Context: an optimization exercise on an open-source flow, tuned for small area. The choices shown serve that exercise and are no tape-out recipe. The RTL was checked by simulation tests, not by an equivalence proof against the original design. Not every run is shown, and edits may drop behaviour that the tests do not exercise.

## flow/run.sh

```bash
#!/bin/bash
# Own layout flow: the standard ORFS flow (standard.sh) with three changes to synthesis and
# placement, none to the registers (their names and cell types are the standard synthesis's):
#  - the technology-mapping ABC call uses an area-oriented script (flow/abc_area_own.script)
#    instead of ORFS's delay-oriented one;
#  - half and full adders are left to ABC as plain gates (ADDER_MAP_FILE empty) instead of being
#    mapped to adder cells before ABC;
#  - ports are buffered as in the standard flow, but with the smallest buffer (buf_1).
# ORFS writes each tool's log under orfs/logs/; make's own output goes to flow_make.log here.
set -euo pipefail
W=$(pwd)
{
  echo "proc abc {args} {"
  echo "  set i [lsearch -exact \$args -script]"
  echo "  if {\$i >= 0} { lset args [expr {\$i + 1}] $W/flow/abc_area_own.script }"
  echo "  yosys abc {*}\$args"
  echo "}"
  cat "$W/synth_recipe.tcl"
} > "$W/own_synth.tcl"
sed "s#SYNTH_SCRIPT=[^ ]*#SYNTH_SCRIPT=$W/own_synth.tcl ADDER_MAP_FILE=#" "$W/standard.sh" > "$W/own_standard.sh"
grep -q "SYNTH_SCRIPT=$W/own_synth.tcl" "$W/own_standard.sh"
export BUFFER_PORTS_ARGS="-buffer_cell sky130_fd_sc_hd__buf_1"
bash "$W/own_standard.sh" > "$W/flow_make.log" 2>&1
```

## standard.sh

```bash
#!/bin/bash
# synth_recipe.tcl (not shown) runs the flow's synth.tcl, then flattens the netlist and writes it again
# the make line also repeats each setting of config.mk as NAME=value (left out here)
make -C /OpenROAD-flow-scripts/flow DESIGN_CONFIG=/design/flow/config.mk WORK_HOME=/design/flow/orfs CLKGATE_MAP_FILE= SYNTH_SCRIPT=/design/flow/synth_recipe.tcl "${@:-finish}"
```

## config.mk

```make
export PLATFORM = sky130hd
export DESIGN_NAME = vga_display
export DESIGN_NICKNAME = vga_display
export VERILOG_FILES = /design/flow/design.v
export SDC_FILE = /design/flow/constraint.sdc
export NUM_CORES = 4
export LEC_CHECK = 0
export CAP_MARGIN = 20
export CORE_MARGIN = 2
export CORE_UTILIZATION = 50
export CTS_BUF_LIST = sky130_fd_sc_hd__clkbuf_8
export PLACE_DENSITY = 0.6
export SLEW_MARGIN = 20
```

## flow/abc_area_own.script

```
strash
dch -f
amap
topo
```

## constraint.sdc

```tcl
create_clock -name core_clock -period 10.0 [get_ports {clk}]
set_input_delay 2.0000 -clock core_clock [delete_from_list [all_inputs] [get_ports {clk}]]
set_output_delay 2.0000 -clock core_clock [all_outputs]
set_load 0.01 [all_outputs]
```

## design.v

```verilog
module vga_logic(
    input wire reset,
    input wire [1:0] count, input wire pixel_strobe,
    input wire [5:0] hq, input wire [4:0] hr, input wire [4:0] vq, input wire [4:0] vr,
    input wire cpu_isAttacking, input wire [3:0] p1_health_out, input wire [3:0] cpu_health_out, input wire [3:0] keyboard_input,
    output wire [1:0] count_n, output wire pixel_strobe_n,
    output wire [5:0] hq_n, output wire [4:0] hr_n, output wire [4:0] vq_n, output wire [4:0] vr_n,
    output wire hSync, output wire vSync, output wire [11:0] VGA
);
wire new_n78, new_n79, new_n80, new_n83, new_n84, new_n85, new_n86,
    new_n87, new_n88, new_n89, new_n90, new_n92, new_n93, new_n94, new_n96,
    new_n97, new_n98, new_n99, new_n101, new_n102, new_n103, new_n104,
    new_n105, new_n106, new_n107, new_n108, new_n109, new_n110, new_n111,
    new_n112, new_n113, new_n114, new_n115, new_n116, new_n117, new_n118,
    new_n119, new_n120, new_n121, new_n122, new_n123, new_n124, new_n125,
    new_n127, new_n128, new_n129, new_n131, new_n132, new_n133, new_n134,
    new_n136, new_n137, new_n138, new_n139, new_n140, new_n142, new_n143,
    new_n144, new_n146, new_n147, new_n148, new_n149, new_n151, new_n152,
    new_n153, new_n154, new_n156, new_n157, new_n159, new_n160, new_n161,
    new_n162, new_n163, new_n164, new_n165, new_n166, new_n168, new_n169,
    new_n170, new_n171, new_n172, new_n173, new_n174, new_n175, new_n176,
    new_n177, new_n178, new_n179, new_n180, new_n181, new_n182, new_n183,
    new_n185, new_n186, new_n187, new_n188, new_n190, new_n191, new_n192,
    new_n193, new_n195, new_n196, new_n197, new_n199, new_n200, new_n202,
    new_n203, new_n205, new_n206, new_n207, new_n208, new_n210, new_n211,
    new_n212, new_n214, new_n215, new_n216, new_n217, new_n219, new_n220,
    new_n221, new_n222, new_n223, new_n224, new_n225, new_n226, new_n228,
    new_n229, new_n230, new_n231, new_n232, new_n234, new_n235, new_n236,
    new_n237, new_n238, new_n239, new_n240, new_n241, new_n242, new_n243,
    new_n244, new_n245, new_n246, new_n247, new_n248, new_n249, new_n250,
    new_n251, new_n252, new_n253, new_n254, new_n255, new_n256, new_n257,
    new_n258, new_n259, new_n260, new_n261, new_n262, new_n263, new_n264,
    new_n265, new_n266, new_n267, new_n268, new_n269, new_n270, new_n271,
    new_n272, new_n273, new_n274, new_n275, new_n276, new_n277, new_n278,
    new_n279, new_n280, new_n281, new_n282, new_n283, new_n284, new_n285,
    new_n286, new_n287, new_n288, new_n289, new_n290, new_n291, new_n292,
    new_n293, new_n294, new_n295, new_n296, new_n297, new_n298, new_n299,
    new_n300, new_n301, new_n302, new_n303, new_n304, new_n305, new_n306,
    new_n307, new_n308, new_n309, new_n310, new_n311, new_n312, new_n313,
    new_n314, new_n315, new_n316, new_n317, new_n318, new_n319, new_n320,
    new_n321, new_n322, new_n323, new_n324, new_n325, new_n326, new_n327,
    new_n328, new_n329, new_n330, new_n331, new_n332, new_n333, new_n334,
    new_n335, new_n336, new_n337, new_n338, new_n339, new_n340, new_n341,
    new_n342, new_n343, new_n344, new_n345, new_n346, new_n347, new_n348,
    new_n349, new_n350, new_n351, new_n352, new_n353, new_n354, new_n355,
    new_n356, new_n357, new_n358, new_n359, new_n360, new_n361, new_n362,
    new_n363, new_n364, new_n365, new_n366, new_n367, new_n368, new_n369,
    new_n370, new_n371, new_n372, new_n373, new_n374, new_n375, new_n376,
    new_n377, new_n378, new_n379, new_n380, new_n381, new_n382, new_n383,
    new_n384, new_n385, new_n386, new_n387, new_n388, new_n389, new_n390,
    new_n391, new_n392, new_n393, new_n394, new_n395, new_n396, new_n397,
    new_n398, new_n399, new_n400, new_n401, new_n402, new_n403, new_n404,
    new_n405, new_n406, new_n407, new_n408, new_n409, new_n410, new_n411,
    new_n412, new_n413, new_n414, new_n415, new_n416, new_n417, new_n418,
    new_n419, new_n420, new_n421, new_n422, new_n423, new_n424, new_n425,
    new_n426, new_n427, new_n428, new_n429, new_n430, new_n431, new_n432,
    new_n433, new_n434, new_n435, new_n436, new_n437, new_n438, new_n439,
    new_n440, new_n441, new_n442, new_n443, new_n444, new_n445, new_n446,
    new_n447, new_n448, new_n449, new_n450, new_n451, new_n452, new_n453,
    new_n454, new_n455, new_n456, new_n457, new_n458, new_n459, new_n460,
    new_n461, new_n462, new_n463, new_n464, new_n465, new_n466, new_n467,
    new_n468, new_n469, new_n470, new_n471, new_n472, new_n473, new_n474,
    new_n475, new_n476, new_n477, new_n478, new_n479, new_n480, new_n481,
    new_n482, new_n483, new_n484, new_n485, new_n486, new_n487, new_n488,
    new_n489, new_n490, new_n491, new_n492, new_n493, new_n494, new_n495,
    new_n496, new_n497, new_n498, new_n499, new_n500, new_n501, new_n502,
    new_n503, new_n504, new_n505, new_n506, new_n507, new_n508, new_n509,
    new_n510, new_n511, new_n512, new_n513, new_n514, new_n515, new_n516,
    new_n517, new_n518, new_n519, new_n520, new_n521, new_n522, new_n523,
    new_n524, new_n525, new_n526, new_n527, new_n528, new_n529, new_n530,
    new_n531, new_n532, new_n533, new_n534, new_n535, new_n536, new_n537,
    new_n538, new_n539, new_n540, new_n541, new_n542, new_n543, new_n544,
    new_n545, new_n546, new_n547, new_n548, new_n549, new_n550, new_n551,
    new_n552, new_n553, new_n554, new_n555, new_n556, new_n557, new_n558,
    new_n559, new_n560, new_n561, new_n562, new_n563, new_n564, new_n565,
    new_n566, new_n567, new_n568, new_n569, new_n570, new_n571, new_n572,
    new_n573, new_n574, new_n575, new_n576, new_n577, new_n578, new_n579,
    new_n580, new_n581, new_n582, new_n583, new_n584, new_n585, new_n586,
    new_n587, new_n588, new_n589, new_n590, new_n591, new_n592, new_n593,
    new_n594, new_n595, new_n596, new_n597, new_n598, new_n599, new_n600,
    new_n601, new_n602, new_n603, new_n604, new_n605, new_n606, new_n607,
    new_n608, new_n609, new_n610, new_n611, new_n612, new_n613, new_n614,
    new_n615, new_n616, new_n617, new_n618, new_n619, new_n620, new_n621,
    new_n622, new_n623, new_n624, new_n625, new_n626, new_n627, new_n628,
    new_n629, new_n630, new_n631, new_n632, new_n633, new_n634, new_n635,
    new_n636, new_n637, new_n638, new_n639, new_n640, new_n641, new_n642,
    new_n643, new_n644, new_n645, new_n646, new_n647, new_n648, new_n649,
    new_n650, new_n651, new_n652, new_n653, new_n654, new_n655, new_n656,
    new_n657, new_n658, new_n659, new_n660, new_n661, new_n662, new_n663,
    new_n664, new_n665, new_n666, new_n667, new_n668, new_n671, new_n672,
    new_n673, new_n674, new_n675, new_n676, new_n677, new_n678, new_n679,
    new_n680, new_n681, new_n682, new_n683, new_n684, new_n685, new_n686,
    new_n687, new_n688, new_n689, new_n690, new_n691, new_n692, new_n694,
    new_n695, new_n696, new_n697, new_n698, new_n699, new_n700, new_n701,
    new_n703, new_n704, new_n706, new_n707, new_n708, new_n709, new_n710,
    new_n711, new_n712, new_n713, new_n714, new_n715, new_n716, new_n717,
    new_n718, new_n719, new_n720, new_n721, new_n722, new_n724, new_n725,
    new_n726, new_n727, new_n728, new_n729, new_n730, new_n731, new_n732,
    new_n733, new_n734, new_n735, new_n736, new_n737, new_n738, new_n741,
    new_n742, new_n743, new_n744, new_n746, new_n747, new_n748, new_n749,
    new_n750, new_n751, new_n752, new_n755, new_n756;
  assign count_n[0] = ~reset & ~count[0];
  assign new_n78 = count[0] & count[1];
  assign new_n79 = ~count[0] & ~count[1];
  assign new_n80 = ~reset & ~new_n79;
  assign count_n[1] = ~new_n78 & new_n80;
  assign pixel_strobe_n = reset | ~new_n78;
  assign new_n83 = hr[2] & ~hr[3];
  assign new_n84 = ~hr[0] & ~hr[1];
  assign new_n85 = ~pixel_strobe & new_n84;
  assign new_n86 = hr[4] & new_n85;
  assign new_n87 = new_n83 & new_n86;
  assign new_n88 = hq[0] & ~new_n87;
  assign new_n89 = ~hq[0] & new_n87;
  assign new_n90 = ~new_n88 & ~new_n89;
  assign hq_n[0] = ~reset & ~new_n90;
  assign new_n92 = hq[1] & new_n89;
  assign new_n93 = ~hq[1] & ~new_n89;
  assign new_n94 = ~new_n92 & ~new_n93;
  assign hq_n[1] = reset | new_n94;
  assign new_n96 = ~hq[2] & ~new_n92;
  assign new_n97 = hq[1] & hq[2];
  assign new_n98 = new_n89 & new_n97;
  assign new_n99 = ~new_n96 & ~new_n98;
  assign hq_n[2] = reset | new_n99;
  assign new_n101 = hr[1] & ~hr[4];
  assign new_n102 = ~hr[2] & hr[3];
  assign new_n103 = ~hr[4] & ~new_n102;
  assign new_n104 = hq[1] & ~hq[4];
  assign new_n105 = ~hq[0] & hq[2];
  assign new_n106 = new_n104 & new_n105;
  assign new_n107 = ~new_n103 & new_n106;
  assign new_n108 = ~new_n101 & new_n107;
  assign new_n109 = ~hq[5] & ~new_n108;
  assign new_n110 = hr[0] & hr[1];
  assign new_n111 = hr[3] & ~new_n110;
  assign new_n112 = hq[0] & new_n103;
  assign new_n113 = ~new_n111 & new_n112;
  assign new_n114 = ~hq[3] & ~hq[4];
  assign new_n115 = new_n97 & new_n114;
  assign new_n116 = ~new_n113 & new_n115;
  assign new_n117 = new_n109 & new_n116;
  assign new_n118 = hr[0] & new_n101;
  assign new_n119 = new_n107 & ~new_n118;
  assign new_n120 = new_n117 & new_n119;
  assign new_n121 = ~pixel_strobe & new_n120;
  assign new_n122 = ~reset & ~new_n121;
  assign new_n123 = hq[3] & ~new_n98;
  assign new_n124 = ~hq[3] & new_n98;
  assign new_n125 = ~new_n123 & ~new_n124;
  assign hq_n[3] = ~new_n122 | ~new_n125;
  assign new_n127 = hq[4] & ~new_n124;
  assign new_n128 = ~hq[4] & new_n124;
  assign new_n129 = ~new_n127 & ~new_n128;
  assign hq_n[4] = ~reset & ~new_n129;
  assign new_n131 = ~hq[5] & ~new_n128;
  assign new_n132 = hq[5] & new_n114;
  assign new_n133 = new_n98 & new_n132;
  assign new_n134 = ~new_n131 & ~new_n133;
  assign hq_n[5] = ~new_n122 | new_n134;
  assign new_n136 = ~hr[0] & ~new_n120;
  assign new_n137 = ~reset & ~new_n136;
  assign new_n138 = ~pixel_strobe & ~new_n137;
  assign new_n139 = ~reset & pixel_strobe;
  assign new_n140 = hr[0] & new_n139;
  assign hr_n[0] = new_n138 | new_n140;
  assign new_n142 = ~reset & ~hr[1];
  assign new_n143 = ~new_n138 & new_n142;
  assign new_n144 = new_n138 & ~new_n142;
  assign hr_n[1] = ~new_n143 & ~new_n144;
  assign new_n146 = ~hr[2] & new_n85;
  assign new_n147 = ~hr[3] & ~new_n146;
  assign new_n148 = hr[3] & new_n146;
  assign new_n149 = ~new_n147 & ~new_n148;
  assign hr_n[3] = reset | new_n149;
  assign new_n151 = new_n86 & ~hr_n[3];
  assign new_n152 = hr[2] & ~new_n85;
  assign new_n153 = ~new_n146 & ~new_n152;
  assign new_n154 = ~reset & ~new_n153;
  assign hr_n[2] = new_n151 | new_n154;
  assign new_n156 = ~hr[4] & ~new_n148;
  assign new_n157 = ~reset & ~new_n156;
  assign hr_n[4] = ~new_n151 & new_n157;
  assign new_n159 = vr[2] & ~vr[3];
  assign new_n160 = ~vr[4] & new_n159;
  assign new_n161 = vr[0] & new_n121;
  assign new_n162 = vr[1] & new_n161;
  assign new_n163 = new_n160 & new_n162;
  assign new_n164 = vq[0] & ~new_n163;
  assign new_n165 = ~vq[0] & new_n163;
  assign new_n166 = ~new_n164 & ~new_n165;
  assign vq_n[0] = ~reset & ~new_n166;
  assign new_n168 = vq[1] & ~new_n165;
  assign new_n169 = ~vq[0] & ~vq[1];
  assign new_n170 = ~vr[2] & vr[3];
  assign new_n171 = vr[4] & ~new_n170;
  assign new_n172 = new_n169 & ~new_n171;
  assign new_n173 = ~vq[2] & vq[3];
  assign new_n174 = ~vq[4] & new_n173;
  assign new_n175 = ~new_n172 & new_n174;
  assign new_n176 = vr[0] & vr[1];
  assign new_n177 = vr[3] & new_n169;
  assign new_n178 = new_n176 & new_n177;
  assign new_n179 = new_n175 & new_n178;
  assign new_n180 = ~reset & ~new_n179;
  assign new_n181 = ~new_n122 & ~new_n180;
  assign new_n182 = new_n163 & new_n169;
  assign new_n183 = ~new_n181 & ~new_n182;
  assign vq_n[1] = new_n168 | ~new_n183;
  assign new_n185 = ~vq[2] & ~new_n182;
  assign new_n186 = vq[2] & new_n169;
  assign new_n187 = new_n163 & new_n186;
  assign new_n188 = ~reset & ~new_n187;
  assign vq_n[2] = ~new_n185 & new_n188;
  assign new_n190 = vq[3] & ~new_n187;
  assign new_n191 = vq[2] & ~vq[3];
  assign new_n192 = new_n182 & new_n191;
  assign new_n193 = ~new_n190 & ~new_n192;
  assign vq_n[3] = ~new_n181 & ~new_n193;
  assign new_n195 = vq[4] & new_n192;
  assign new_n196 = ~vq[4] & ~new_n192;
  assign new_n197 = ~reset & ~new_n196;
  assign vq_n[4] = ~new_n195 & new_n197;
  assign new_n199 = ~vr[0] & ~new_n121;
  assign new_n200 = ~new_n161 & ~new_n199;
  assign vr_n[0] = ~new_n180 | new_n200;
  assign new_n202 = ~vr[1] & ~new_n161;
  assign new_n203 = ~new_n162 & ~new_n202;
  assign vr_n[1] = ~new_n180 | new_n203;
  assign new_n205 = ~vr[2] & new_n162;
  assign new_n206 = vr[2] & ~new_n162;
  assign new_n207 = ~new_n160 & ~new_n206;
  assign new_n208 = ~new_n205 & new_n207;
  assign vr_n[2] = ~reset & ~new_n208;
  assign new_n210 = ~vr[3] & ~new_n205;
  assign new_n211 = new_n162 & new_n170;
  assign new_n212 = ~new_n181 & ~new_n211;
  assign vr_n[3] = ~new_n210 & new_n212;
  assign new_n214 = vr[4] & ~new_n211;
  assign new_n215 = ~vr[4] & new_n211;
  assign new_n216 = ~reset & ~new_n163;
  assign new_n217 = ~new_n215 & new_n216;
  assign vr_n[4] = new_n214 | ~new_n217;
  assign new_n219 = ~hq[1] & ~hq[2];
  assign new_n220 = new_n113 & new_n219;
  assign new_n221 = ~hr[4] & new_n83;
  assign new_n222 = ~hr[3] & new_n118;
  assign new_n223 = ~new_n221 & ~new_n222;
  assign new_n224 = new_n105 & new_n223;
  assign new_n225 = ~new_n97 & new_n132;
  assign new_n226 = ~new_n224 & new_n225;
  assign hSync = new_n220 | ~new_n226;
  assign new_n228 = ~vq[0] & vq[1];
  assign new_n229 = ~vr[0] & ~vr[1];
  assign new_n230 = ~new_n176 & ~new_n229;
  assign new_n231 = new_n228 & new_n230;
  assign new_n232 = new_n160 & new_n174;
  assign vSync = ~new_n231 | ~new_n232;
  assign new_n234 = new_n159 & new_n229;
  assign new_n235 = ~vr[4] & ~new_n234;
  assign new_n236 = new_n186 & new_n235;
  assign new_n237 = vq[3] & ~new_n236;
  assign new_n238 = vq[4] & ~new_n237;
  assign new_n239 = new_n117 & new_n238;
  assign new_n240 = ~vq[3] & vq[4];
  assign new_n241 = new_n236 & new_n240;
  assign new_n242 = ~new_n175 & ~new_n241;
  assign new_n243 = hq[3] & new_n119;
  assign new_n244 = ~new_n109 & ~new_n132;
  assign new_n245 = ~new_n243 & new_n244;
  assign new_n246 = ~new_n242 & ~new_n245;
  assign new_n247 = vq[0] & ~new_n235;
  assign new_n248 = ~vr[3] & vr[4];
  assign new_n249 = ~vq[0] & ~new_n248;
  assign new_n250 = ~vq[1] & ~vq[2];
  assign new_n251 = ~new_n249 & new_n250;
  assign new_n252 = ~new_n247 & new_n251;
  assign new_n253 = ~vr[2] & new_n176;
  assign new_n254 = ~vr[3] & ~new_n253;
  assign new_n255 = vr[4] & ~new_n254;
  assign new_n256 = ~vr[1] & new_n160;
  assign new_n257 = ~new_n255 & ~new_n256;
  assign new_n258 = ~vq[0] & ~vq[2];
  assign new_n259 = vq[1] & ~new_n258;
  assign new_n260 = vq[1] & vq[2];
  assign new_n261 = ~new_n250 & ~new_n260;
  assign new_n262 = vq[0] & ~new_n261;
  assign new_n263 = new_n259 & ~new_n262;
  assign new_n264 = ~new_n257 & new_n263;
  assign new_n265 = ~new_n252 & ~new_n264;
  assign new_n266 = hq[3] & new_n219;
  assign new_n267 = hq[0] & hq[4];
  assign new_n268 = new_n266 & new_n267;
  assign new_n269 = ~hq[5] & ~new_n268;
  assign new_n270 = new_n240 & new_n269;
  assign new_n271 = ~new_n116 & new_n270;
  assign new_n272 = ~new_n265 & new_n271;
  assign new_n273 = ~new_n246 & ~new_n272;
  assign new_n274 = ~hq[5] & vq[4];
  assign new_n275 = ~cpu_health_out[0] & ~cpu_health_out[1];
  assign new_n276 = ~cpu_health_out[2] & ~cpu_health_out[3];
  assign new_n277 = new_n275 & new_n276;
  assign new_n278 = ~p1_health_out[0] & ~p1_health_out[1];
  assign new_n279 = ~p1_health_out[2] & ~p1_health_out[3];
  assign new_n280 = new_n278 & new_n279;
  assign new_n281 = new_n277 & ~new_n280;
  assign new_n282 = hr[2] & ~new_n84;
  assign new_n283 = new_n281 & ~new_n282;
  assign new_n284 = ~new_n223 & ~new_n283;
  assign new_n285 = hq[0] & new_n284;
  assign new_n286 = ~hq[4] & new_n266;
  assign new_n287 = new_n285 & ~new_n286;
  assign new_n288 = ~hq[3] & hq[4];
  assign new_n289 = new_n97 & new_n288;
  assign new_n290 = ~new_n285 & ~new_n289;
  assign new_n291 = new_n281 & ~new_n290;
  assign new_n292 = ~new_n287 & new_n291;
  assign new_n293 = new_n274 & new_n292;
  assign new_n294 = ~hq[0] & ~new_n221;
  assign new_n295 = vq[1] & ~vq[3];
  assign new_n296 = ~vq[2] & new_n295;
  assign new_n297 = vq[0] & new_n296;
  assign new_n298 = ~new_n294 & new_n297;
  assign new_n299 = ~new_n285 & new_n298;
  assign new_n300 = new_n293 & new_n299;
  assign new_n301 = new_n273 & ~new_n300;
  assign new_n302 = ~hq[4] & ~new_n285;
  assign new_n303 = ~hq[4] & ~new_n219;
  assign new_n304 = ~new_n302 & ~new_n303;
  assign new_n305 = hq[3] & ~new_n304;
  assign new_n306 = ~hq[3] & new_n304;
  assign new_n307 = ~new_n305 & ~new_n306;
  assign new_n308 = ~new_n104 & ~new_n302;
  assign new_n309 = hq[2] & ~new_n308;
  assign new_n310 = ~hq[2] & new_n308;
  assign new_n311 = ~new_n309 & ~new_n310;
  assign new_n312 = ~hq[1] & ~new_n302;
  assign new_n313 = new_n104 & ~new_n285;
  assign new_n314 = ~new_n312 & ~new_n313;
  assign new_n315 = ~hq[4] & ~new_n284;
  assign new_n316 = hq[0] & ~new_n315;
  assign new_n317 = ~hq[0] & new_n315;
  assign new_n318 = ~new_n316 & ~new_n317;
  assign new_n319 = new_n314 & new_n318;
  assign new_n320 = vq[0] & new_n319;
  assign new_n321 = new_n311 & ~new_n320;
  assign new_n322 = ~new_n250 & new_n321;
  assign new_n323 = vq[2] & new_n228;
  assign new_n324 = ~new_n322 & ~new_n323;
  assign new_n325 = ~vq[2] & new_n314;
  assign new_n326 = new_n259 & ~new_n325;
  assign new_n327 = new_n311 & new_n326;
  assign new_n328 = ~hq[4] & new_n281;
  assign new_n329 = ~vq[3] & new_n328;
  assign new_n330 = ~new_n327 & new_n329;
  assign new_n331 = ~new_n324 & new_n330;
  assign new_n332 = ~new_n311 & new_n314;
  assign new_n333 = vq[2] & vq[3];
  assign new_n334 = new_n169 & new_n333;
  assign new_n335 = new_n332 & ~new_n334;
  assign new_n336 = ~new_n311 & ~new_n314;
  assign new_n337 = ~new_n296 & new_n336;
  assign new_n338 = ~new_n335 & ~new_n337;
  assign new_n339 = vq[2] & ~new_n169;
  assign new_n340 = ~vq[3] & new_n339;
  assign new_n341 = ~new_n338 & ~new_n340;
  assign new_n342 = ~new_n277 & new_n280;
  assign new_n343 = hq[4] & new_n342;
  assign new_n344 = ~vq[0] & new_n318;
  assign new_n345 = vq[0] & vq[1];
  assign new_n346 = ~new_n314 & ~new_n345;
  assign new_n347 = ~new_n344 & new_n346;
  assign new_n348 = new_n333 & new_n347;
  assign new_n349 = new_n311 & ~new_n348;
  assign new_n350 = new_n343 & ~new_n349;
  assign new_n351 = ~new_n341 & new_n350;
  assign new_n352 = ~new_n331 & ~new_n351;
  assign new_n353 = ~new_n307 & ~new_n352;
  assign new_n354 = vq[3] & new_n250;
  assign new_n355 = vr[4] & new_n234;
  assign new_n356 = ~vq[0] & ~new_n355;
  assign new_n357 = new_n354 & ~new_n356;
  assign new_n358 = ~new_n344 & new_n357;
  assign new_n359 = keyboard_input[0] & keyboard_input[1];
  assign new_n360 = ~keyboard_input[0] & ~keyboard_input[1];
  assign new_n361 = ~keyboard_input[2] & ~keyboard_input[3];
  assign new_n362 = ~new_n360 & new_n361;
  assign new_n363 = ~new_n359 & new_n362;
  assign new_n364 = ~new_n281 & ~new_n363;
  assign new_n365 = hq[4] & ~new_n364;
  assign new_n366 = ~hq[4] & cpu_isAttacking;
  assign new_n367 = new_n364 & new_n366;
  assign new_n368 = ~new_n342 & ~new_n367;
  assign new_n369 = ~new_n365 & new_n368;
  assign new_n370 = vq[0] & ~new_n314;
  assign new_n371 = ~new_n318 & new_n370;
  assign new_n372 = ~vq[1] & new_n333;
  assign new_n373 = ~new_n319 & new_n372;
  assign new_n374 = ~new_n371 & new_n373;
  assign new_n375 = new_n311 & ~new_n374;
  assign new_n376 = ~new_n369 & ~new_n375;
  assign new_n377 = ~new_n297 & ~new_n354;
  assign new_n378 = ~new_n318 & ~new_n377;
  assign new_n379 = new_n335 & ~new_n378;
  assign new_n380 = new_n376 & ~new_n379;
  assign new_n381 = ~vq[2] & ~vq[3];
  assign new_n382 = ~vq[1] & new_n318;
  assign new_n383 = vq[1] & ~new_n318;
  assign new_n384 = ~new_n382 & ~new_n383;
  assign new_n385 = ~new_n345 & ~new_n384;
  assign new_n386 = new_n381 & new_n385;
  assign new_n387 = new_n339 & ~new_n345;
  assign new_n388 = new_n318 & new_n387;
  assign new_n389 = ~new_n386 & ~new_n388;
  assign new_n390 = new_n380 & new_n389;
  assign new_n391 = vq[0] & ~vq[1];
  assign new_n392 = ~new_n314 & ~new_n318;
  assign new_n393 = ~new_n169 & new_n381;
  assign new_n394 = ~new_n334 & ~new_n393;
  assign new_n395 = new_n392 & ~new_n394;
  assign new_n396 = new_n391 & new_n395;
  assign new_n397 = new_n384 & ~new_n391;
  assign new_n398 = new_n381 & ~new_n397;
  assign new_n399 = new_n314 & ~new_n378;
  assign new_n400 = ~new_n398 & new_n399;
  assign new_n401 = ~new_n311 & ~new_n400;
  assign new_n402 = ~new_n396 & ~new_n401;
  assign new_n403 = new_n369 & ~new_n402;
  assign new_n404 = ~new_n307 & ~new_n403;
  assign new_n405 = ~vq[3] & ~new_n260;
  assign new_n406 = ~new_n384 & new_n405;
  assign new_n407 = vq[1] & new_n344;
  assign new_n408 = new_n333 & new_n407;
  assign new_n409 = new_n191 & new_n344;
  assign new_n410 = ~new_n234 & new_n409;
  assign new_n411 = ~new_n408 & ~new_n410;
  assign new_n412 = ~new_n406 & new_n411;
  assign new_n413 = ~new_n404 & new_n412;
  assign new_n414 = ~new_n390 & ~new_n413;
  assign new_n415 = ~new_n358 & ~new_n414;
  assign new_n416 = ~new_n380 & new_n404;
  assign new_n417 = ~new_n336 & ~new_n416;
  assign new_n418 = ~new_n415 & ~new_n417;
  assign new_n419 = ~new_n328 & ~new_n343;
  assign new_n420 = ~vq[1] & ~new_n318;
  assign new_n421 = new_n311 & ~new_n420;
  assign new_n422 = new_n325 & ~new_n421;
  assign new_n423 = ~new_n262 & ~new_n407;
  assign new_n424 = ~new_n422 & new_n423;
  assign new_n425 = new_n311 & new_n314;
  assign new_n426 = vq[2] & ~new_n425;
  assign new_n427 = ~vq[0] & new_n420;
  assign new_n428 = new_n314 & ~new_n427;
  assign new_n429 = ~new_n311 & ~new_n428;
  assign new_n430 = ~vq[3] & new_n307;
  assign new_n431 = ~new_n429 & new_n430;
  assign new_n432 = ~new_n426 & new_n431;
  assign new_n433 = ~new_n424 & new_n432;
  assign new_n434 = ~new_n318 & new_n433;
  assign new_n435 = ~new_n419 & ~new_n434;
  assign new_n436 = ~new_n260 & new_n319;
  assign new_n437 = ~vq[1] & ~new_n314;
  assign new_n438 = ~vq[3] & ~new_n393;
  assign new_n439 = ~new_n437 & new_n438;
  assign new_n440 = new_n311 & ~new_n439;
  assign new_n441 = ~new_n436 & ~new_n440;
  assign new_n442 = vq[0] & vq[3];
  assign new_n443 = new_n383 & new_n442;
  assign new_n444 = ~vq[2] & new_n443;
  assign new_n445 = new_n425 & ~new_n444;
  assign new_n446 = ~vq[2] & ~new_n295;
  assign new_n447 = ~new_n443 & ~new_n446;
  assign new_n448 = ~new_n445 & ~new_n447;
  assign new_n449 = ~vq[3] & new_n382;
  assign new_n450 = new_n370 & new_n449;
  assign new_n451 = ~new_n448 & ~new_n450;
  assign new_n452 = ~new_n441 & new_n451;
  assign new_n453 = new_n307 & ~new_n452;
  assign new_n454 = ~new_n435 & ~new_n453;
  assign new_n455 = ~new_n418 & new_n454;
  assign new_n456 = ~new_n353 & ~new_n455;
  assign new_n457 = new_n343 & new_n433;
  assign new_n458 = new_n456 & ~new_n457;
  assign new_n459 = ~new_n314 & new_n357;
  assign new_n460 = ~new_n369 & new_n381;
  assign new_n461 = ~vq[2] & ~new_n460;
  assign new_n462 = new_n383 & new_n461;
  assign new_n463 = ~vq[0] & new_n333;
  assign new_n464 = new_n318 & new_n460;
  assign new_n465 = ~new_n463 & ~new_n464;
  assign new_n466 = ~new_n462 & new_n465;
  assign new_n467 = ~new_n459 & new_n466;
  assign new_n468 = new_n389 & new_n467;
  assign new_n469 = ~new_n416 & new_n468;
  assign new_n470 = new_n311 & new_n318;
  assign new_n471 = ~new_n307 & ~new_n470;
  assign new_n472 = ~new_n469 & new_n471;
  assign new_n473 = new_n311 & ~new_n376;
  assign new_n474 = vq[2] & new_n295;
  assign new_n475 = new_n319 & new_n474;
  assign new_n476 = new_n307 & ~new_n475;
  assign new_n477 = ~new_n473 & ~new_n476;
  assign new_n478 = ~new_n472 & new_n477;
  assign new_n479 = new_n307 & new_n311;
  assign new_n480 = vq[1] & new_n314;
  assign new_n481 = ~new_n385 & new_n480;
  assign new_n482 = ~new_n347 & ~new_n481;
  assign new_n483 = new_n311 & new_n393;
  assign new_n484 = ~new_n482 & new_n483;
  assign new_n485 = ~new_n333 & ~new_n354;
  assign new_n486 = new_n425 & ~new_n485;
  assign new_n487 = ~new_n169 & new_n325;
  assign new_n488 = ~new_n372 & ~new_n487;
  assign new_n489 = new_n470 & ~new_n488;
  assign new_n490 = ~new_n486 & ~new_n489;
  assign new_n491 = ~new_n484 & new_n490;
  assign new_n492 = new_n381 & new_n491;
  assign new_n493 = new_n191 & new_n383;
  assign new_n494 = new_n314 & ~new_n493;
  assign new_n495 = ~new_n228 & new_n333;
  assign new_n496 = new_n494 & ~new_n495;
  assign new_n497 = ~vq[3] & new_n169;
  assign new_n498 = ~new_n314 & ~new_n497;
  assign new_n499 = ~new_n408 & new_n498;
  assign new_n500 = ~new_n496 & ~new_n499;
  assign new_n501 = vq[2] & new_n392;
  assign new_n502 = ~new_n296 & ~new_n501;
  assign new_n503 = ~new_n383 & ~new_n502;
  assign new_n504 = ~new_n500 & ~new_n503;
  assign new_n505 = ~new_n492 & new_n504;
  assign new_n506 = new_n479 & ~new_n505;
  assign new_n507 = new_n419 & ~new_n506;
  assign new_n508 = ~new_n478 & new_n507;
  assign new_n509 = ~new_n250 & ~new_n407;
  assign new_n510 = ~vq[3] & ~new_n509;
  assign new_n511 = ~vq[0] & new_n319;
  assign new_n512 = ~new_n370 & ~new_n511;
  assign new_n513 = new_n460 & new_n512;
  assign new_n514 = new_n395 & new_n513;
  assign new_n515 = hq[4] & new_n391;
  assign new_n516 = ~vq[3] & ~new_n515;
  assign new_n517 = new_n314 & ~new_n516;
  assign new_n518 = new_n321 & ~new_n517;
  assign new_n519 = new_n345 & new_n369;
  assign new_n520 = ~new_n169 & ~new_n519;
  assign new_n521 = new_n332 & new_n520;
  assign new_n522 = ~new_n518 & ~new_n521;
  assign new_n523 = new_n394 & ~new_n513;
  assign new_n524 = ~new_n522 & ~new_n523;
  assign new_n525 = ~new_n514 & new_n524;
  assign new_n526 = ~new_n510 & new_n525;
  assign new_n527 = new_n258 & new_n369;
  assign new_n528 = new_n491 & new_n527;
  assign new_n529 = new_n307 & ~new_n528;
  assign new_n530 = new_n425 & new_n510;
  assign new_n531 = new_n529 & ~new_n530;
  assign new_n532 = ~new_n526 & new_n531;
  assign new_n533 = new_n295 & new_n501;
  assign new_n534 = ~vq[3] & new_n391;
  assign new_n535 = new_n319 & new_n534;
  assign new_n536 = ~new_n259 & new_n393;
  assign new_n537 = ~new_n535 & ~new_n536;
  assign new_n538 = ~new_n533 & new_n537;
  assign new_n539 = new_n349 & new_n538;
  assign new_n540 = new_n345 & ~new_n355;
  assign new_n541 = new_n340 & ~new_n540;
  assign new_n542 = ~new_n314 & new_n541;
  assign new_n543 = new_n539 & ~new_n542;
  assign new_n544 = ~new_n258 & ~new_n394;
  assign new_n545 = ~new_n311 & ~new_n544;
  assign new_n546 = ~vq[0] & new_n295;
  assign new_n547 = ~new_n494 & new_n546;
  assign new_n548 = new_n545 & ~new_n547;
  assign new_n549 = ~new_n543 & ~new_n548;
  assign new_n550 = ~vq[1] & new_n191;
  assign new_n551 = new_n320 & new_n550;
  assign new_n552 = ~new_n307 & ~new_n551;
  assign new_n553 = ~new_n549 & new_n552;
  assign new_n554 = ~new_n532 & ~new_n553;
  assign new_n555 = new_n328 & ~new_n554;
  assign new_n556 = new_n437 & new_n463;
  assign new_n557 = ~new_n381 & ~new_n556;
  assign new_n558 = ~new_n345 & ~new_n512;
  assign new_n559 = ~new_n383 & ~new_n481;
  assign new_n560 = ~new_n558 & new_n559;
  assign new_n561 = new_n307 & new_n560;
  assign new_n562 = new_n325 & new_n383;
  assign new_n563 = new_n228 & ~new_n307;
  assign new_n564 = ~new_n501 & ~new_n563;
  assign new_n565 = ~new_n562 & new_n564;
  assign new_n566 = ~new_n561 & new_n565;
  assign new_n567 = ~new_n557 & ~new_n566;
  assign new_n568 = new_n307 & ~new_n321;
  assign new_n569 = ~new_n169 & new_n560;
  assign new_n570 = ~new_n568 & ~new_n569;
  assign new_n571 = new_n191 & ~new_n561;
  assign new_n572 = ~new_n570 & new_n571;
  assign new_n573 = ~new_n567 & ~new_n572;
  assign new_n574 = new_n311 & ~new_n573;
  assign new_n575 = ~new_n307 & new_n474;
  assign new_n576 = ~new_n297 & ~new_n575;
  assign new_n577 = ~new_n311 & new_n512;
  assign new_n578 = ~new_n576 & new_n577;
  assign new_n579 = new_n343 & ~new_n578;
  assign new_n580 = ~new_n574 & new_n579;
  assign new_n581 = ~new_n555 & ~new_n580;
  assign new_n582 = ~new_n508 & new_n581;
  assign new_n583 = vq[1] & ~new_n392;
  assign new_n584 = new_n311 & ~new_n583;
  assign new_n585 = new_n513 & new_n584;
  assign new_n586 = new_n529 & ~new_n585;
  assign new_n587 = new_n318 & new_n391;
  assign new_n588 = ~new_n325 & new_n587;
  assign new_n589 = new_n311 & ~new_n339;
  assign new_n590 = ~new_n588 & new_n589;
  assign new_n591 = new_n369 & ~new_n480;
  assign new_n592 = ~new_n545 & new_n591;
  assign new_n593 = ~new_n590 & new_n592;
  assign new_n594 = ~new_n539 & new_n593;
  assign new_n595 = ~new_n307 & ~new_n594;
  assign new_n596 = ~new_n586 & ~new_n595;
  assign new_n597 = ~new_n419 & ~new_n596;
  assign new_n598 = new_n357 & ~new_n587;
  assign new_n599 = new_n369 & new_n409;
  assign new_n600 = ~new_n598 & ~new_n599;
  assign new_n601 = vq[1] & ~new_n234;
  assign new_n602 = ~new_n307 & ~new_n601;
  assign new_n603 = new_n336 & new_n602;
  assign new_n604 = ~new_n600 & new_n603;
  assign new_n605 = new_n475 & new_n479;
  assign new_n606 = new_n419 & ~new_n605;
  assign new_n607 = ~new_n604 & new_n606;
  assign new_n608 = ~new_n597 & ~new_n607;
  assign new_n609 = new_n582 & ~new_n608;
  assign new_n610 = new_n307 & ~new_n493;
  assign new_n611 = ~new_n510 & new_n610;
  assign new_n612 = new_n332 & ~new_n611;
  assign new_n613 = new_n491 & ~new_n612;
  assign new_n614 = ~new_n416 & ~new_n613;
  assign new_n615 = vq[0] & ~new_n318;
  assign new_n616 = ~new_n344 & ~new_n615;
  assign new_n617 = new_n357 & ~new_n616;
  assign new_n618 = ~new_n307 & ~new_n550;
  assign new_n619 = ~new_n617 & new_n618;
  assign new_n620 = ~new_n414 & new_n619;
  assign new_n621 = ~new_n614 & ~new_n620;
  assign new_n622 = new_n419 & ~new_n621;
  assign new_n623 = ~vq[1] & ~new_n615;
  assign new_n624 = ~new_n392 & ~new_n623;
  assign new_n625 = new_n191 & ~new_n624;
  assign new_n626 = new_n296 & ~new_n370;
  assign new_n627 = ~new_n320 & new_n626;
  assign new_n628 = ~new_n625 & ~new_n627;
  assign new_n629 = ~new_n369 & ~new_n628;
  assign new_n630 = new_n369 & ~new_n538;
  assign new_n631 = new_n349 & ~new_n630;
  assign new_n632 = ~new_n629 & new_n631;
  assign new_n633 = ~vq[3] & new_n259;
  assign new_n634 = ~new_n369 & new_n633;
  assign new_n635 = ~new_n512 & new_n634;
  assign new_n636 = new_n369 & new_n534;
  assign new_n637 = ~new_n297 & ~new_n636;
  assign new_n638 = ~new_n551 & new_n637;
  assign new_n639 = ~new_n338 & new_n638;
  assign new_n640 = ~new_n635 & new_n639;
  assign new_n641 = ~new_n632 & ~new_n640;
  assign new_n642 = ~new_n307 & ~new_n641;
  assign new_n643 = new_n307 & ~new_n525;
  assign new_n644 = ~new_n419 & ~new_n643;
  assign new_n645 = ~new_n642 & new_n644;
  assign new_n646 = ~new_n622 & ~new_n645;
  assign new_n647 = ~new_n609 & new_n646;
  assign new_n648 = new_n458 & ~new_n647;
  assign new_n649 = ~new_n582 & new_n608;
  assign new_n650 = new_n646 & new_n649;
  assign new_n651 = ~new_n648 & ~new_n650;
  assign new_n652 = ~hq[4] & new_n274;
  assign new_n653 = ~new_n651 & new_n652;
  assign new_n654 = hq[4] & new_n274;
  assign new_n655 = new_n608 & ~new_n646;
  assign new_n656 = ~new_n608 & new_n646;
  assign new_n657 = new_n582 & ~new_n656;
  assign new_n658 = ~new_n655 & ~new_n657;
  assign new_n659 = new_n458 & new_n658;
  assign new_n660 = new_n654 & ~new_n659;
  assign new_n661 = ~new_n653 & ~new_n660;
  assign new_n662 = ~hq[4] & ~new_n456;
  assign new_n663 = ~new_n609 & ~new_n649;
  assign new_n664 = ~new_n656 & ~new_n663;
  assign new_n665 = ~new_n458 & new_n608;
  assign new_n666 = ~new_n664 & ~new_n665;
  assign new_n667 = ~new_n662 & ~new_n666;
  assign new_n668 = ~new_n661 & new_n667;
  assign VGA[6] = ~new_n301 | new_n668;
  assign VGA[0] = new_n239 | VGA[6];
  assign new_n671 = new_n653 & new_n658;
  assign new_n672 = ~new_n458 & ~new_n609;
  assign new_n673 = new_n646 & ~new_n672;
  assign new_n674 = new_n671 & ~new_n673;
  assign new_n675 = new_n582 & ~new_n646;
  assign new_n676 = new_n654 & ~new_n675;
  assign new_n677 = ~new_n656 & new_n676;
  assign new_n678 = ~new_n609 & ~new_n677;
  assign new_n679 = new_n660 & new_n678;
  assign new_n680 = new_n286 & new_n342;
  assign new_n681 = ~new_n292 & ~new_n680;
  assign new_n682 = hq[0] & vq[0];
  assign new_n683 = new_n274 & new_n295;
  assign new_n684 = ~new_n682 & new_n683;
  assign new_n685 = new_n680 & new_n684;
  assign new_n686 = new_n274 & ~new_n345;
  assign new_n687 = new_n340 & new_n686;
  assign new_n688 = ~new_n685 & new_n687;
  assign new_n689 = ~new_n681 & new_n688;
  assign new_n690 = new_n273 & ~new_n689;
  assign new_n691 = ~new_n239 & new_n690;
  assign new_n692 = ~new_n679 & new_n691;
  assign VGA[1] = new_n674 | ~new_n692;
  assign new_n694 = new_n664 & ~new_n674;
  assign new_n695 = ~new_n661 & ~new_n694;
  assign new_n696 = ~new_n458 & ~new_n646;
  assign new_n697 = ~new_n582 & ~new_n696;
  assign new_n698 = new_n695 & ~new_n697;
  assign new_n699 = new_n293 & new_n536;
  assign new_n700 = ~new_n685 & ~new_n699;
  assign new_n701 = ~VGA[0] & new_n700;
  assign VGA[2] = new_n698 | ~new_n701;
  assign new_n703 = new_n301 & new_n700;
  assign new_n704 = new_n691 & new_n703;
  assign VGA[3] = ~new_n661 | ~new_n704;
  assign new_n706 = new_n672 & new_n695;
  assign new_n707 = new_n608 & ~new_n697;
  assign new_n708 = new_n652 & ~new_n707;
  assign new_n709 = new_n456 & ~new_n655;
  assign new_n710 = new_n708 & ~new_n709;
  assign new_n711 = ~new_n671 & ~new_n710;
  assign new_n712 = ~new_n646 & ~new_n711;
  assign new_n713 = hq[4] & new_n649;
  assign new_n714 = ~new_n655 & ~new_n713;
  assign new_n715 = new_n274 & new_n458;
  assign new_n716 = ~new_n714 & new_n715;
  assign new_n717 = new_n690 & new_n700;
  assign new_n718 = ~new_n258 & new_n685;
  assign new_n719 = new_n273 & new_n718;
  assign new_n720 = ~new_n717 & ~new_n719;
  assign new_n721 = ~new_n716 & ~new_n720;
  assign new_n722 = ~new_n712 & new_n721;
  assign VGA[4] = new_n706 | ~new_n722;
  assign new_n724 = ~new_n695 & ~new_n712;
  assign new_n725 = new_n609 & ~new_n724;
  assign new_n726 = new_n169 & new_n608;
  assign new_n727 = ~new_n662 & ~new_n726;
  assign new_n728 = ~new_n697 & new_n727;
  assign new_n729 = new_n677 & ~new_n728;
  assign new_n730 = new_n274 & ~new_n727;
  assign new_n731 = new_n697 & new_n730;
  assign new_n732 = ~new_n729 & ~new_n731;
  assign new_n733 = ~new_n725 & new_n732;
  assign new_n734 = ~new_n654 & ~new_n708;
  assign new_n735 = ~new_n653 & new_n734;
  assign new_n736 = ~new_n608 & new_n697;
  assign new_n737 = ~new_n735 & ~new_n736;
  assign new_n738 = new_n703 & ~new_n737;
  assign VGA[5] = ~new_n733 | ~new_n738;
  assign VGA[7] = new_n695 | ~new_n717;
  assign new_n741 = new_n238 & ~new_n269;
  assign new_n742 = ~new_n245 & new_n741;
  assign new_n743 = new_n273 & ~new_n742;
  assign new_n744 = ~new_n718 & new_n743;
  assign VGA[8] = ~new_n733 | ~new_n744;
  assign new_n746 = ~new_n646 & new_n672;
  assign new_n747 = new_n727 & new_n746;
  assign new_n748 = ~new_n673 & ~new_n747;
  assign new_n749 = ~new_n649 & ~new_n748;
  assign new_n750 = ~new_n734 & ~new_n749;
  assign new_n751 = ~new_n689 & ~new_n742;
  assign new_n752 = new_n301 & new_n751;
  assign VGA[9] = new_n750 | ~new_n752;
  assign VGA[10] = ~new_n738 | new_n742;
  assign new_n755 = ~new_n651 & new_n676;
  assign new_n756 = new_n743 & ~new_n755;
  assign VGA[11] = new_n710 | ~new_n756;
endmodule
module vga_display(
    input wire clk, reset,
    input cpu_isAttacking,
    input wire [3:0] p1_health_out, cpu_health_out,
    input wire [3:0] keyboard_input,
    output wire hSync, vSync,
    output wire [11:0] VGA
    );
    reg [1:0] count;
    reg pixel_strobe;
    reg [5:0] hq;
    reg [4:0] hr, vq, vr;
    wire [1:0] count_n;
    wire pixel_strobe_n;
    wire [5:0] hq_n;
    wire [4:0] hr_n, vq_n, vr_n;
    always @(posedge clk) begin
        count <= count_n;
        pixel_strobe <= pixel_strobe_n;
        hq <= hq_n;
        hr <= hr_n;
        vq <= vq_n;
        vr <= vr_n;
    end
    vga_logic logic_i (.reset(reset), .count(count), .pixel_strobe(pixel_strobe),
        .hq(hq), .hr(hr), .vq(vq), .vr(vr),
        .cpu_isAttacking(cpu_isAttacking), .p1_health_out(p1_health_out), .cpu_health_out(cpu_health_out),
        .keyboard_input(keyboard_input),
        .count_n(count_n), .pixel_strobe_n(pixel_strobe_n), .hq_n(hq_n), .hr_n(hr_n), .vq_n(vq_n), .vr_n(vr_n),
        .hSync(hSync), .vSync(vSync), .VGA(VGA));
endmodule
```

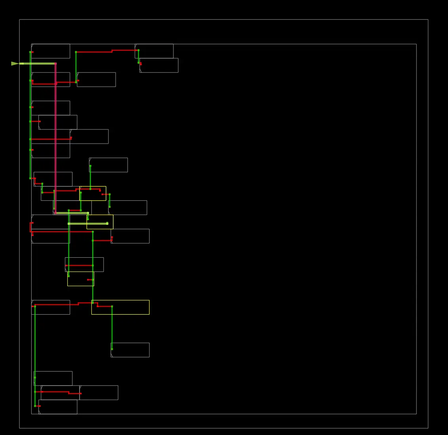
(run_1/clock_nets.png)
CTS Buf Count: 3
Skew-Pair Late Insertion Delay: 260 ps

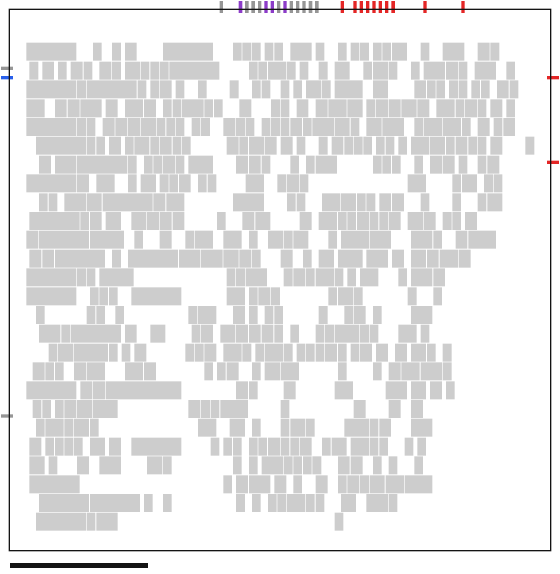
(run_1/pinout.png)
Scale bar: 20 µm. Pins as bars across the die edge, other pins in gray.
| color | port | pins | direction | edge |
|---|---|---|---|---|
| blue | reset | 1 | input | left |
| red | VGA | 12 | output | 10 top, 2 right |
| purple | cpu_health_out | 4 | input | top |
all pins by edge: 24 top, 3 left, 2 right
height of the chip: 78.13 µm
die width: 78.13 µm

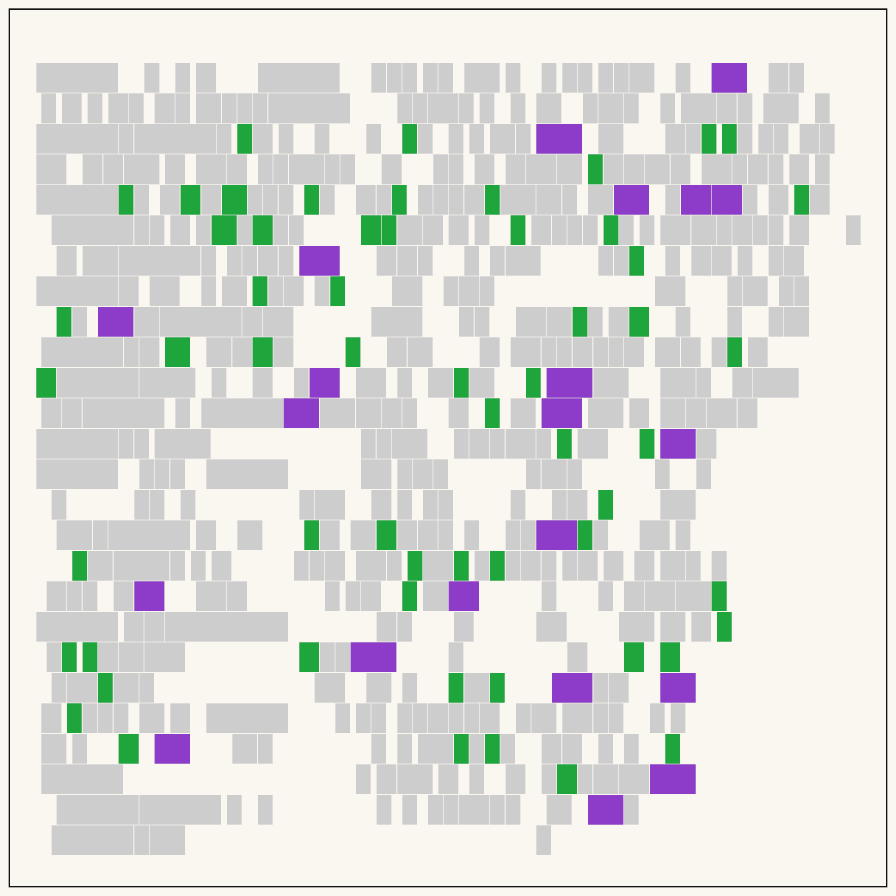
(run_1/gates.png)
| color | family | cells | most used |
|---|---|---|---|
| green | nand cells | 59 | nand2_1 |
| purple | non-inverting ao/oa cells | 21 | o21a_1 |
most common cell after layout, fill and taps aside: nor2_1
fraction of area in multi-input gates: 0.6677
Non-Filler Instances: 591

==> impl_results.md, run 1 <==
- Post-route ant nets: 0
- Main flop type after synthesis: dfxtp_1
- Post-Route WL: 10,450 µm
- Worst EP arrival: 7500 ps
- Register-to-register setup slack: 6790 ps
- Status: no timing/DRC/antenna violations
- Hold_sp: count[1]
- Antenna diode count: 0
- Gr ovfl total: 0
- Fin worst setup slack: 496.7 ps
- YS warnings: 1
- Buffers excl. clock: 36
- GPL Wtd Cong: 1.029
- Multi-Input Combinational: 398
- I/O pins: 29
- Initial Util: 0.5279
- Data required time of the worst path: 8000 ps
- FMAX: 0.1052 GHz
- Mean Syn Cell Area: 5.712 µm²
- Post-synth net total: 496
- CP max stage delay: 530 ps
- Rel. slew slack: 0.2832
- Synth Area in Adders: 0
- Clock skew: 2.275 ps
- Synthesized instance count: 481
- Synth Register Bits: 24
- Core ar.: 0.005205 mm²
- Synth-to-layout area growth: 12.39%
- Worst reg2reg path depth: 16
- CTS resizes: 0
- Root buffer cell: clkbuf_8
- Share of the synthesized area in the top cell type: 0.1831
- CP startpoint: p1_health_out[0]
- Clock buf count: 3
- Slew @ Worst Pin: 1065 ps
- Gr usage total: 0.3318
- Via-per-instance ratio: 6.496
- Final hold vios: 0
- DRT Pass-1 Iters: 6
- Number of flip-flops in the largest register: 6
- Place WS: 488.7 ps
- Most frequent cells in the layout: 132 x nor2_1, 58 x clkinv_1, 49 x o21ai_0
- Worst r2r dst: vq[4]
- Crit path max-delay cell type: or4_1
- Critical Path End: VGA[8]
- Post-DP HPWL: 7984 µm
- Yosys top cell by area: nor2_1
- Post-synth EDFFs: 0
- Sequential share of the synthesized area: 0.1749
- Leading cell kind: multi-input combinational cells
- Post-Synth Simple-Gate Area: 0.3734
- Largest family of logic cells by synthesized area: simple AND/OR/NAND/NOR gates
- Library cells used by synthesis: 46
- CTS Sinks: 24
- Post-Synth XOR/XNOR Area: 0.003188
- Cell area after synthesis: 0.002748 mm²
- Final Setup Violations: 0
- Multi-input logic area: 0.002062 mm²
- Util after Layout: 0.5933
- Mux cell area share after synthesis: 0
- DRC: 0
- Hold Path Sink: pixel_strobe
- Initial antenna violation count: 0
- Cell Rows: 26
- Inverter count: 59
- Min cycle time layout: 9503 ps
- ClkCell Share: 0.02310
- Hold Path Stages: 1
- Sequential share of cell area: 0.1556
- Initial detailed-routing violation count: 581
- Reg-to-reg startpoint: hq[4]
- Die area: 0.006104 mm²
- Max FO, Critical Path: 5
- Crit path capture type: primary output
- RSZ-0062 raised after global routing: no
- Non-clock buffering overhead in the final layout: 0.05348
- Fraction of the mapped netlist area in compound gates: 0.3679
- Synth top cells by count: 134 x nor2_1, 59 x clkinv_1, 53 x o21ai_0, 44 x nand2_1, 28 x a21oi_1
- Register area: 480.5 µm²
- Fillers: 514
- Largest net degree at the start of global routing: 15
- Final Slew Violations: 0
- Flip-flop and latch count: 24
- Critical path launch point type: input port
- Clk slew on worst S/H paths: 80 ps
- Hold-fix buffers, CTS: 0
- Hold WC Path Type: register to register
## run 1: stage by stage
| step | cells | hold WS (ps) |
|---|---|---|
| 4_1_cts | 591 | 410.4 |
| 5_1_grt | 591 | 424.6 |
| 3_3_place_gp | 587 | 385.7 |
| 6_report | 591 | 416.6 |
| 3_5_place_dp | 587 | 390.9 |
| 2_1_floorplan | 481 | 378.1 |
## run 1: worst max-delay path, delay by kind of cell
family | cells | cell delay (ps)
and+or+nand+nor | 15 | 2410
AOI/OAI and AO/OA | 14 | 1920
buffers and inverters | 9 | 1180
## run 1: routing by layer
metal / share of wire / wire [µm] / vias to the layer above / GRT usage
met2: 0.46 / 4842 / 296 / 0.5500
met3: 0.11 / 1156 / 53 / 0.05862
li1: - / - / 1813 / -
met5: 0 / 0 / - / 0
met4: 0.038 / 397 / 0 / 0.1544
met1: 0.39 / 4049 / 1677 / 0.4179
==> run 2: changes to the inputs <==
--- a/config.mk
+++ b/config.mk
@@ -6,8 +6,8 @@
 export NUM_CORES = 4
 export LEC_CHECK = 0
-export CAP_MARGIN = 20
+export CAP_MARGIN = 5
 export CORE_MARGIN = 2
 export CORE_UTILIZATION = 50
 export CTS_BUF_LIST = sky130_fd_sc_hd__clkbuf_8
 export PLACE_DENSITY = 0.6
-export SLEW_MARGIN = 20
+export SLEW_MARGIN = 5
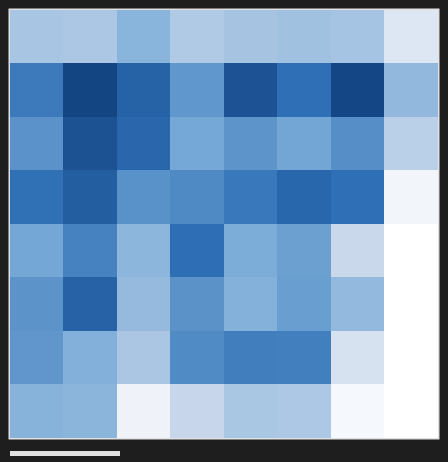
(run_2/util_map.png)
Scale bar: 20 µm. 8 x 8 tiles, from white (low) to dark blue (high), 0 to 100% covered.
fullest tile: 92%
tiles over 75% full: 16%
nearly empty tiles: 6.2%
Core ar.: 0.005205 mm²
Util after Layout: 0.5933
Initial Util: 0.5279

==> run 2 against run 1 <==
Routed wire length stayed put. First-iteration DRC count is the same. Still clean. Utilization unchanged. Worst setup slack unchanged. Hold slack is the same.
==> impl_results.md, run 2 <==
- Flip-flop and latch count: 24 (unchanged)
- Library cells used by synthesis: 46 (unchanged)
- Status: no timing/DRC/antenna violations
- Worst EP arrival: 7500 ps (about the same)
- Mean Syn Cell Area: 5.712 µm² (unchanged)
- Final Cell Area: 0.003088 mm²
- Initial detailed-routing violation count: 581 (unchanged)
- Post-synth EDFFs: 0 (unchanged)
- Multi-input logic area: 0.002062 mm² (unchanged)
- Top Metal Used: met4
- Most frequent cells in the layout: 132 x nor2_1, 58 x clkinv_1, 49 x o21ai_0
- M1 GR Usage: 0.4179 (unchanged)
- Data required time of the worst path: 8000 ps (about the same)
- Post-route ant nets: 0 (unchanged)
- Hold WS: 416.6 ps (unchanged)
- Clk slew on worst S/H paths: 80 ps (about the same)
- Synthesized instance count: 481 (unchanged)
- Rel. slew slack: 0.2832 (unchanged)
- Skew-Pair Late Insertion Delay: 260 ps (about the same)
- Hold Path Stages: 1 (unchanged)
- Final hold vios: 0 (unchanged)
- Share of the synthesized area in the top cell type: 0.1831 (unchanged)
- Slew @ Worst Pin: 1065 ps (unchanged)
- Crit path capture type: primary output
- Sequential share of the synthesized area: 0.1749 (unchanged)
- Clock buf count: 3 (unchanged)
- Hold WC Path Type: register to register
- Place WS: 488.7 ps (unchanged)
- Initial antenna violation count: 0 (unchanged)
- Fin worst setup slack: 496.7 ps (unchanged)
- Cell Rows: 26 (unchanged)
- Root buffer cell: clkbuf_8
- Die width: 78.13 µm (unchanged)
- Max FO, Critical Path: 5 (unchanged)
- Placed Area: 0.003000 mm²
- Placed Instances: 587 (unchanged)
- Min cycle time layout: 9503 ps (unchanged)
- Met3 routed WL: 1156 µm (unchanged)
- Multi-Input Combinational: 398 (unchanged)
- Routing usage on met2: 0.5500 (unchanged)
- DRC: 0 (unchanged)
- Register-to-register setup slack: 6790 ps (about the same)
- CTS Buf Count: 3 (unchanged)
- Synth Register Bits: 24 (unchanged)
- Grt peak-use layer: met2
- YS warnings: 1 (unchanged)
- Number of flip-flops in the largest register: 6 (unchanged)
- Wire length on met2: 4842 µm (unchanged)
- FMAX: 0.1052 GHz (unchanged)
- Critical path launch point type: input port
- DRT Pass-1 Iters: 6 (unchanged)
- CTS Sinks: 24 (unchanged)
- Wl on met1: 4049 µm (unchanged)
- Gr usage total: 0.3318 (unchanged)
- Post-DP HPWL: 7984 µm (unchanged)
- I/O pins: 29 (unchanged)
- Post-Route WL: 10,450 µm (unchanged)
- GR Util met3: 0.05862 (unchanged)
- Worst reg2reg path depth: 16 (unchanged)
- Most common cell after layout, fill and taps aside: nor2_1
- RSZ-0062 raised after global routing: no
- Main flop type after synthesis: dfxtp_1
- Fraction of area in multi-input gates: 0.6677 (unchanged)
- Leading cell kind: multi-input combinational cells
- Max-Cap Viols: 0
- Non-clock buffering overhead in the final layout: 0.05348 (unchanged)
- Crit path max-delay cell type: or4_1
- Fillers: 514 (unchanged)
- Largest net degree at the start of global routing: 15 (unchanged)
- Non-Filler Instances: 591 (unchanged)
- Synth top cells by count: 134 x nor2_1, 59 x clkinv_1, 53 x o21ai_0, 44 x nand2_1, 28 x a21oi_1
- Hold-fix buffers, CTS: 0 (unchanged)
- Antenna diode count: 0 (unchanged)
- Yosys top cell by area: nor2_1
- GPL Wtd Cong: 1.029 (unchanged)
- Via-per-instance ratio: 6.496 (unchanged)
- CP max stage delay: 530 ps (about the same)
- Inverter count: 59 (unchanged)
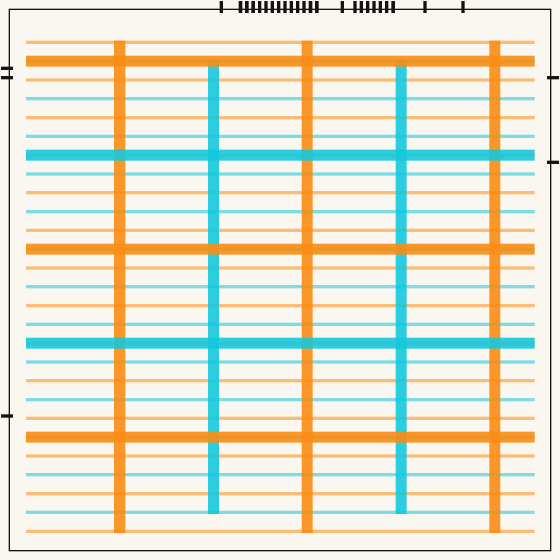
(run_2/floorplan.png)
Pins as bars on the die edge.
| color | net |
|---|---|
| orange | VSS |
| cyan | VDD |
rows: 26
met4 straps: 5

run 2: worst paths after layout:
check / to / start
setup / recovery: VGA[8] / p1_health_out[0]
setup reg to reg: vq[4] / hq[4]
hold / removal: pixel_strobe / count[1]
hold reg to reg: pixel_strobe / count[1]
run 2: cell families after synthesis:
group / count (synthesis) / synth area share
flops: 24 / 0.1749
simple gates: 240 / 0.3734
xor+xnor: 1 / 0.003188
compound gates: 157 / 0.3679
buf+inv: 59 / 0.08060
run 2: worst max-delay path, delay by kind of cell:
kind | cells | cell delay, ps
AND/OR/NAND/NOR | 15 | 2410
AO/OA/AOI/OAI | 14 | 1920
buffers and inverters | 9 | 1180
run 2: repair_timing:
action | in CTS | in global routing
resized for setup | 0 | 8
setup endpoints to repair | 0 | 5
buffers inserted | 0 | 0
--- run 3: outline of the changes from run 2 ---
design.v: 814 -> 799 lines; modules unchanged: 1
  vga_logic: edited, 783 -> 768 lines
--- a/flow/run.sh
+++ b/flow/run.sh
@@ -6,5 +6,6 @@
 #  - half and full adders are left to ABC as plain gates (ADDER_MAP_FILE empty) instead of being
 #    mapped to adder cells before ABC;
-#  - ports are buffered as in the standard flow, but with the smallest buffer (buf_1).
+#  - ports are buffered as in the standard flow, but with the smallest buffer (buf_1);
+#  - clock tree synthesis clusters up to 30 sinks per buffer and inserts no dummy loads.
 # ORFS writes each tool's log under orfs/logs/; make's own output goes to flow_make.log here.
 set -euo pipefail
@@ -21,3 +22,4 @@
 grep -q "SYNTH_SCRIPT=$W/own_synth.tcl" "$W/own_standard.sh"
 export BUFFER_PORTS_ARGS="-buffer_cell sky130_fd_sc_hd__buf_1"
+export CTS_ARGS="-sink_clustering_enable -repair_clock_nets -buf_list sky130_fd_sc_hd__clkbuf_8 -sink_clustering_size 30 -sink_clustering_max_diameter 500 -dont_use_dummy_load"
 bash "$W/own_standard.sh" > "$W/flow_make.log" 2>&1
--- a/config.mk
+++ b/config.mk
@@ -6,8 +6,8 @@
 export NUM_CORES = 4
 export LEC_CHECK = 0
-export CAP_MARGIN = 5
+export CAP_MARGIN = 20
 export CORE_MARGIN = 2
 export CORE_UTILIZATION = 50
 export CTS_BUF_LIST = sky130_fd_sc_hd__clkbuf_8
 export PLACE_DENSITY = 0.6
-export SLEW_MARGIN = 5
+export SLEW_MARGIN = 20
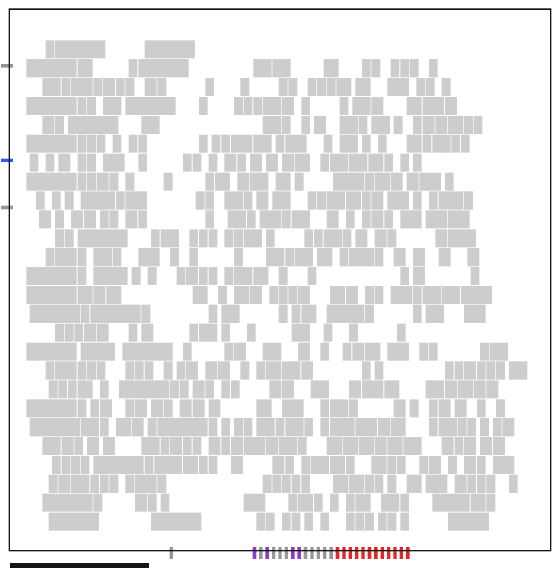
(run_3/pinout.png)
Scale bar: 20 µm. Pins as bars across the die edge, other pins in gray.
| color | port | pins | direction | edge |
|---|---|---|---|---|
| purple | cpu_health_out | 4 | input | bottom |
| red | VGA | 12 | output | bottom |
| blue | reset | 1 | input | left |
all pins by edge: 26 bottom, 3 left
height of the chip: 77.74 µm
port bufs: 28
die width: 77.74 µm

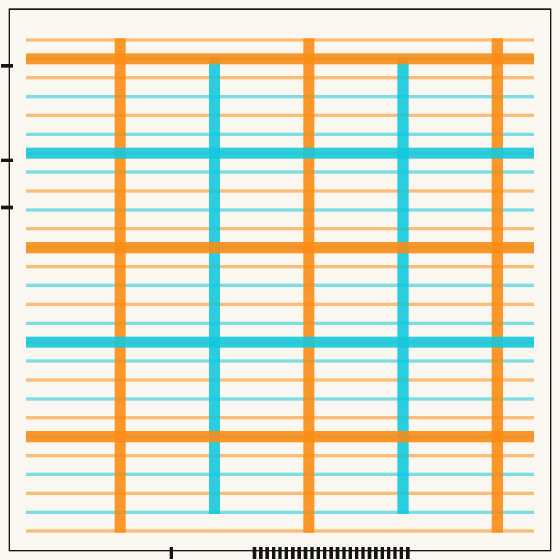
(run_3/floorplan.png)
Pins as bars on the die edge.
Core ar.: 0.005172 mm²

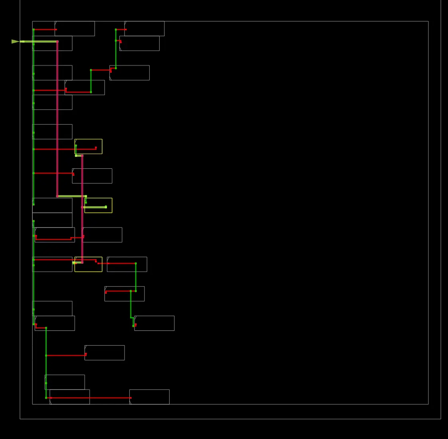
(run_3/clock_nets.png)
CTS Sinks: 24
clock buf count: 3
flip-flop and latch count: 24

==> run 3 against run 2 <==
Sequential share of layout area decreased by 0.057 points. Die area down 1.0%. Non-clock buffer count is 7 higher. Hold slack better by 25 ps. Largest cell class unchanged. Highest routed layer unchanged.
==> impl_results.md, run 3 <==
- Status: no timing/DRC/antenna violations
- Clk slew on worst S/H paths: 70 ps (about the same)
- Multi-input logic area: 0.002017 mm² (-2.2%)
- Tap cells: 70
- Post-Route WL: 10,130 µm (-3.0%)
- CTS Buf Count: 3 (unchanged)
- Hold WC Path Type: register to register
- Synthesized instance count: 476 (-1.0%)
- M1 GR Usage: 0.4472 (+0.02932)
- Placed Instances: 588 (+0.17%)
- RSZ-0062 raised after global routing: no
- Post-DP HPWL: 7909 µm (-0.94%)
- Grt peak-use layer: met2
- Critical path launch point type: input port
- Max-Cap Viols: 0 (unchanged)
- Post-synth EDFFs: 0 (unchanged)
- Clock skew: 9.319 ps
- Most frequent cells in the layout: 131 x nor2_1, 67 x clkinv_1, 49 x nand2_1
- Hold-fix buffers, CTS: 0 (unchanged)
- Slew @ Worst Pin: 898.5 ps (-167.0 ps)
- Final hold vios: 0 (unchanged)
- YS warnings: 1 (unchanged)
- I/O pins: 29 (unchanged)
- Largest reg by FF count: hq
- GR Util met3: 0.02558 (-0.03304)
- Skew-Pair Late Insertion Delay: 260 ps (about the same)
- Crit path kind: input port to primary output
- Rel. slew slack: 0.3932 (+0.1100)
- Final Setup Violations: 0
- Via-per-instance ratio: 6.573 (+1.2%)
- Final period util: 0.9619
- Post-synth net total: 491
- Buffers excl. clock: 43
- Leading cell kind: multi-input combinational cells
- Initial antenna violation count: 0 (unchanged)
- Layout Nets: 539
- Post-route ant nets: 0 (unchanged)
- Cell Rows: 26 (unchanged)
- Number of flip-flops in the largest register: 6 (unchanged)
- Routing usage on met2: 0.5457 (-0.004310)
- Data required time of the worst path: 8000 ps (about the same)
- DRT Pass-1 Iters: 8 (+2)
- Final Cell Area: 0.003099 mm² (+0.36%)
- Min cycle time layout: 9619 ps (+115.5 ps)
- GPL Wtd Cong: 1.092 (+6.2%)
- Share of the synthesized area in the top cell type: 0.1809 (-0.002204)
- Synth top cells by count: 131 x nor2_1, 68 x clkinv_1, 49 x nand2_1, 30 x a21oi_1, 29 x o21ai_0
- Worst EP arrival: 7620 ps (+120 ps)
- Top-count cell post-synth: nor2_1
- Antenna diode count: 0 (unchanged)
- Hold WS: 441.5 ps (+24.83 ps)
- Library cells used by synthesis: 42 (-8.7%)
- Mean Syn Cell Area: 5.712 µm² (about the same)
- Initial detailed-routing violation count: 809 (+39%)
- Yosys top cell by area: nor2_1
- Die area: 0.006044 mm²
- CTS resizes: 1 (+1)
- CTS tree: yes
- H-tree levels: 1
- Non-clock buffering overhead in the final layout: 0.07025 (+0.01676)
- Non-Filler Instances: 592 (+0.17%)
- CTS max path bufs: 2
- Main flop type after synthesis: dfxtp_1
- Max FO, Critical Path: 10 (+5)
- Place WS: 29.54 ps (-459.2 ps)
- Crit path capture type: primary output
- Vias in the first global route: 3,522
- Sequential share of cell area: 0.1550
- Postcts setup bufs: 0 (unchanged)
- Most common cell after layout, fill and taps aside: nor2_1
- CP max stage delay: 540 ps (about the same)
- Fraction of area in multi-input gates: 0.6508 (-0.01696)
- DRC: 0 (unchanged)
- Gr usage total: 0.3336 (+0.001778)
- Crit path max-delay cell type: or4_1
- Initial Util: 0.5256 (-0.002243)
- Util after Layout: 0.5992 (+0.005909)
- Multi-Input Combinational: 384 (-3.5%)
- Fin worst setup slack: 381.2 ps (-115.5 ps)
- FMAX: 0.1040 GHz (-1.2%)
- Sequential share of the synthesized area: 0.1767 (+0.001851)
- Synth Register Bits: 24 (unchanged)
- ClkCell Share: 0.01332
- Root buffer cell: clkbuf_8
- Largest net degree at the start of global routing: 14 (-1)
- Inverter count: 68 (+15%)
- Placed Area: 0.003017 mm² (+0.54%)
- Final TNS setup: 0 ps
- Fillers: 530 (+3.1%)
==> run 3: cell types whose count changed after synthesis, sizes merged, moves of 4 or more <==
cell | previous run | this run
o21ai | 53 | 29
clkinv | 59 | 68
nand3 | 12 | 5
o21a | 5 | 11
nand2 | 44 | 49
nor3 | 19 | 24
a22oi | 5 | 1
nor4 | 8 | 4
o211ai | 3 | 7
==> run 3: cells by family (layout without fill, tap and decap cells) <==
kind of cell	after synthesis	after routing	share of synthesized area
buf+inv	68	114	0.09388
simple gates	239	239	0.3741
xor+xnor	1	1	0.003222
flops	24	24	0.1767
compound gates	144	144	0.3521
==> run 3: path summary, 6_finish.rpt <==
| path | depth (start not counted) | to | startpoint | slack [ps] |
|---|---|---|---|---|
| worst max-delay path | 28 | VGA[0] | cpu_health_out[0] | 380 |
| worst min-delay path | 1 | count[0] | count[0] | 440 |
| worst max register to register | 13 | vq[3] | hq[1] | 7510 |
| worst min register to register | 1 | count[0] | count[0] | 440 |
==> run 3: routing by layer <==
layer,share of wire,wire [µm]
met5,0,0
met4,0.048,487
met3,0.10,1026
met2,0.45,4570
met1,0.40,4050
==> run 3: critical path, delay by kind of cell <==
kind            cells  cell delay, ps
compound gates     11            1860
buf+inv             5             770
simple gates       12            2990
==> run_3/gates.png <==
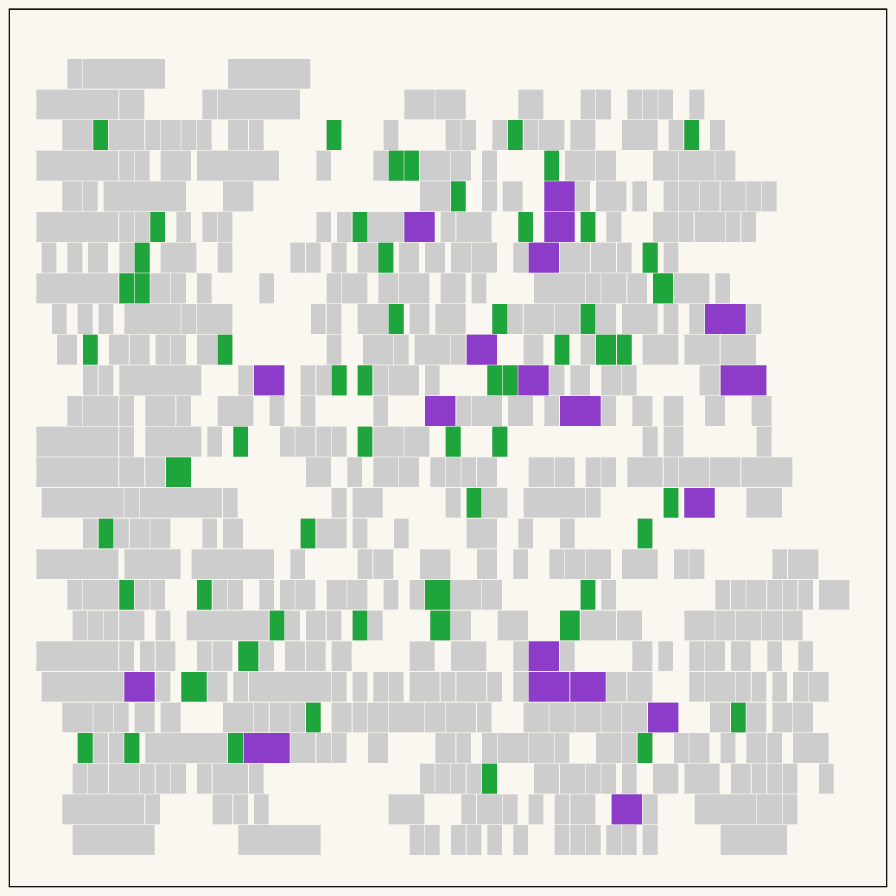

==> run 4: changes to the inputs <==
--- a/flow/run.sh
+++ b/flow/run.sh
@@ -6,6 +6,5 @@
 #  - half and full adders are left to ABC as plain gates (ADDER_MAP_FILE empty) instead of being
 #    mapped to adder cells before ABC;
-#  - ports are buffered as in the standard flow, but with the smallest buffer (buf_1);
-#  - clock tree synthesis clusters up to 30 sinks per buffer and inserts no dummy loads.
+#  - ports are buffered as in the standard flow, but with the smallest buffer (buf_1).
 # ORFS writes each tool's log under orfs/logs/; make's own output goes to flow_make.log here.
 set -euo pipefail
@@ -22,4 +21,3 @@
 grep -q "SYNTH_SCRIPT=$W/own_synth.tcl" "$W/own_standard.sh"
 export BUFFER_PORTS_ARGS="-buffer_cell sky130_fd_sc_hd__buf_1"
-export CTS_ARGS="-sink_clustering_enable -repair_clock_nets -buf_list sky130_fd_sc_hd__clkbuf_8 -sink_clustering_size 30 -sink_clustering_max_diameter 500 -dont_use_dummy_load"
 bash "$W/own_standard.sh" > "$W/flow_make.log" 2>&1
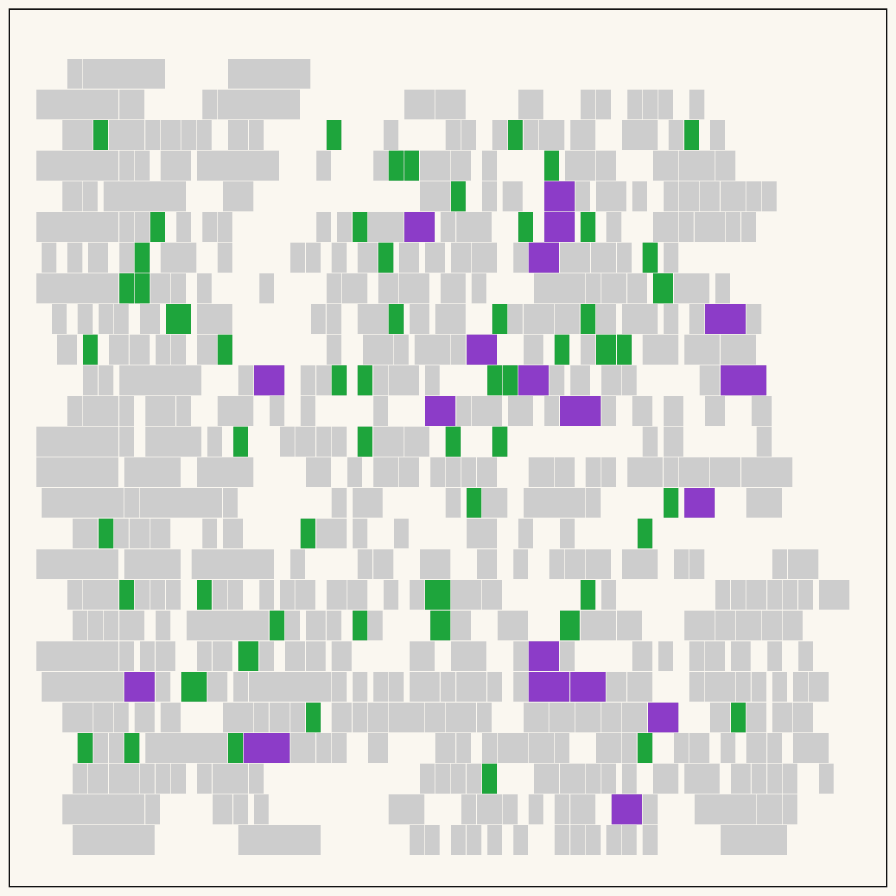
(run_4/gates.png)
| color | family | cells | most used |
|---|---|---|---|
| green | nand cells | 57 | nand2_1 |
| purple | non-inverting ao/oa cells | 19 | o21a_1 |
Non-Filler Instances: 593
fraction of area in multi-input gates: 0.6479

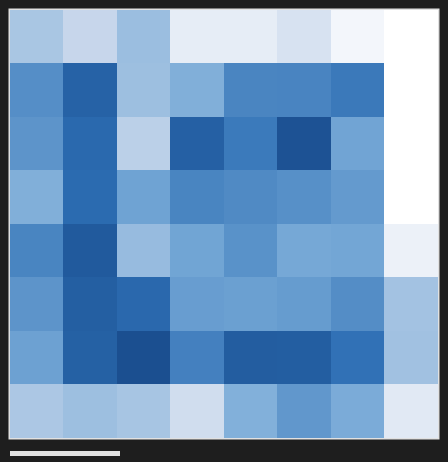
(run_4/util_map.png)
Scale bar: 20 µm. 8 x 8 tiles, from white (low) to dark blue (high), 0 to 100% covered.
Util after Layout: 0.6018
Initial Util: 0.5256

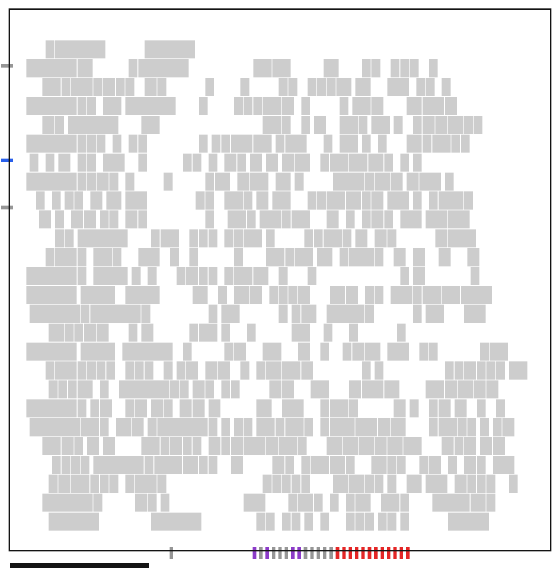
(run_4/pinout.png)
Scale bar: 20 µm. Pins as bars across the die edge, other pins in gray.
| color | port | pins | direction | edge |
|---|---|---|---|---|
| purple | cpu_health_out | 4 | input | bottom |
| red | VGA | 12 | output | bottom |
| blue | reset | 1 | input | left |
all pins by edge: 26 bottom, 3 left

==> run 4 against run 3 <==
Sequential share of layout area down 0.069 points. First-iteration DRC count decreased by 18%. Fmax barely moved. Still clean on timing, DRC and antenna. Non-clock buffer count unchanged. Global-route usage decreased by 0.22 points. Cell area rose by 0.44%. Highest routed layer unchanged. Final cell count grew 0.17%. Routed wire length shrank 0.33%. Critical path depth did not move.
==> impl_results.md, run 4 <==
- Status: no timing/DRC/antenna violations
- Hold-fix buffers, CTS: 0 (unchanged)
- Largest reg by FF count: hq
- Library cells used by synthesis: 42 (unchanged)
- DRT Pass-1 Iters: 6 (-2)
- CTS Buf Count: 3 (unchanged)
- Reg-to-reg startpoint: hq[1]
- Final period util: 0.9628 (about the same)
- DRC: 0 (unchanged)
- I/O pins: 29 (unchanged)
- Port bufs: 28 (unchanged)
- Max FO, Critical Path: 10 (unchanged)
- Fin worst setup slack: 372.2 ps (-8.965 ps)
- CTS tree: yes
- Synthesized instance count: 476 (unchanged)
- Most frequent cells in the layout: 131 x nor2_1, 67 x clkinv_1, 49 x nand2_1
- Initial antenna violation count: 0 (unchanged)
- Min cycle time layout: 9628 ps (+8.965 ps)
- Placed Area: 0.003017 mm² (unchanged)
- Final hold vios: 0 (unchanged)
- CP top delay family: simple AND/OR/NAND/NOR gates
- Mean Syn Cell Area: 5.712 µm² (unchanged)
- Place WS: 29.54 ps (unchanged)
- Most common cell after layout, fill and taps aside: nor2_1
- Height of the chip: 77.74 µm (unchanged)
- Rel. slew slack: 0.3762 (-0.01699)
- Fillers: 532 (+0.38%)
- Layout Nets: 539 (unchanged)
- Core ar.: 0.005172 mm² (unchanged)
- Main flop type after synthesis: dfxtp_1
- Yosys top cell by area: nor2_1
- Die width: 77.74 µm (unchanged)
- YS warnings: 1 (unchanged)
- Post-DP HPWL: 7909 µm (unchanged)
- Post-synth net total: 491 (unchanged)
- Crit path kind: input port to primary output
[run 4: layer usage]
metal	GRT usage	routed length (µm)
met4	0.1375	455
met3	0.02558	1081
met2	0.5405	4531
met1	0.4494	4032
met5	0	0
[run 4: what timing repair did]
action                                  CTS  global route
endpoints found under the setup margin    1             8
resized for setup                         1            10
gates cloned                              0             0
pin swaps                                 0             1
setup buffers                             0             1
[run 4: logic make-up after synthesis]
group	after synthesis	share of synthesized area
and+or+nand+nor	239	0.3741
AOI/OAI and AO/OA	144	0.3521
buffers and inverters	68	0.09388
DFF	24	0.1767
xor gates and xnor gates	1	0.003222
[run 4: area by class of cell]
| type | instances | area [µm²] | share of cell area |
|---|---|---|---|
| multi-input cells | 384 | 2017 | 0.6479 |
| flip-flops and latches | 24 | 480.5 | 0.1543 |
| inverters | 68 | 255.2 | 0.08199 |
| repair buffers | 43 | 217.7 | 0.06994 |
| well taps | 70 | 87.58 | 0.02814 |
| clock buffers | 4 | 55.05 | 0.01768 |
[run 4: worst paths after layout]
kind | to | depth (start not counted)
setup reg to reg | vq[3] | 13
setup / recovery | VGA[0] | 28
hold reg to reg | count[0] | 1
hold / removal | count[0] | 1
==> run 5: too many edits to list; what changed since run 4 <==
design.v: 799 -> 837 lines; modules unchanged: 1
  vga_logic: edited, 768 -> 17 lines
  vga_core: new, 442 lines
  vga_rom4: new, 347 lines
==> module vga_logic as of run 5 <==
module vga_logic(
    input wire reset,
    input wire [1:0] count, input wire pixel_strobe,
    input wire [5:0] hq, input wire [4:0] hr, input wire [4:0] vq, input wire [4:0] vr,
    input wire cpu_isAttacking, input wire [3:0] p1_health_out, input wire [3:0] cpu_health_out, input wire [3:0] keyboard_input,
    output wire [1:0] count_n, output wire pixel_strobe_n,
    output wire [5:0] hq_n, output wire [4:0] hr_n, output wire [4:0] vq_n, output wire [4:0] vr_n,
    output wire hSync, output wire vSync, output wire [11:0] VGA);
    wire [3:0] c0, c1, c2, c3, lcA, lcB, row;
    wire vr0;
    vga_core core (.reset(reset), .count(count), .pixel_strobe(pixel_strobe), .hq(hq), .hr(hr), .vq(vq), .vr(vr),
        .cpu_isAttacking(cpu_isAttacking), .p1_health_out(p1_health_out), .cpu_health_out(cpu_health_out),
        .keyboard_input(keyboard_input), .count_n(count_n), .pixel_strobe_n(pixel_strobe_n), .hq_n(hq_n), .hr_n(hr_n),
        .vq_n(vq_n), .vr_n(vr_n), .hSync(hSync), .vSync(vSync), .VGA(VGA),
        .c0(c0), .c1(c1), .c2(c2), .c3(c3), .lcA(lcA), .lcB(lcB), .row(row), .vr0(vr0));
    vga_rom4 rom (.lcA(lcA), .lcB(lcB), .row(row), .vr0(vr0), .c0(c0), .c1(c1), .c2(c2), .c3(c3));
endmodule
--- a/flow/run.sh
+++ b/flow/run.sh
@@ -6,5 +6,6 @@
 #  - half and full adders are left to ABC as plain gates (ADDER_MAP_FILE empty) instead of being
 #    mapped to adder cells before ABC;
-#  - ports are buffered as in the standard flow, but with the smallest buffer (buf_1).
+#  - ports are buffered as in the standard flow, but with the smallest buffer (buf_1);
+#  - clock tree synthesis clusters up to 30 sinks per buffer and inserts no dummy loads.
 # ORFS writes each tool's log under orfs/logs/; make's own output goes to flow_make.log here.
 set -euo pipefail
@@ -21,3 +22,4 @@
 grep -q "SYNTH_SCRIPT=$W/own_synth.tcl" "$W/own_standard.sh"
 export BUFFER_PORTS_ARGS="-buffer_cell sky130_fd_sc_hd__buf_1"
+export CTS_ARGS="-sink_clustering_enable -repair_clock_nets -buf_list sky130_fd_sc_hd__clkbuf_8 -sink_clustering_size 30 -sink_clustering_max_diameter 500 -dont_use_dummy_load"
 bash "$W/own_standard.sh" > "$W/flow_make.log" 2>&1
--- a/config.mk
+++ b/config.mk
@@ -10,4 +10,5 @@
 export CORE_UTILIZATION = 50
 export CTS_BUF_LIST = sky130_fd_sc_hd__clkbuf_8
+export GPL_TIMING_DRIVEN = 0
 export PLACE_DENSITY = 0.6
 export SLEW_MARGIN = 20
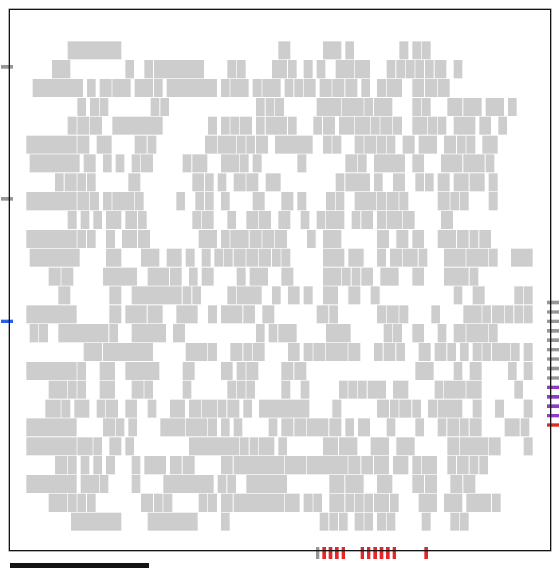
(run_5/pinout.png)
Scale bar: 20 µm. Pins as bars across the die edge, other pins in gray.
die width: 77.90 µm
height of the chip: 77.90 µm

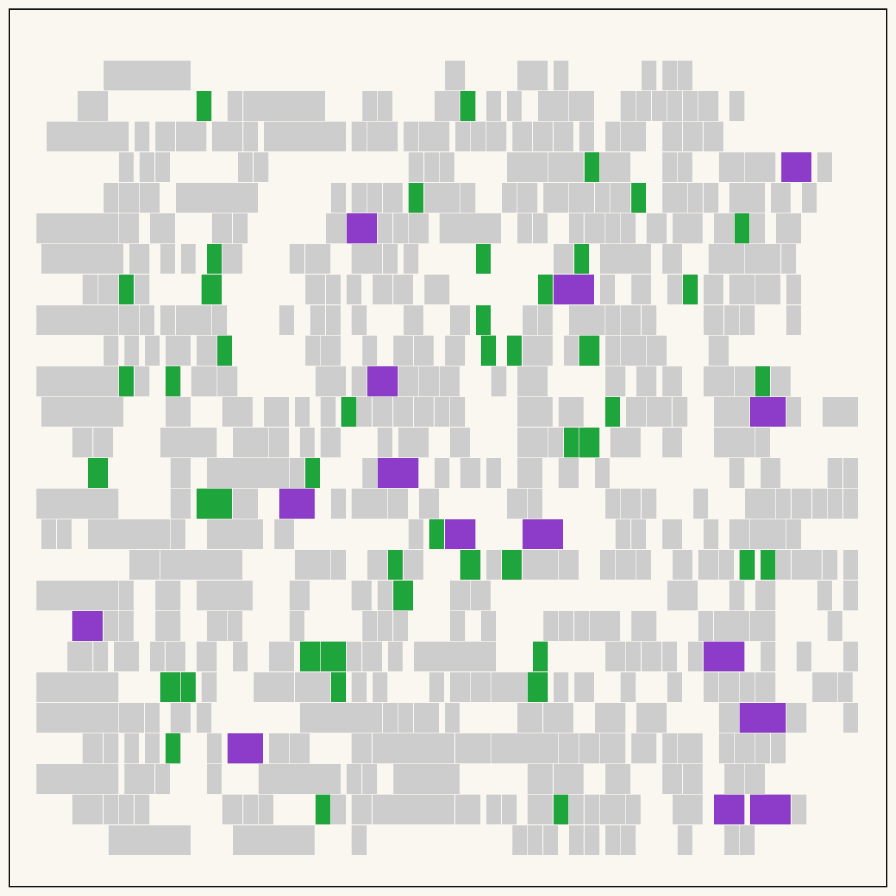
(run_5/gates.png)
| color | family | cells | most used |
|---|---|---|---|
| purple | non-inverting ao/oa cells | 15 | o21a_1 |
| green | nand cells | 45 | nand2_1 |
fraction of area in multi-input gates: 0.6738
Non-Filler Instances: 586

==> run 5 against run 4 <==
Utilization down 0.63 points. Cell area shrank 1.0%. Final cell count shrank 1.2%. Critical endpoint is now VGA[3].
==> impl_results.md, run 5 <==
- Flip-flop and latch count: 24 (unchanged)
- Clock buf count: 3 (-1)
- YS warnings: 1 (unchanged)
- Postcts setup bufs: 0 (unchanged)
- Initial antenna violation count: 0 (unchanged)
- Status: no timing/DRC/antenna violations
- Leading cell kind: multi-input combinational cells
- Crit path max-delay cell type: o311ai_0
- CTS tree: yes
- Wl on met1: 3961 µm (-1.8%)
- Layout Nets: 533 (-1.1%)
- Worst r2r dst: vq[1]
- M1 GR Usage: 0.4040 (-0.04539)
- Post-Synth Simple-Gate Area: 0.3804 (+0.006248)
- Library cells used by synthesis: 40 (-4.8%)
- Hold-fix buffers, CTS: 0 (unchanged)
- ClkCell Share: 0.01340 (-0.004281)
- Rel. slew slack: 0.2966 (-0.07957)
- Register area: 481.7 µm² (+0.26%)
- CTS Buf Count: 3 (unchanged)
- Top Metal Used: met4
- Reg-to-reg startpoint: hq[1]
- Multi-Input Combinational: 392 (+2.1%)
- Fraction of the mapped netlist area in compound gates: 0.3524 (+0.0003811)
- Layout cell share with drive strength beyond 1: 0.04264
- Wire length on met2: 4268 µm (-5.8%)
- Core ar.: 0.005172 mm² (unchanged)
- Sequential share of cell area: 0.1564 (+0.002036)
- Min cycle time layout: 9461 ps (-166.6 ps)
- I/O pins: 29 (unchanged)
- DRT Pass-1 Iters: 5 (-1)
- Yosys top cell by area: dfxtp_1
- Crit path kind: register to primary output
- Place WS: 108.5 ps (+79.00 ps)
- Fin worst setup slack: 538.8 ps (+166.6 ps)
- Port bufs: 28 (unchanged)
- Slew @ Worst Pin: 1052 ps
- Hold Path Sink: pixel_strobe
- Met3 routed WL: 908 µm (-16%)
- Inverter count: 64 (-5.9%)
- Final hold vios: 0 (unchanged)
- Final period util: 0.9461 (-0.01666)
- Post-DP HPWL: 7119 µm (-10%)
- Worst reg2reg path depth: 10 (-3)
- Non-clock buffering overhead in the final layout: 0.04630 (-0.02363)
- Routed WL per cell: 16.08 µm
- Routing usage on met2: 0.5034 (-0.03707)
- CP top delay family: compound AO/OA/AOI/OAI gates
- Cell area after synthesis: 0.002730 mm²
- Largest reg by FF count: hq
- Most common cell after layout, fill and taps aside: nor2_1
- Largest family of logic cells by synthesized area: simple AND/OR/NAND/NOR gates
- Post-synth EDFFs: 0
- Grt peak-use layer: met2
- DRC: 0 (unchanged)
- Tap cells: 70 (unchanged)
- GR Util met3: 0.04767 (+0.02209)
- Most frequent cells in the layout: 126 x nor2_1, 61 x clkinv_1, 41 x o21ai_0
- Mean Syn Cell Area: 5.688 µm² (-0.42%)
- Final Setup Violations: 0
- Post-synth net total: 495 (+0.81%)
- Main flop type after synthesis: dfxtp_1
- Max FO, Critical Path: 9 (-1)
- Synthesized instance count: 480 (+0.84%)
- Multi-input logic area: 0.002076 mm² (+2.9%)
- Number of flip-flops in the largest register: 6
- Synth Area in Adders: 0 (unchanged)
- Fillers: 524 (-1.5%)
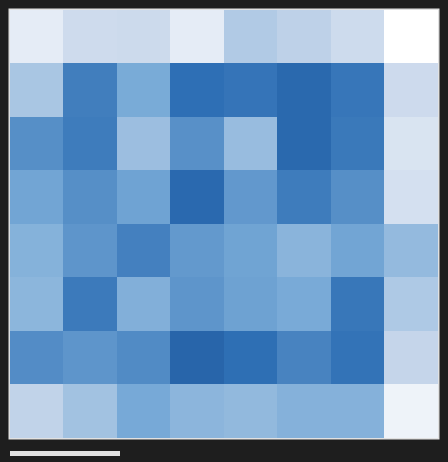
(run_5/util_map.png)
Scale bar: 20 µm. 8 x 8 tiles, from white (low) to dark blue (high), 0 to 100% covered.
mean over tiles: 49%
nearly empty tiles: 1.6%
tiles over 75% full: 6.2%
fullest tile: 79%
Util after Layout: 0.5955
Initial Util: 0.5278

run 5: changes by cell type in the layout (fill, tap and decap cells not counted), moves of 4 or more:
cell / change
nand2_1: -16
o21ai_0: +13
nor3_1: +11
buf_4: -10
clkinv_1: -6
o21a_1: -6
a21oi_1: +5
a31oi_1: -5
nand3_1: +5
nor2_1: -5
o221ai_1: +4
run 5: how the worst max path moves through the flow:
stage / start / end / slack [ps] / depth (start not counted)
2_1_floorplan: hr[3] / VGA[3] / 1830 / 34
3_3_place_gp: hr[3] / VGA[3] / 170 / 35
3_5_place_dp: hr[3] / VGA[3] / 110 / 35
4_1_cts: hr[3] / VGA[3] / 70 / 33
5_1_grt: hr[3] / VGA[3] / 20 / 33
6_report: hr[4] / VGA[3] / 540 / 33
run 5: metrics by stage:
stage               area, µm²    util  instances
CTS                      2972  0.5745        581
global route             3080  0.5955        586
finish                   3080  0.5955        586
detailed placement       2924  0.5653        578
global placement         2923  0.5651        578
floorplan                2730       -        480
run 5: kinds of logic after synthesis:
group / Yosys count
compound gates: 153
xor+xnor: 1
buf+inv: 64
flops: 24
simple gates: 238
==> run 6: changes to the inputs <==
--- a/config.mk
+++ b/config.mk
@@ -10,5 +10,4 @@
 export CORE_UTILIZATION = 50
 export CTS_BUF_LIST = sky130_fd_sc_hd__clkbuf_8
-export GPL_TIMING_DRIVEN = 0
 export PLACE_DENSITY = 0.6
 export SLEW_MARGIN = 20
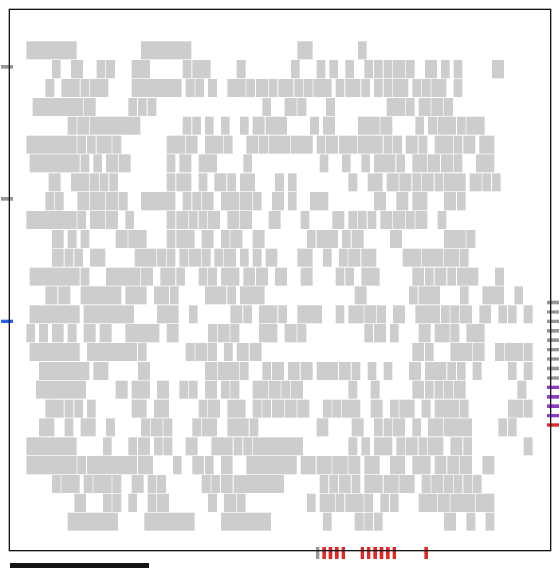
(run_6/pinout.png)
Scale bar: 20 µm. Pins as bars across the die edge, other pins in gray.

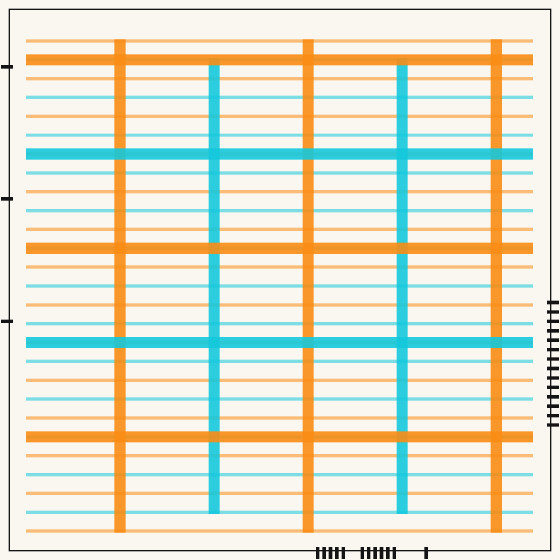
(run_6/floorplan.png)
Pins as bars on the die edge.
| color | net |
|---|---|
| cyan | VDD |
| orange | VSS |
rows: 26
met5 straps: 5
met1 rails: 27

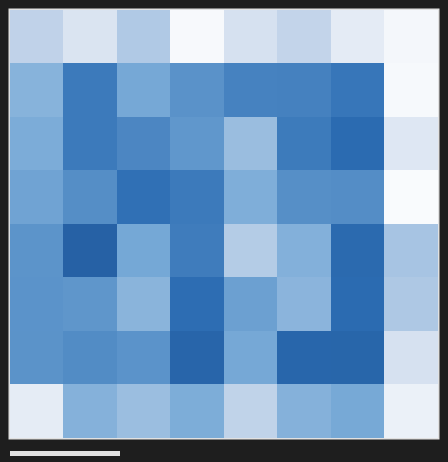
(run_6/util_map.png)
Scale bar: 20 µm. 8 x 8 tiles, from white (low) to dark blue (high), 0 to 100% covered.
mean over tiles: 49%
tiles over 75% full: 13%
densest ninth of the die: middle left
Util after Layout: 0.5873

==> run 6 against run 5 <==
Critical endpoint unchanged. Non-clock buffer count up 3. Hold slack improved by 14 ps.
==> impl_results.md, run 6 <==
- Final period util: 0.9375 (-0.008647)
- Yosys top cell by area: dfxtp_1
- Core ar.: 0.005172 mm² (unchanged)
- CTS max path bufs: 2
- Library cells used by synthesis: 40 (unchanged)
- Max FO, Critical Path: 15 (+6)
- Initial Util: 0.5278 (unchanged)
- Crit path kind: register to primary output
- Grt peak-use layer: met2
- Async SR Flop Fraction: 0
- Flip-flop and latch count: 24 (unchanged)
- YS warnings: 1 (unchanged)
- Initial antenna violation count: 0 (unchanged)
- Fillers: 532 (+1.5%)
- Post-synth net total: 495 (unchanged)
- Post-DP HPWL: 7333 µm (+3.0%)
- Hold-fix buffers, CTS: 0 (unchanged)
- Main flop type after synthesis: dfxtp_1
- I/O pins: 29 (unchanged)
- Multi-Input Combinational: 392 (unchanged)
- Number of flip-flops in the largest register: 6 (unchanged)
- CP top delay family: compound AO/OA/AOI/OAI gates
- M1 GR Usage: 0.4116 (+0.007671)
- Most frequent cells in the layout: 127 x nor2_1, 63 x clkinv_1, 45 x o21ai_0
- Fraction of area in multi-input gates: 0.6647 (-0.009097)
- Clock buf count: 3 (unchanged)
- Crit path max-delay cell type: dfxtp_1
- Cell area after synthesis: 0.002730 mm² (unchanged)
- Non-clock buffering overhead in the final layout: 0.05437 (+0.008062)
- Min cycle time layout: 9375 ps (-86.47 ps)
- DRC: 0 (unchanged)
- Status: no timing/DRC/antenna violations
- DRT Pass-1 Iters: 5 (unchanged)
- Die width: 77.90 µm (unchanged)
- Leading cell kind: multi-input combinational cells
- Routed WL per cell: 15.99 µm (-0.56%)
- Routing usage on met2: 0.5155 (+0.01207)
- Post-synth EDFFs: 0 (unchanged)
- Tap cells: 70 (unchanged)
- Layout cell share with drive strength beyond 1: 0.02697 (-0.01566)
- Slew @ Worst Pin: 870.8 ps (-181.6 ps)
- Layout Nets: 536 (+0.56%)
- Rel. slew slack: 0.4195 (+0.1228)
- Height of the chip: 77.90 µm (unchanged)
- Sequential share of cell area: 0.1582 (+0.001778)
- ClkCell Share: 0.01359 (+0.0001877)
- CTS Buf Count: 3 (unchanged)
- Port bufs: 28 (unchanged)
- Most common cell after layout, fill and taps aside: nor2_1
- Largest reg by FF count: hq
-- run 6: what timing repair did --
action	CTS	global route
setup buffers	0	1
setup endpoints to repair	0	5
resized for setup	0	3
-- run 6: metal layers --
layer  up-vias  part of all wire
met4         0             0.024
met1      1681              0.42
met5         -                 0
met2       236              0.45
met3        36              0.10
li1       1816                 -
-- run 6: per-stage QoR --
step | std cells | setup slack [ps] | instance area [µm²]
2_1_floorplan | 480 | 1834 | 2730
6_report | 589 | 625.2 | 3038
4_1_cts | 588 | 689.1 | 3017
5_1_grt | 589 | 10.15 | 3038
3_5_place_dp | 585 | 1019 | 2975
3_3_place_gp | 585 | 1273 | 2975
-- run 6: final timing paths --
check        startpoint           end  cells past startpoint
max reg2reg       hq[2]         vr[4]                     10
max               vq[2]        VGA[3]                     29
min            count[1]  pixel_strobe                      1
min reg2reg    count[1]  pixel_strobe                      1
-- run 6: kinds of logic after synthesis --
logic type | synth area share
simple gates | 0.3804
compound gates | 0.3524
buf+inv | 0.08799
flops | 0.1760
xor+xnor | 0.003209
==> run_6/gates.png <==
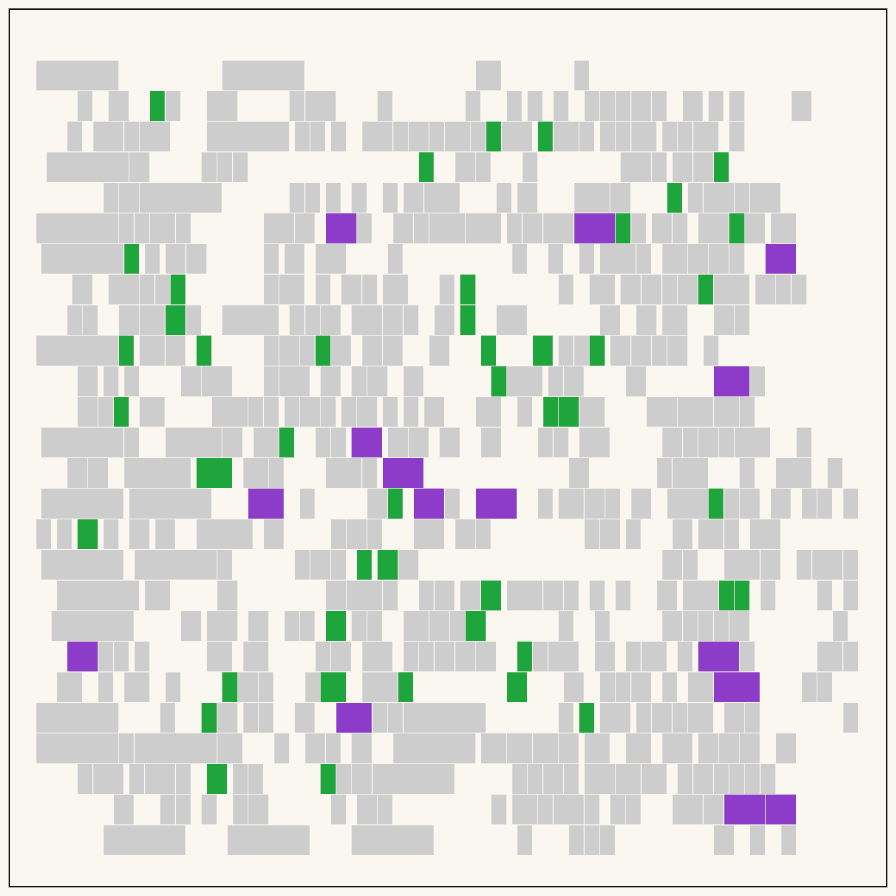

==> run 7: too many edits to list; what changed since run 6 <==
design.v: 837 -> 826 lines; modules unchanged: 3
  vga_core: edited, 442 -> 431 lines
--- a/config.mk
+++ b/config.mk
@@ -8,6 +8,6 @@
 export CAP_MARGIN = 20
 export CORE_MARGIN = 2
-export CORE_UTILIZATION = 50
+export CORE_UTILIZATION = 40
 export CTS_BUF_LIST = sky130_fd_sc_hd__clkbuf_8
-export PLACE_DENSITY = 0.6
+export PLACE_DENSITY = 0.5
 export SLEW_MARGIN = 20
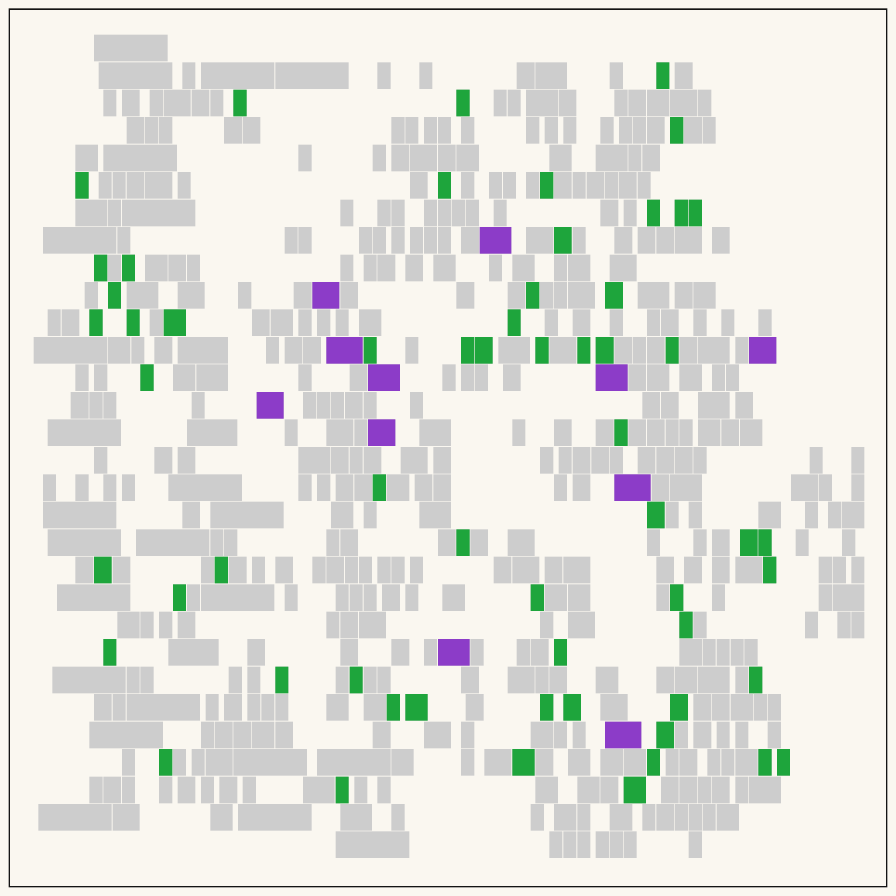
(run_7/gates.png)
fraction of area in multi-input gates: 0.6653
Non-Filler Instances: 605

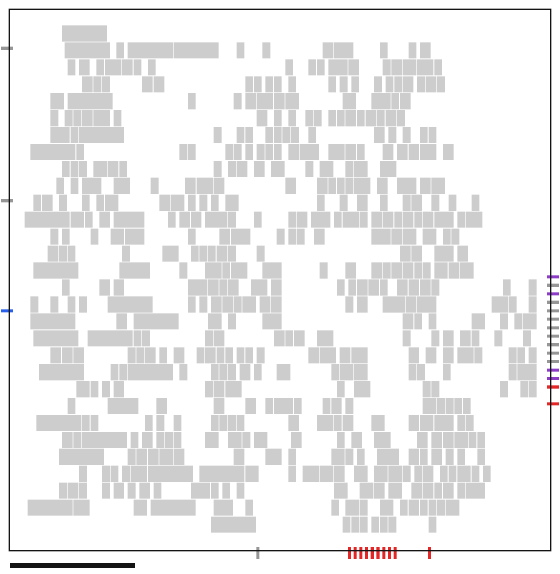
(run_7/pinout.png)
Scale bar: 20 µm. Pins as bars across the die edge, other pins in gray.
height of the chip: 86.73 µm
die width: 86.73 µm

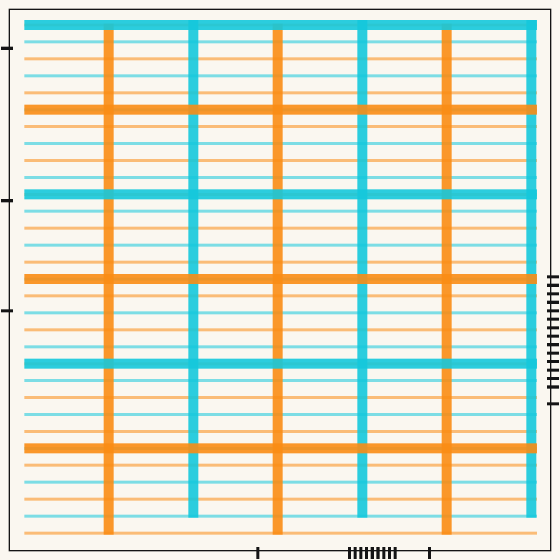
(run_7/floorplan.png)
Pins as bars on the die edge.
| color | net |
|---|---|
| orange | VSS |
| cyan | VDD |
met4 straps: 6
signal pins: 29
Core ar.: 0.006719 mm²

==> run 7 against run 6 <==
Via count increased by 0.61%. Utilization decreased by 14 points. Non-clock buffer count decreased by 5. Still clean on timing, DRC and antenna. Area after synthesis increased by 0.28%.
==> impl_results.md, run 7 <==
- Clk slew on worst S/H paths: 90 ps
- Yosys top cell by area: dfxtp_1
- YS warnings: 1 (unchanged)
- Largest reg by FF count: hq
- Hold_sp: count[1]
- Worst reg2reg path depth: 7 (-3)
- Gr ovfl total: 0
- Register-to-register setup slack: 6680 ps
- Port bufs: 28 (unchanged)
- H-tree levels: 1
- Slew @ Worst Pin: 987.0 ps (+116.2 ps)
- Most common cell after layout, fill and taps aside: nor2_1
- CTS Buf Count: 3 (unchanged)
- Post-DP HPWL: 7986 µm (+8.9%)
- Crit path max-delay cell type: or3_1
- Clock skew: 12.97 ps
- Post-synth EDFFs: 0 (unchanged)
- Cell Rows: 30
- Final hold vios: 0
- CP startpoint: hr[4]
- CTS Sinks: 24
- Crit path kind: register to primary output
- Post-route ant nets: 0
- Worst r2r dst: vq[2]
- CTS tree: yes
- Fraction of the mapped netlist area in compound gates: 0.3368 (-0.01559)
- Util after Layout: 0.4484 (-0.1389)
- Detailed-route via count: 3,792
- Stages on the worst setup path: 37 (+28%)
- Main flop type after synthesis: dfxtp_1
- DRT Pass-1 Iters: 5 (unchanged)
- I/O pins: 29 (unchanged)
- Rel. slew slack: 0.3334 (-0.08606)
- Antenna diode count: 0
- Hold Path Sink: pixel_strobe
- Reg-to-reg startpoint: vq[3]
- Routed WL per cell: 16.46 µm (+3.0%)
- RSZ-0062 raised after global routing: no
- CP top delay family: simple AND/OR/NAND/NOR gates
- Number of flip-flops in the largest register: 6 (unchanged)
- Top-count cell post-synth: nor2_1
- Layout cell share with drive strength beyond 1: 0.01524 (-0.01174)
- Critical Path End: VGA[3]
- Vias in the first global route: 3,302
- Initial Util: 0.4074 (-0.1204)
- Final Slew Violations: 0
- GPL Wtd Cong: 1.085
- Most frequent cells in the layout: 126 x nor2_1, 69 x clkinv_1, 53 x o21ai_0
- Hold WC Path Type: register to register
- Skew-Pair Late Insertion Delay: 270 ps
- Placed Instances: 602 (+2.9%)
- Synth top area cells: dfxtp_1 18%, nor2_1 17%, o21ai_0 9.9%
- Mux cell area share after synthesis: 0 (unchanged)
- Cell repeated most along the worst path: nor2_1
- Hold Path Stages: 1 (unchanged)
- Status: no timing/DRC/antenna violations
- CTS max path bufs: 2 (unchanged)
- Fillers: 742 (+39%)
- CP max stage delay: 400 ps
- Largest family of logic cells by synthesized area: simple AND/OR/NAND/NOR gates
- Sequential share of the synthesized area: 0.1755
- Crit path capture type: primary output
- DRC: 0 (unchanged)
- Final period util: 0.9354 (-0.002033)
- Post-Synth Simple-Gate Area: 0.3931 (+0.01267)
- Placed Area: 0.002965 mm² (-0.34%)
- Place WS: 751.6 ps (-267.7 ps)
- Synth top cells by count: 127 x nor2_1, 69 x clkinv_1, 54 x o21ai_0, 45 x nand2_1, 35 x a21oi_1
- Async SR Flop Fraction: 0 (unchanged)
- Worst EP arrival: 7350 ps
- Post-Synth XOR/XNOR Area: 0 (-0.003208)
- Global-route wire length before repair: 16,190 µm
- Fin worst setup slack: 645.6 ps (+20.33 ps)
- Synth Area in Adders: 0 (unchanged)
- Final TNS setup: 0 ps
- Min cycle time layout: 9354 ps (-20.33 ps)
- Final Cell Area: 0.003013 mm² (-0.82%)
- Library cells used by synthesis: 37 (-7.5%)
- Post-synth net total: 506 (+2.2%)
- Worst path buffer plus inverter count: 5
- Cell area after synthesis: 0.002738 mm² (+0.28%)
- Max-Cap Viols: 0
- Max FO, Critical Path: 8 (-7)
- Initial antenna violation count: 0 (unchanged)
- Layout Nets: 542 (+1.1%)
- Largest net degree at the start of global routing: 20
- Synth Register Bits: 24
- Hold WS: 427.0 ps
-- run 7: cell count changes after synthesis, moves of 2 or more --
cell	delta
a21oi_1	-3
a221oi_1	+2
a22oi_1	-3
clkinv_1	+5
nand2_1	+12
nand2b_1	+2
nor3_1	-7
nor3b_1	+2
o21ai_0	+8
o31ai_1	+2
-- run 7: area by class of cell --
type	count	area (µm²)	share of cell area
multi-input combinational	398	2004	0.6653
inverter	69	259.0	0.08596
tap	80	100.1	0.03322
timing repair buffer	31	127.6	0.04236
clock buffer	3	41.29	0.01370
sequential	24	480.5	0.1595
-- run 7: per-layer routing --
metal / share of wire / track usage
met4: 0.023 / 0.07955
met2: 0.46 / 0.4483
met3: 0.081 / 0.02381
met1: 0.44 / 0.3564
met5: 0 / 0
-- run 7: timing repair --
action,CTS,global route
hold buffers,0,0
buffers inserted,0,0
setup endpoints to repair,0,6
gates resized for setup,0,3
==> run_7/util_map.png <==
Scale bar: 20 µm. 9 x 9 tiles, from white (low) to dark blue (high), 0 to 100% covered.
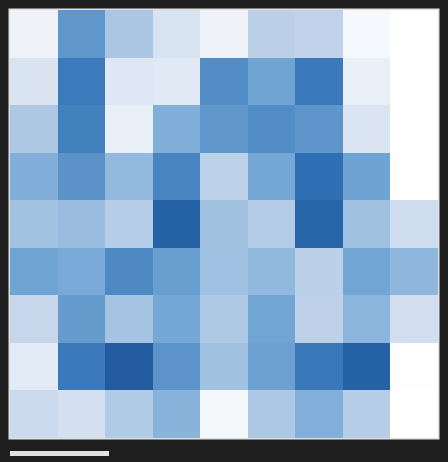

==> run 8: changes to the inputs <==
--- a/config.mk
+++ b/config.mk
@@ -8,6 +8,6 @@
 export CAP_MARGIN = 20
 export CORE_MARGIN = 2
-export CORE_UTILIZATION = 40
+export CORE_UTILIZATION = 50
 export CTS_BUF_LIST = sky130_fd_sc_hd__clkbuf_8
-export PLACE_DENSITY = 0.5
+export PLACE_DENSITY = 0.6
 export SLEW_MARGIN = 20
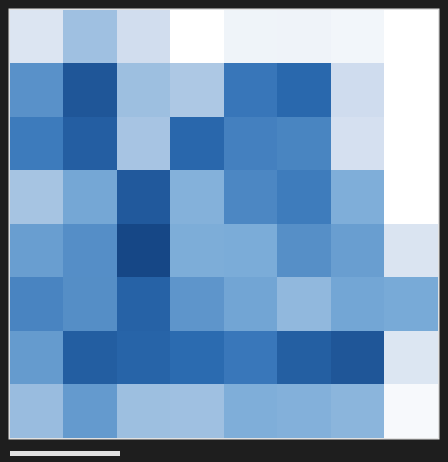
(run_8/util_map.png)
Scale bar: 20 µm. 8 x 8 tiles, from white (low) to dark blue (high), 0 to 100% covered.
emptiest ninth of the die: upper right
tiles over 75% full: 19%
fullest tile: 91%
Util after Layout: 0.5752
Initial Util: 0.5260
Core ar.: 0.005205 mm²

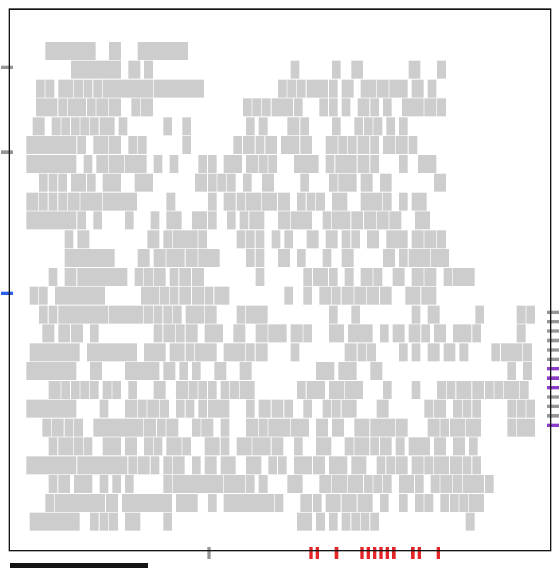
(run_8/pinout.png)
Scale bar: 20 µm. Pins as bars across the die edge, other pins in gray.
| color | port | pins | direction | edge |
|---|---|---|---|---|
| blue | reset | 1 | input | left |
| purple | cpu_health_out | 4 | input | right |
| red | VGA | 12 | output | bottom |
all pins by edge: 13 bottom, 13 right, 3 left
die width: 78.00 µm
height of the chip: 78.00 µm

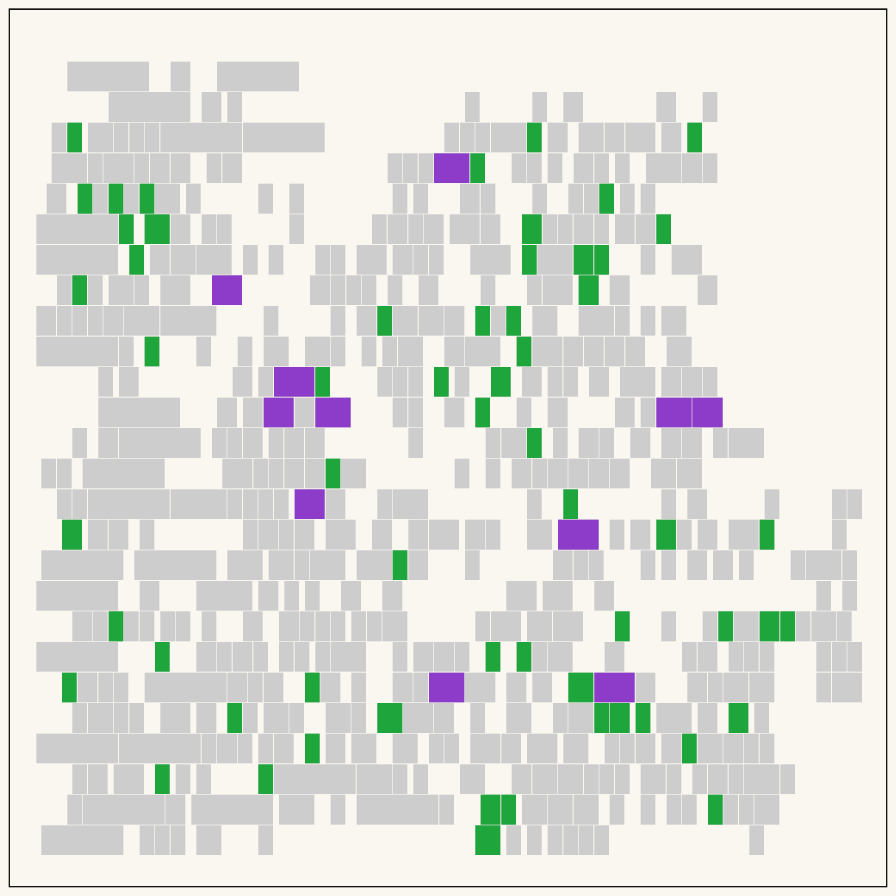
(run_8/gates.png)
| color | family | cells | most used |
|---|---|---|---|
| purple | non-inverting ao/oa cells | 11 | o21a_1 |
| green | nand cells | 59 | nand2_1 |
fraction of area in multi-input gates: 0.6724
Non-Filler Instances: 593

==> run 8 against run 7 <==
Fmax rose by 0.46%. Routed wire length fell by 5.2%. Die area fell by 19%. Clock skew rose by 1.1 ps. First-iteration DRC count rose by 48%.
==> impl_results.md, run 8 <==
- Status: no timing/DRC/antenna violations
- Postcts setup bufs: 0 (unchanged)
- Detailed-route via count: 3,833 (+1.1%)
- Yosys top cell by area: dfxtp_1
- Cell area after synthesis: 0.002738 mm² (unchanged)
- Wire length on met2: 4118 µm (-9.7%)
- Hold Path Stages: 1 (unchanged)
- Fillers: 537 (-28%)
- CP max stage delay: 390 ps (about the same)
- Reg-to-reg startpoint: hq[2]
- Number of flip-flops in the largest register: 6 (unchanged)
- Post-synth EDFFs: 0 (unchanged)
- Hold Path Sink: pixel_strobe
- Gr ovfl total: 0 (unchanged)
- Sequential share of the synthesized area: 0.1755 (unchanged)
- GR Util met3: 0.05116 (+0.02735)
- Crit path kind: register to primary output
- Place WS: 913.0 ps (+161.4 ps)
- Fin worst setup slack: 688.3 ps (+42.68 ps)
- Worst r2r dst: vq[2]
- Post-route ant nets: 0 (unchanged)
- CP startpoint: hr[4]
- Final period util: 0.9312 (-0.004268)
- Main flop type after synthesis: dfxtp_1
- Worst path buffer plus inverter count: 6 (+1)
- Synth Register Bits: 24 (unchanged)
- Min cycle time layout: 9312 ps (-42.68 ps)
- Layout Nets: 540 (-0.37%)
- Hold_sp: count[1]
- Synth top area cells: dfxtp_1 18%, nor2_1 17%, o21ai_0 9.9%
- Synth top cells by count: 127 x nor2_1, 69 x clkinv_1, 54 x o21ai_0, 45 x nand2_1, 35 x a21oi_1
- Post-DP HPWL: 7501 µm (-6.1%)
- DRT Pass-1 Iters: 6 (+1)
- Cell repeated most along the worst path: nor2_1
- Global-route wire length before repair: 15,280 µm (-5.6%)
- Grt peak-use layer: met2
- Final Cell Area: 0.002994 mm² (-0.62%)
- Stages on the worst setup path: 38 (+2.7%)
- Worst EP arrival: 7310 ps (-40 ps)
- Largest reg by FF count: hq
- Vias in the first global route: 3,225 (-2.3%)
- GPL Wtd Cong: 1.064 (-1.9%)
- Skew-Pair Late Insertion Delay: 270 ps (about the same)
- Routed WL per cell: 15.92 µm (-3.3%)
- Hold WC Path Type: register to register
- Crit path capture type: primary output
- Antenna diode count: 0 (unchanged)
- Register area: 480.5 µm² (unchanged)
- Port bufs: 28 (unchanged)
- Placed Instances: 590 (-2.0%)
- Most frequent cells in the layout: 126 x nor2_1, 68 x clkinv_1, 54 x o21ai_0
- Initial antenna violation count: 0 (unchanged)
- CTS Buf Count: 3 (unchanged)
- Max FO, Critical Path: 6 (-2)
- Library cells used by synthesis: 37 (unchanged)
- Post-synth net total: 506 (unchanged)
- Clk slew on worst S/H paths: 90 ps (about the same)
- CP top delay family: simple AND/OR/NAND/NOR gates
- Cell Rows: 26 (-13%)
- Rel. slew slack: 0.2814 (-0.05204)
- Max-Cap Viols: 0 (unchanged)
- Critical Path End: VGA[3]
- Multi-input logic area: 0.002013 mm² (+0.44%)
==> run 8: cell types whose count changed in the layout (fill, tap and decap cells not counted) <==
cell / previous run / this run
a2111oi_0: 4 / 3
buf_4: 3 / 1
clkinv_1: 69 / 68
a21oi_1: 34 / 32
inv_2: 0 / 1
o21ai_1: 1 / 0
a2111oi_1: 0 / 1
a21oi_2: 1 / 3
o21ai_0: 53 / 54
==> run 8: repair_timing <==
item                                    in CTS  in global routing
hold buffers                                 0                  0
endpoints found under the setup margin       0                  6
gates resized for setup                      0                  5
==> run 8: kinds of logic after synthesis <==
family                 after synthesis  synth area share
AO/OA/AOI/OAI                      151            0.3368
buffers and inverters               69           0.09461
flip-flops                          24            0.1755
AND/OR/NAND/NOR                    247            0.3931
==> run 8: per-stage QoR <==
stage               hold WS, ps  TNS [ps]
finish                    424.5         0
global placement          407.9         0
CTS                       428.3         0
floorplan                 390.1         0
global route              448.5    -33.31
detailed placement        402.9         0
==> run 8: layout make-up <==
class                   count  area share
repair buffers             29     0.03761
inverters                  69     0.08650
well taps                  70     0.02925
flip-flops and latches     24      0.1605
clock buffers               3     0.01379
multi-input cells         398      0.6724

## re-timing with driven ports
How much do the figures lean on ideal ports? The routed layouts below were timed once more, with nothing changed but the port constraints. Step 1 assumes that a clkbuf_16 drives the clock port and a buf_2 every other input. Step 2 times the ports against the registers' clock, not the clock port: input delays grow and output delays shrink by t, the midpoint of the rising clock arrivals with the driver on. Slacks: no drivers / after step 1 / after step 2; pairs: no drivers / after step 1.
run	shift t [ns]	slack for setup (ns)	worst setup path at the end	worst slew at a driven data input, ns
run 1	0.284	0.497 / 0.476 / 0.476	input to output	0.03
run 2	0.284	0.497 / 0.476 / 0.476	input to output	0.03
run 3	0.283	0.381 / 0.360 / 0.360	input to output	0.04
run 4	0.283	0.372 / 0.351 / 0.351	input to output	0.04
run 5	0.282	0.539 / 0.514 / 0.796	register to output	0.03
run 6	0.279	0.625 / 0.603 / 0.882	register to output	0.04
run 7	0.289	0.646 / 0.619 / 0.909	register to output	0.03
run 8	0.285	0.688 / 0.663 / 0.948	register to output	0.03
After both steps setup and hold are still met in every run listed.
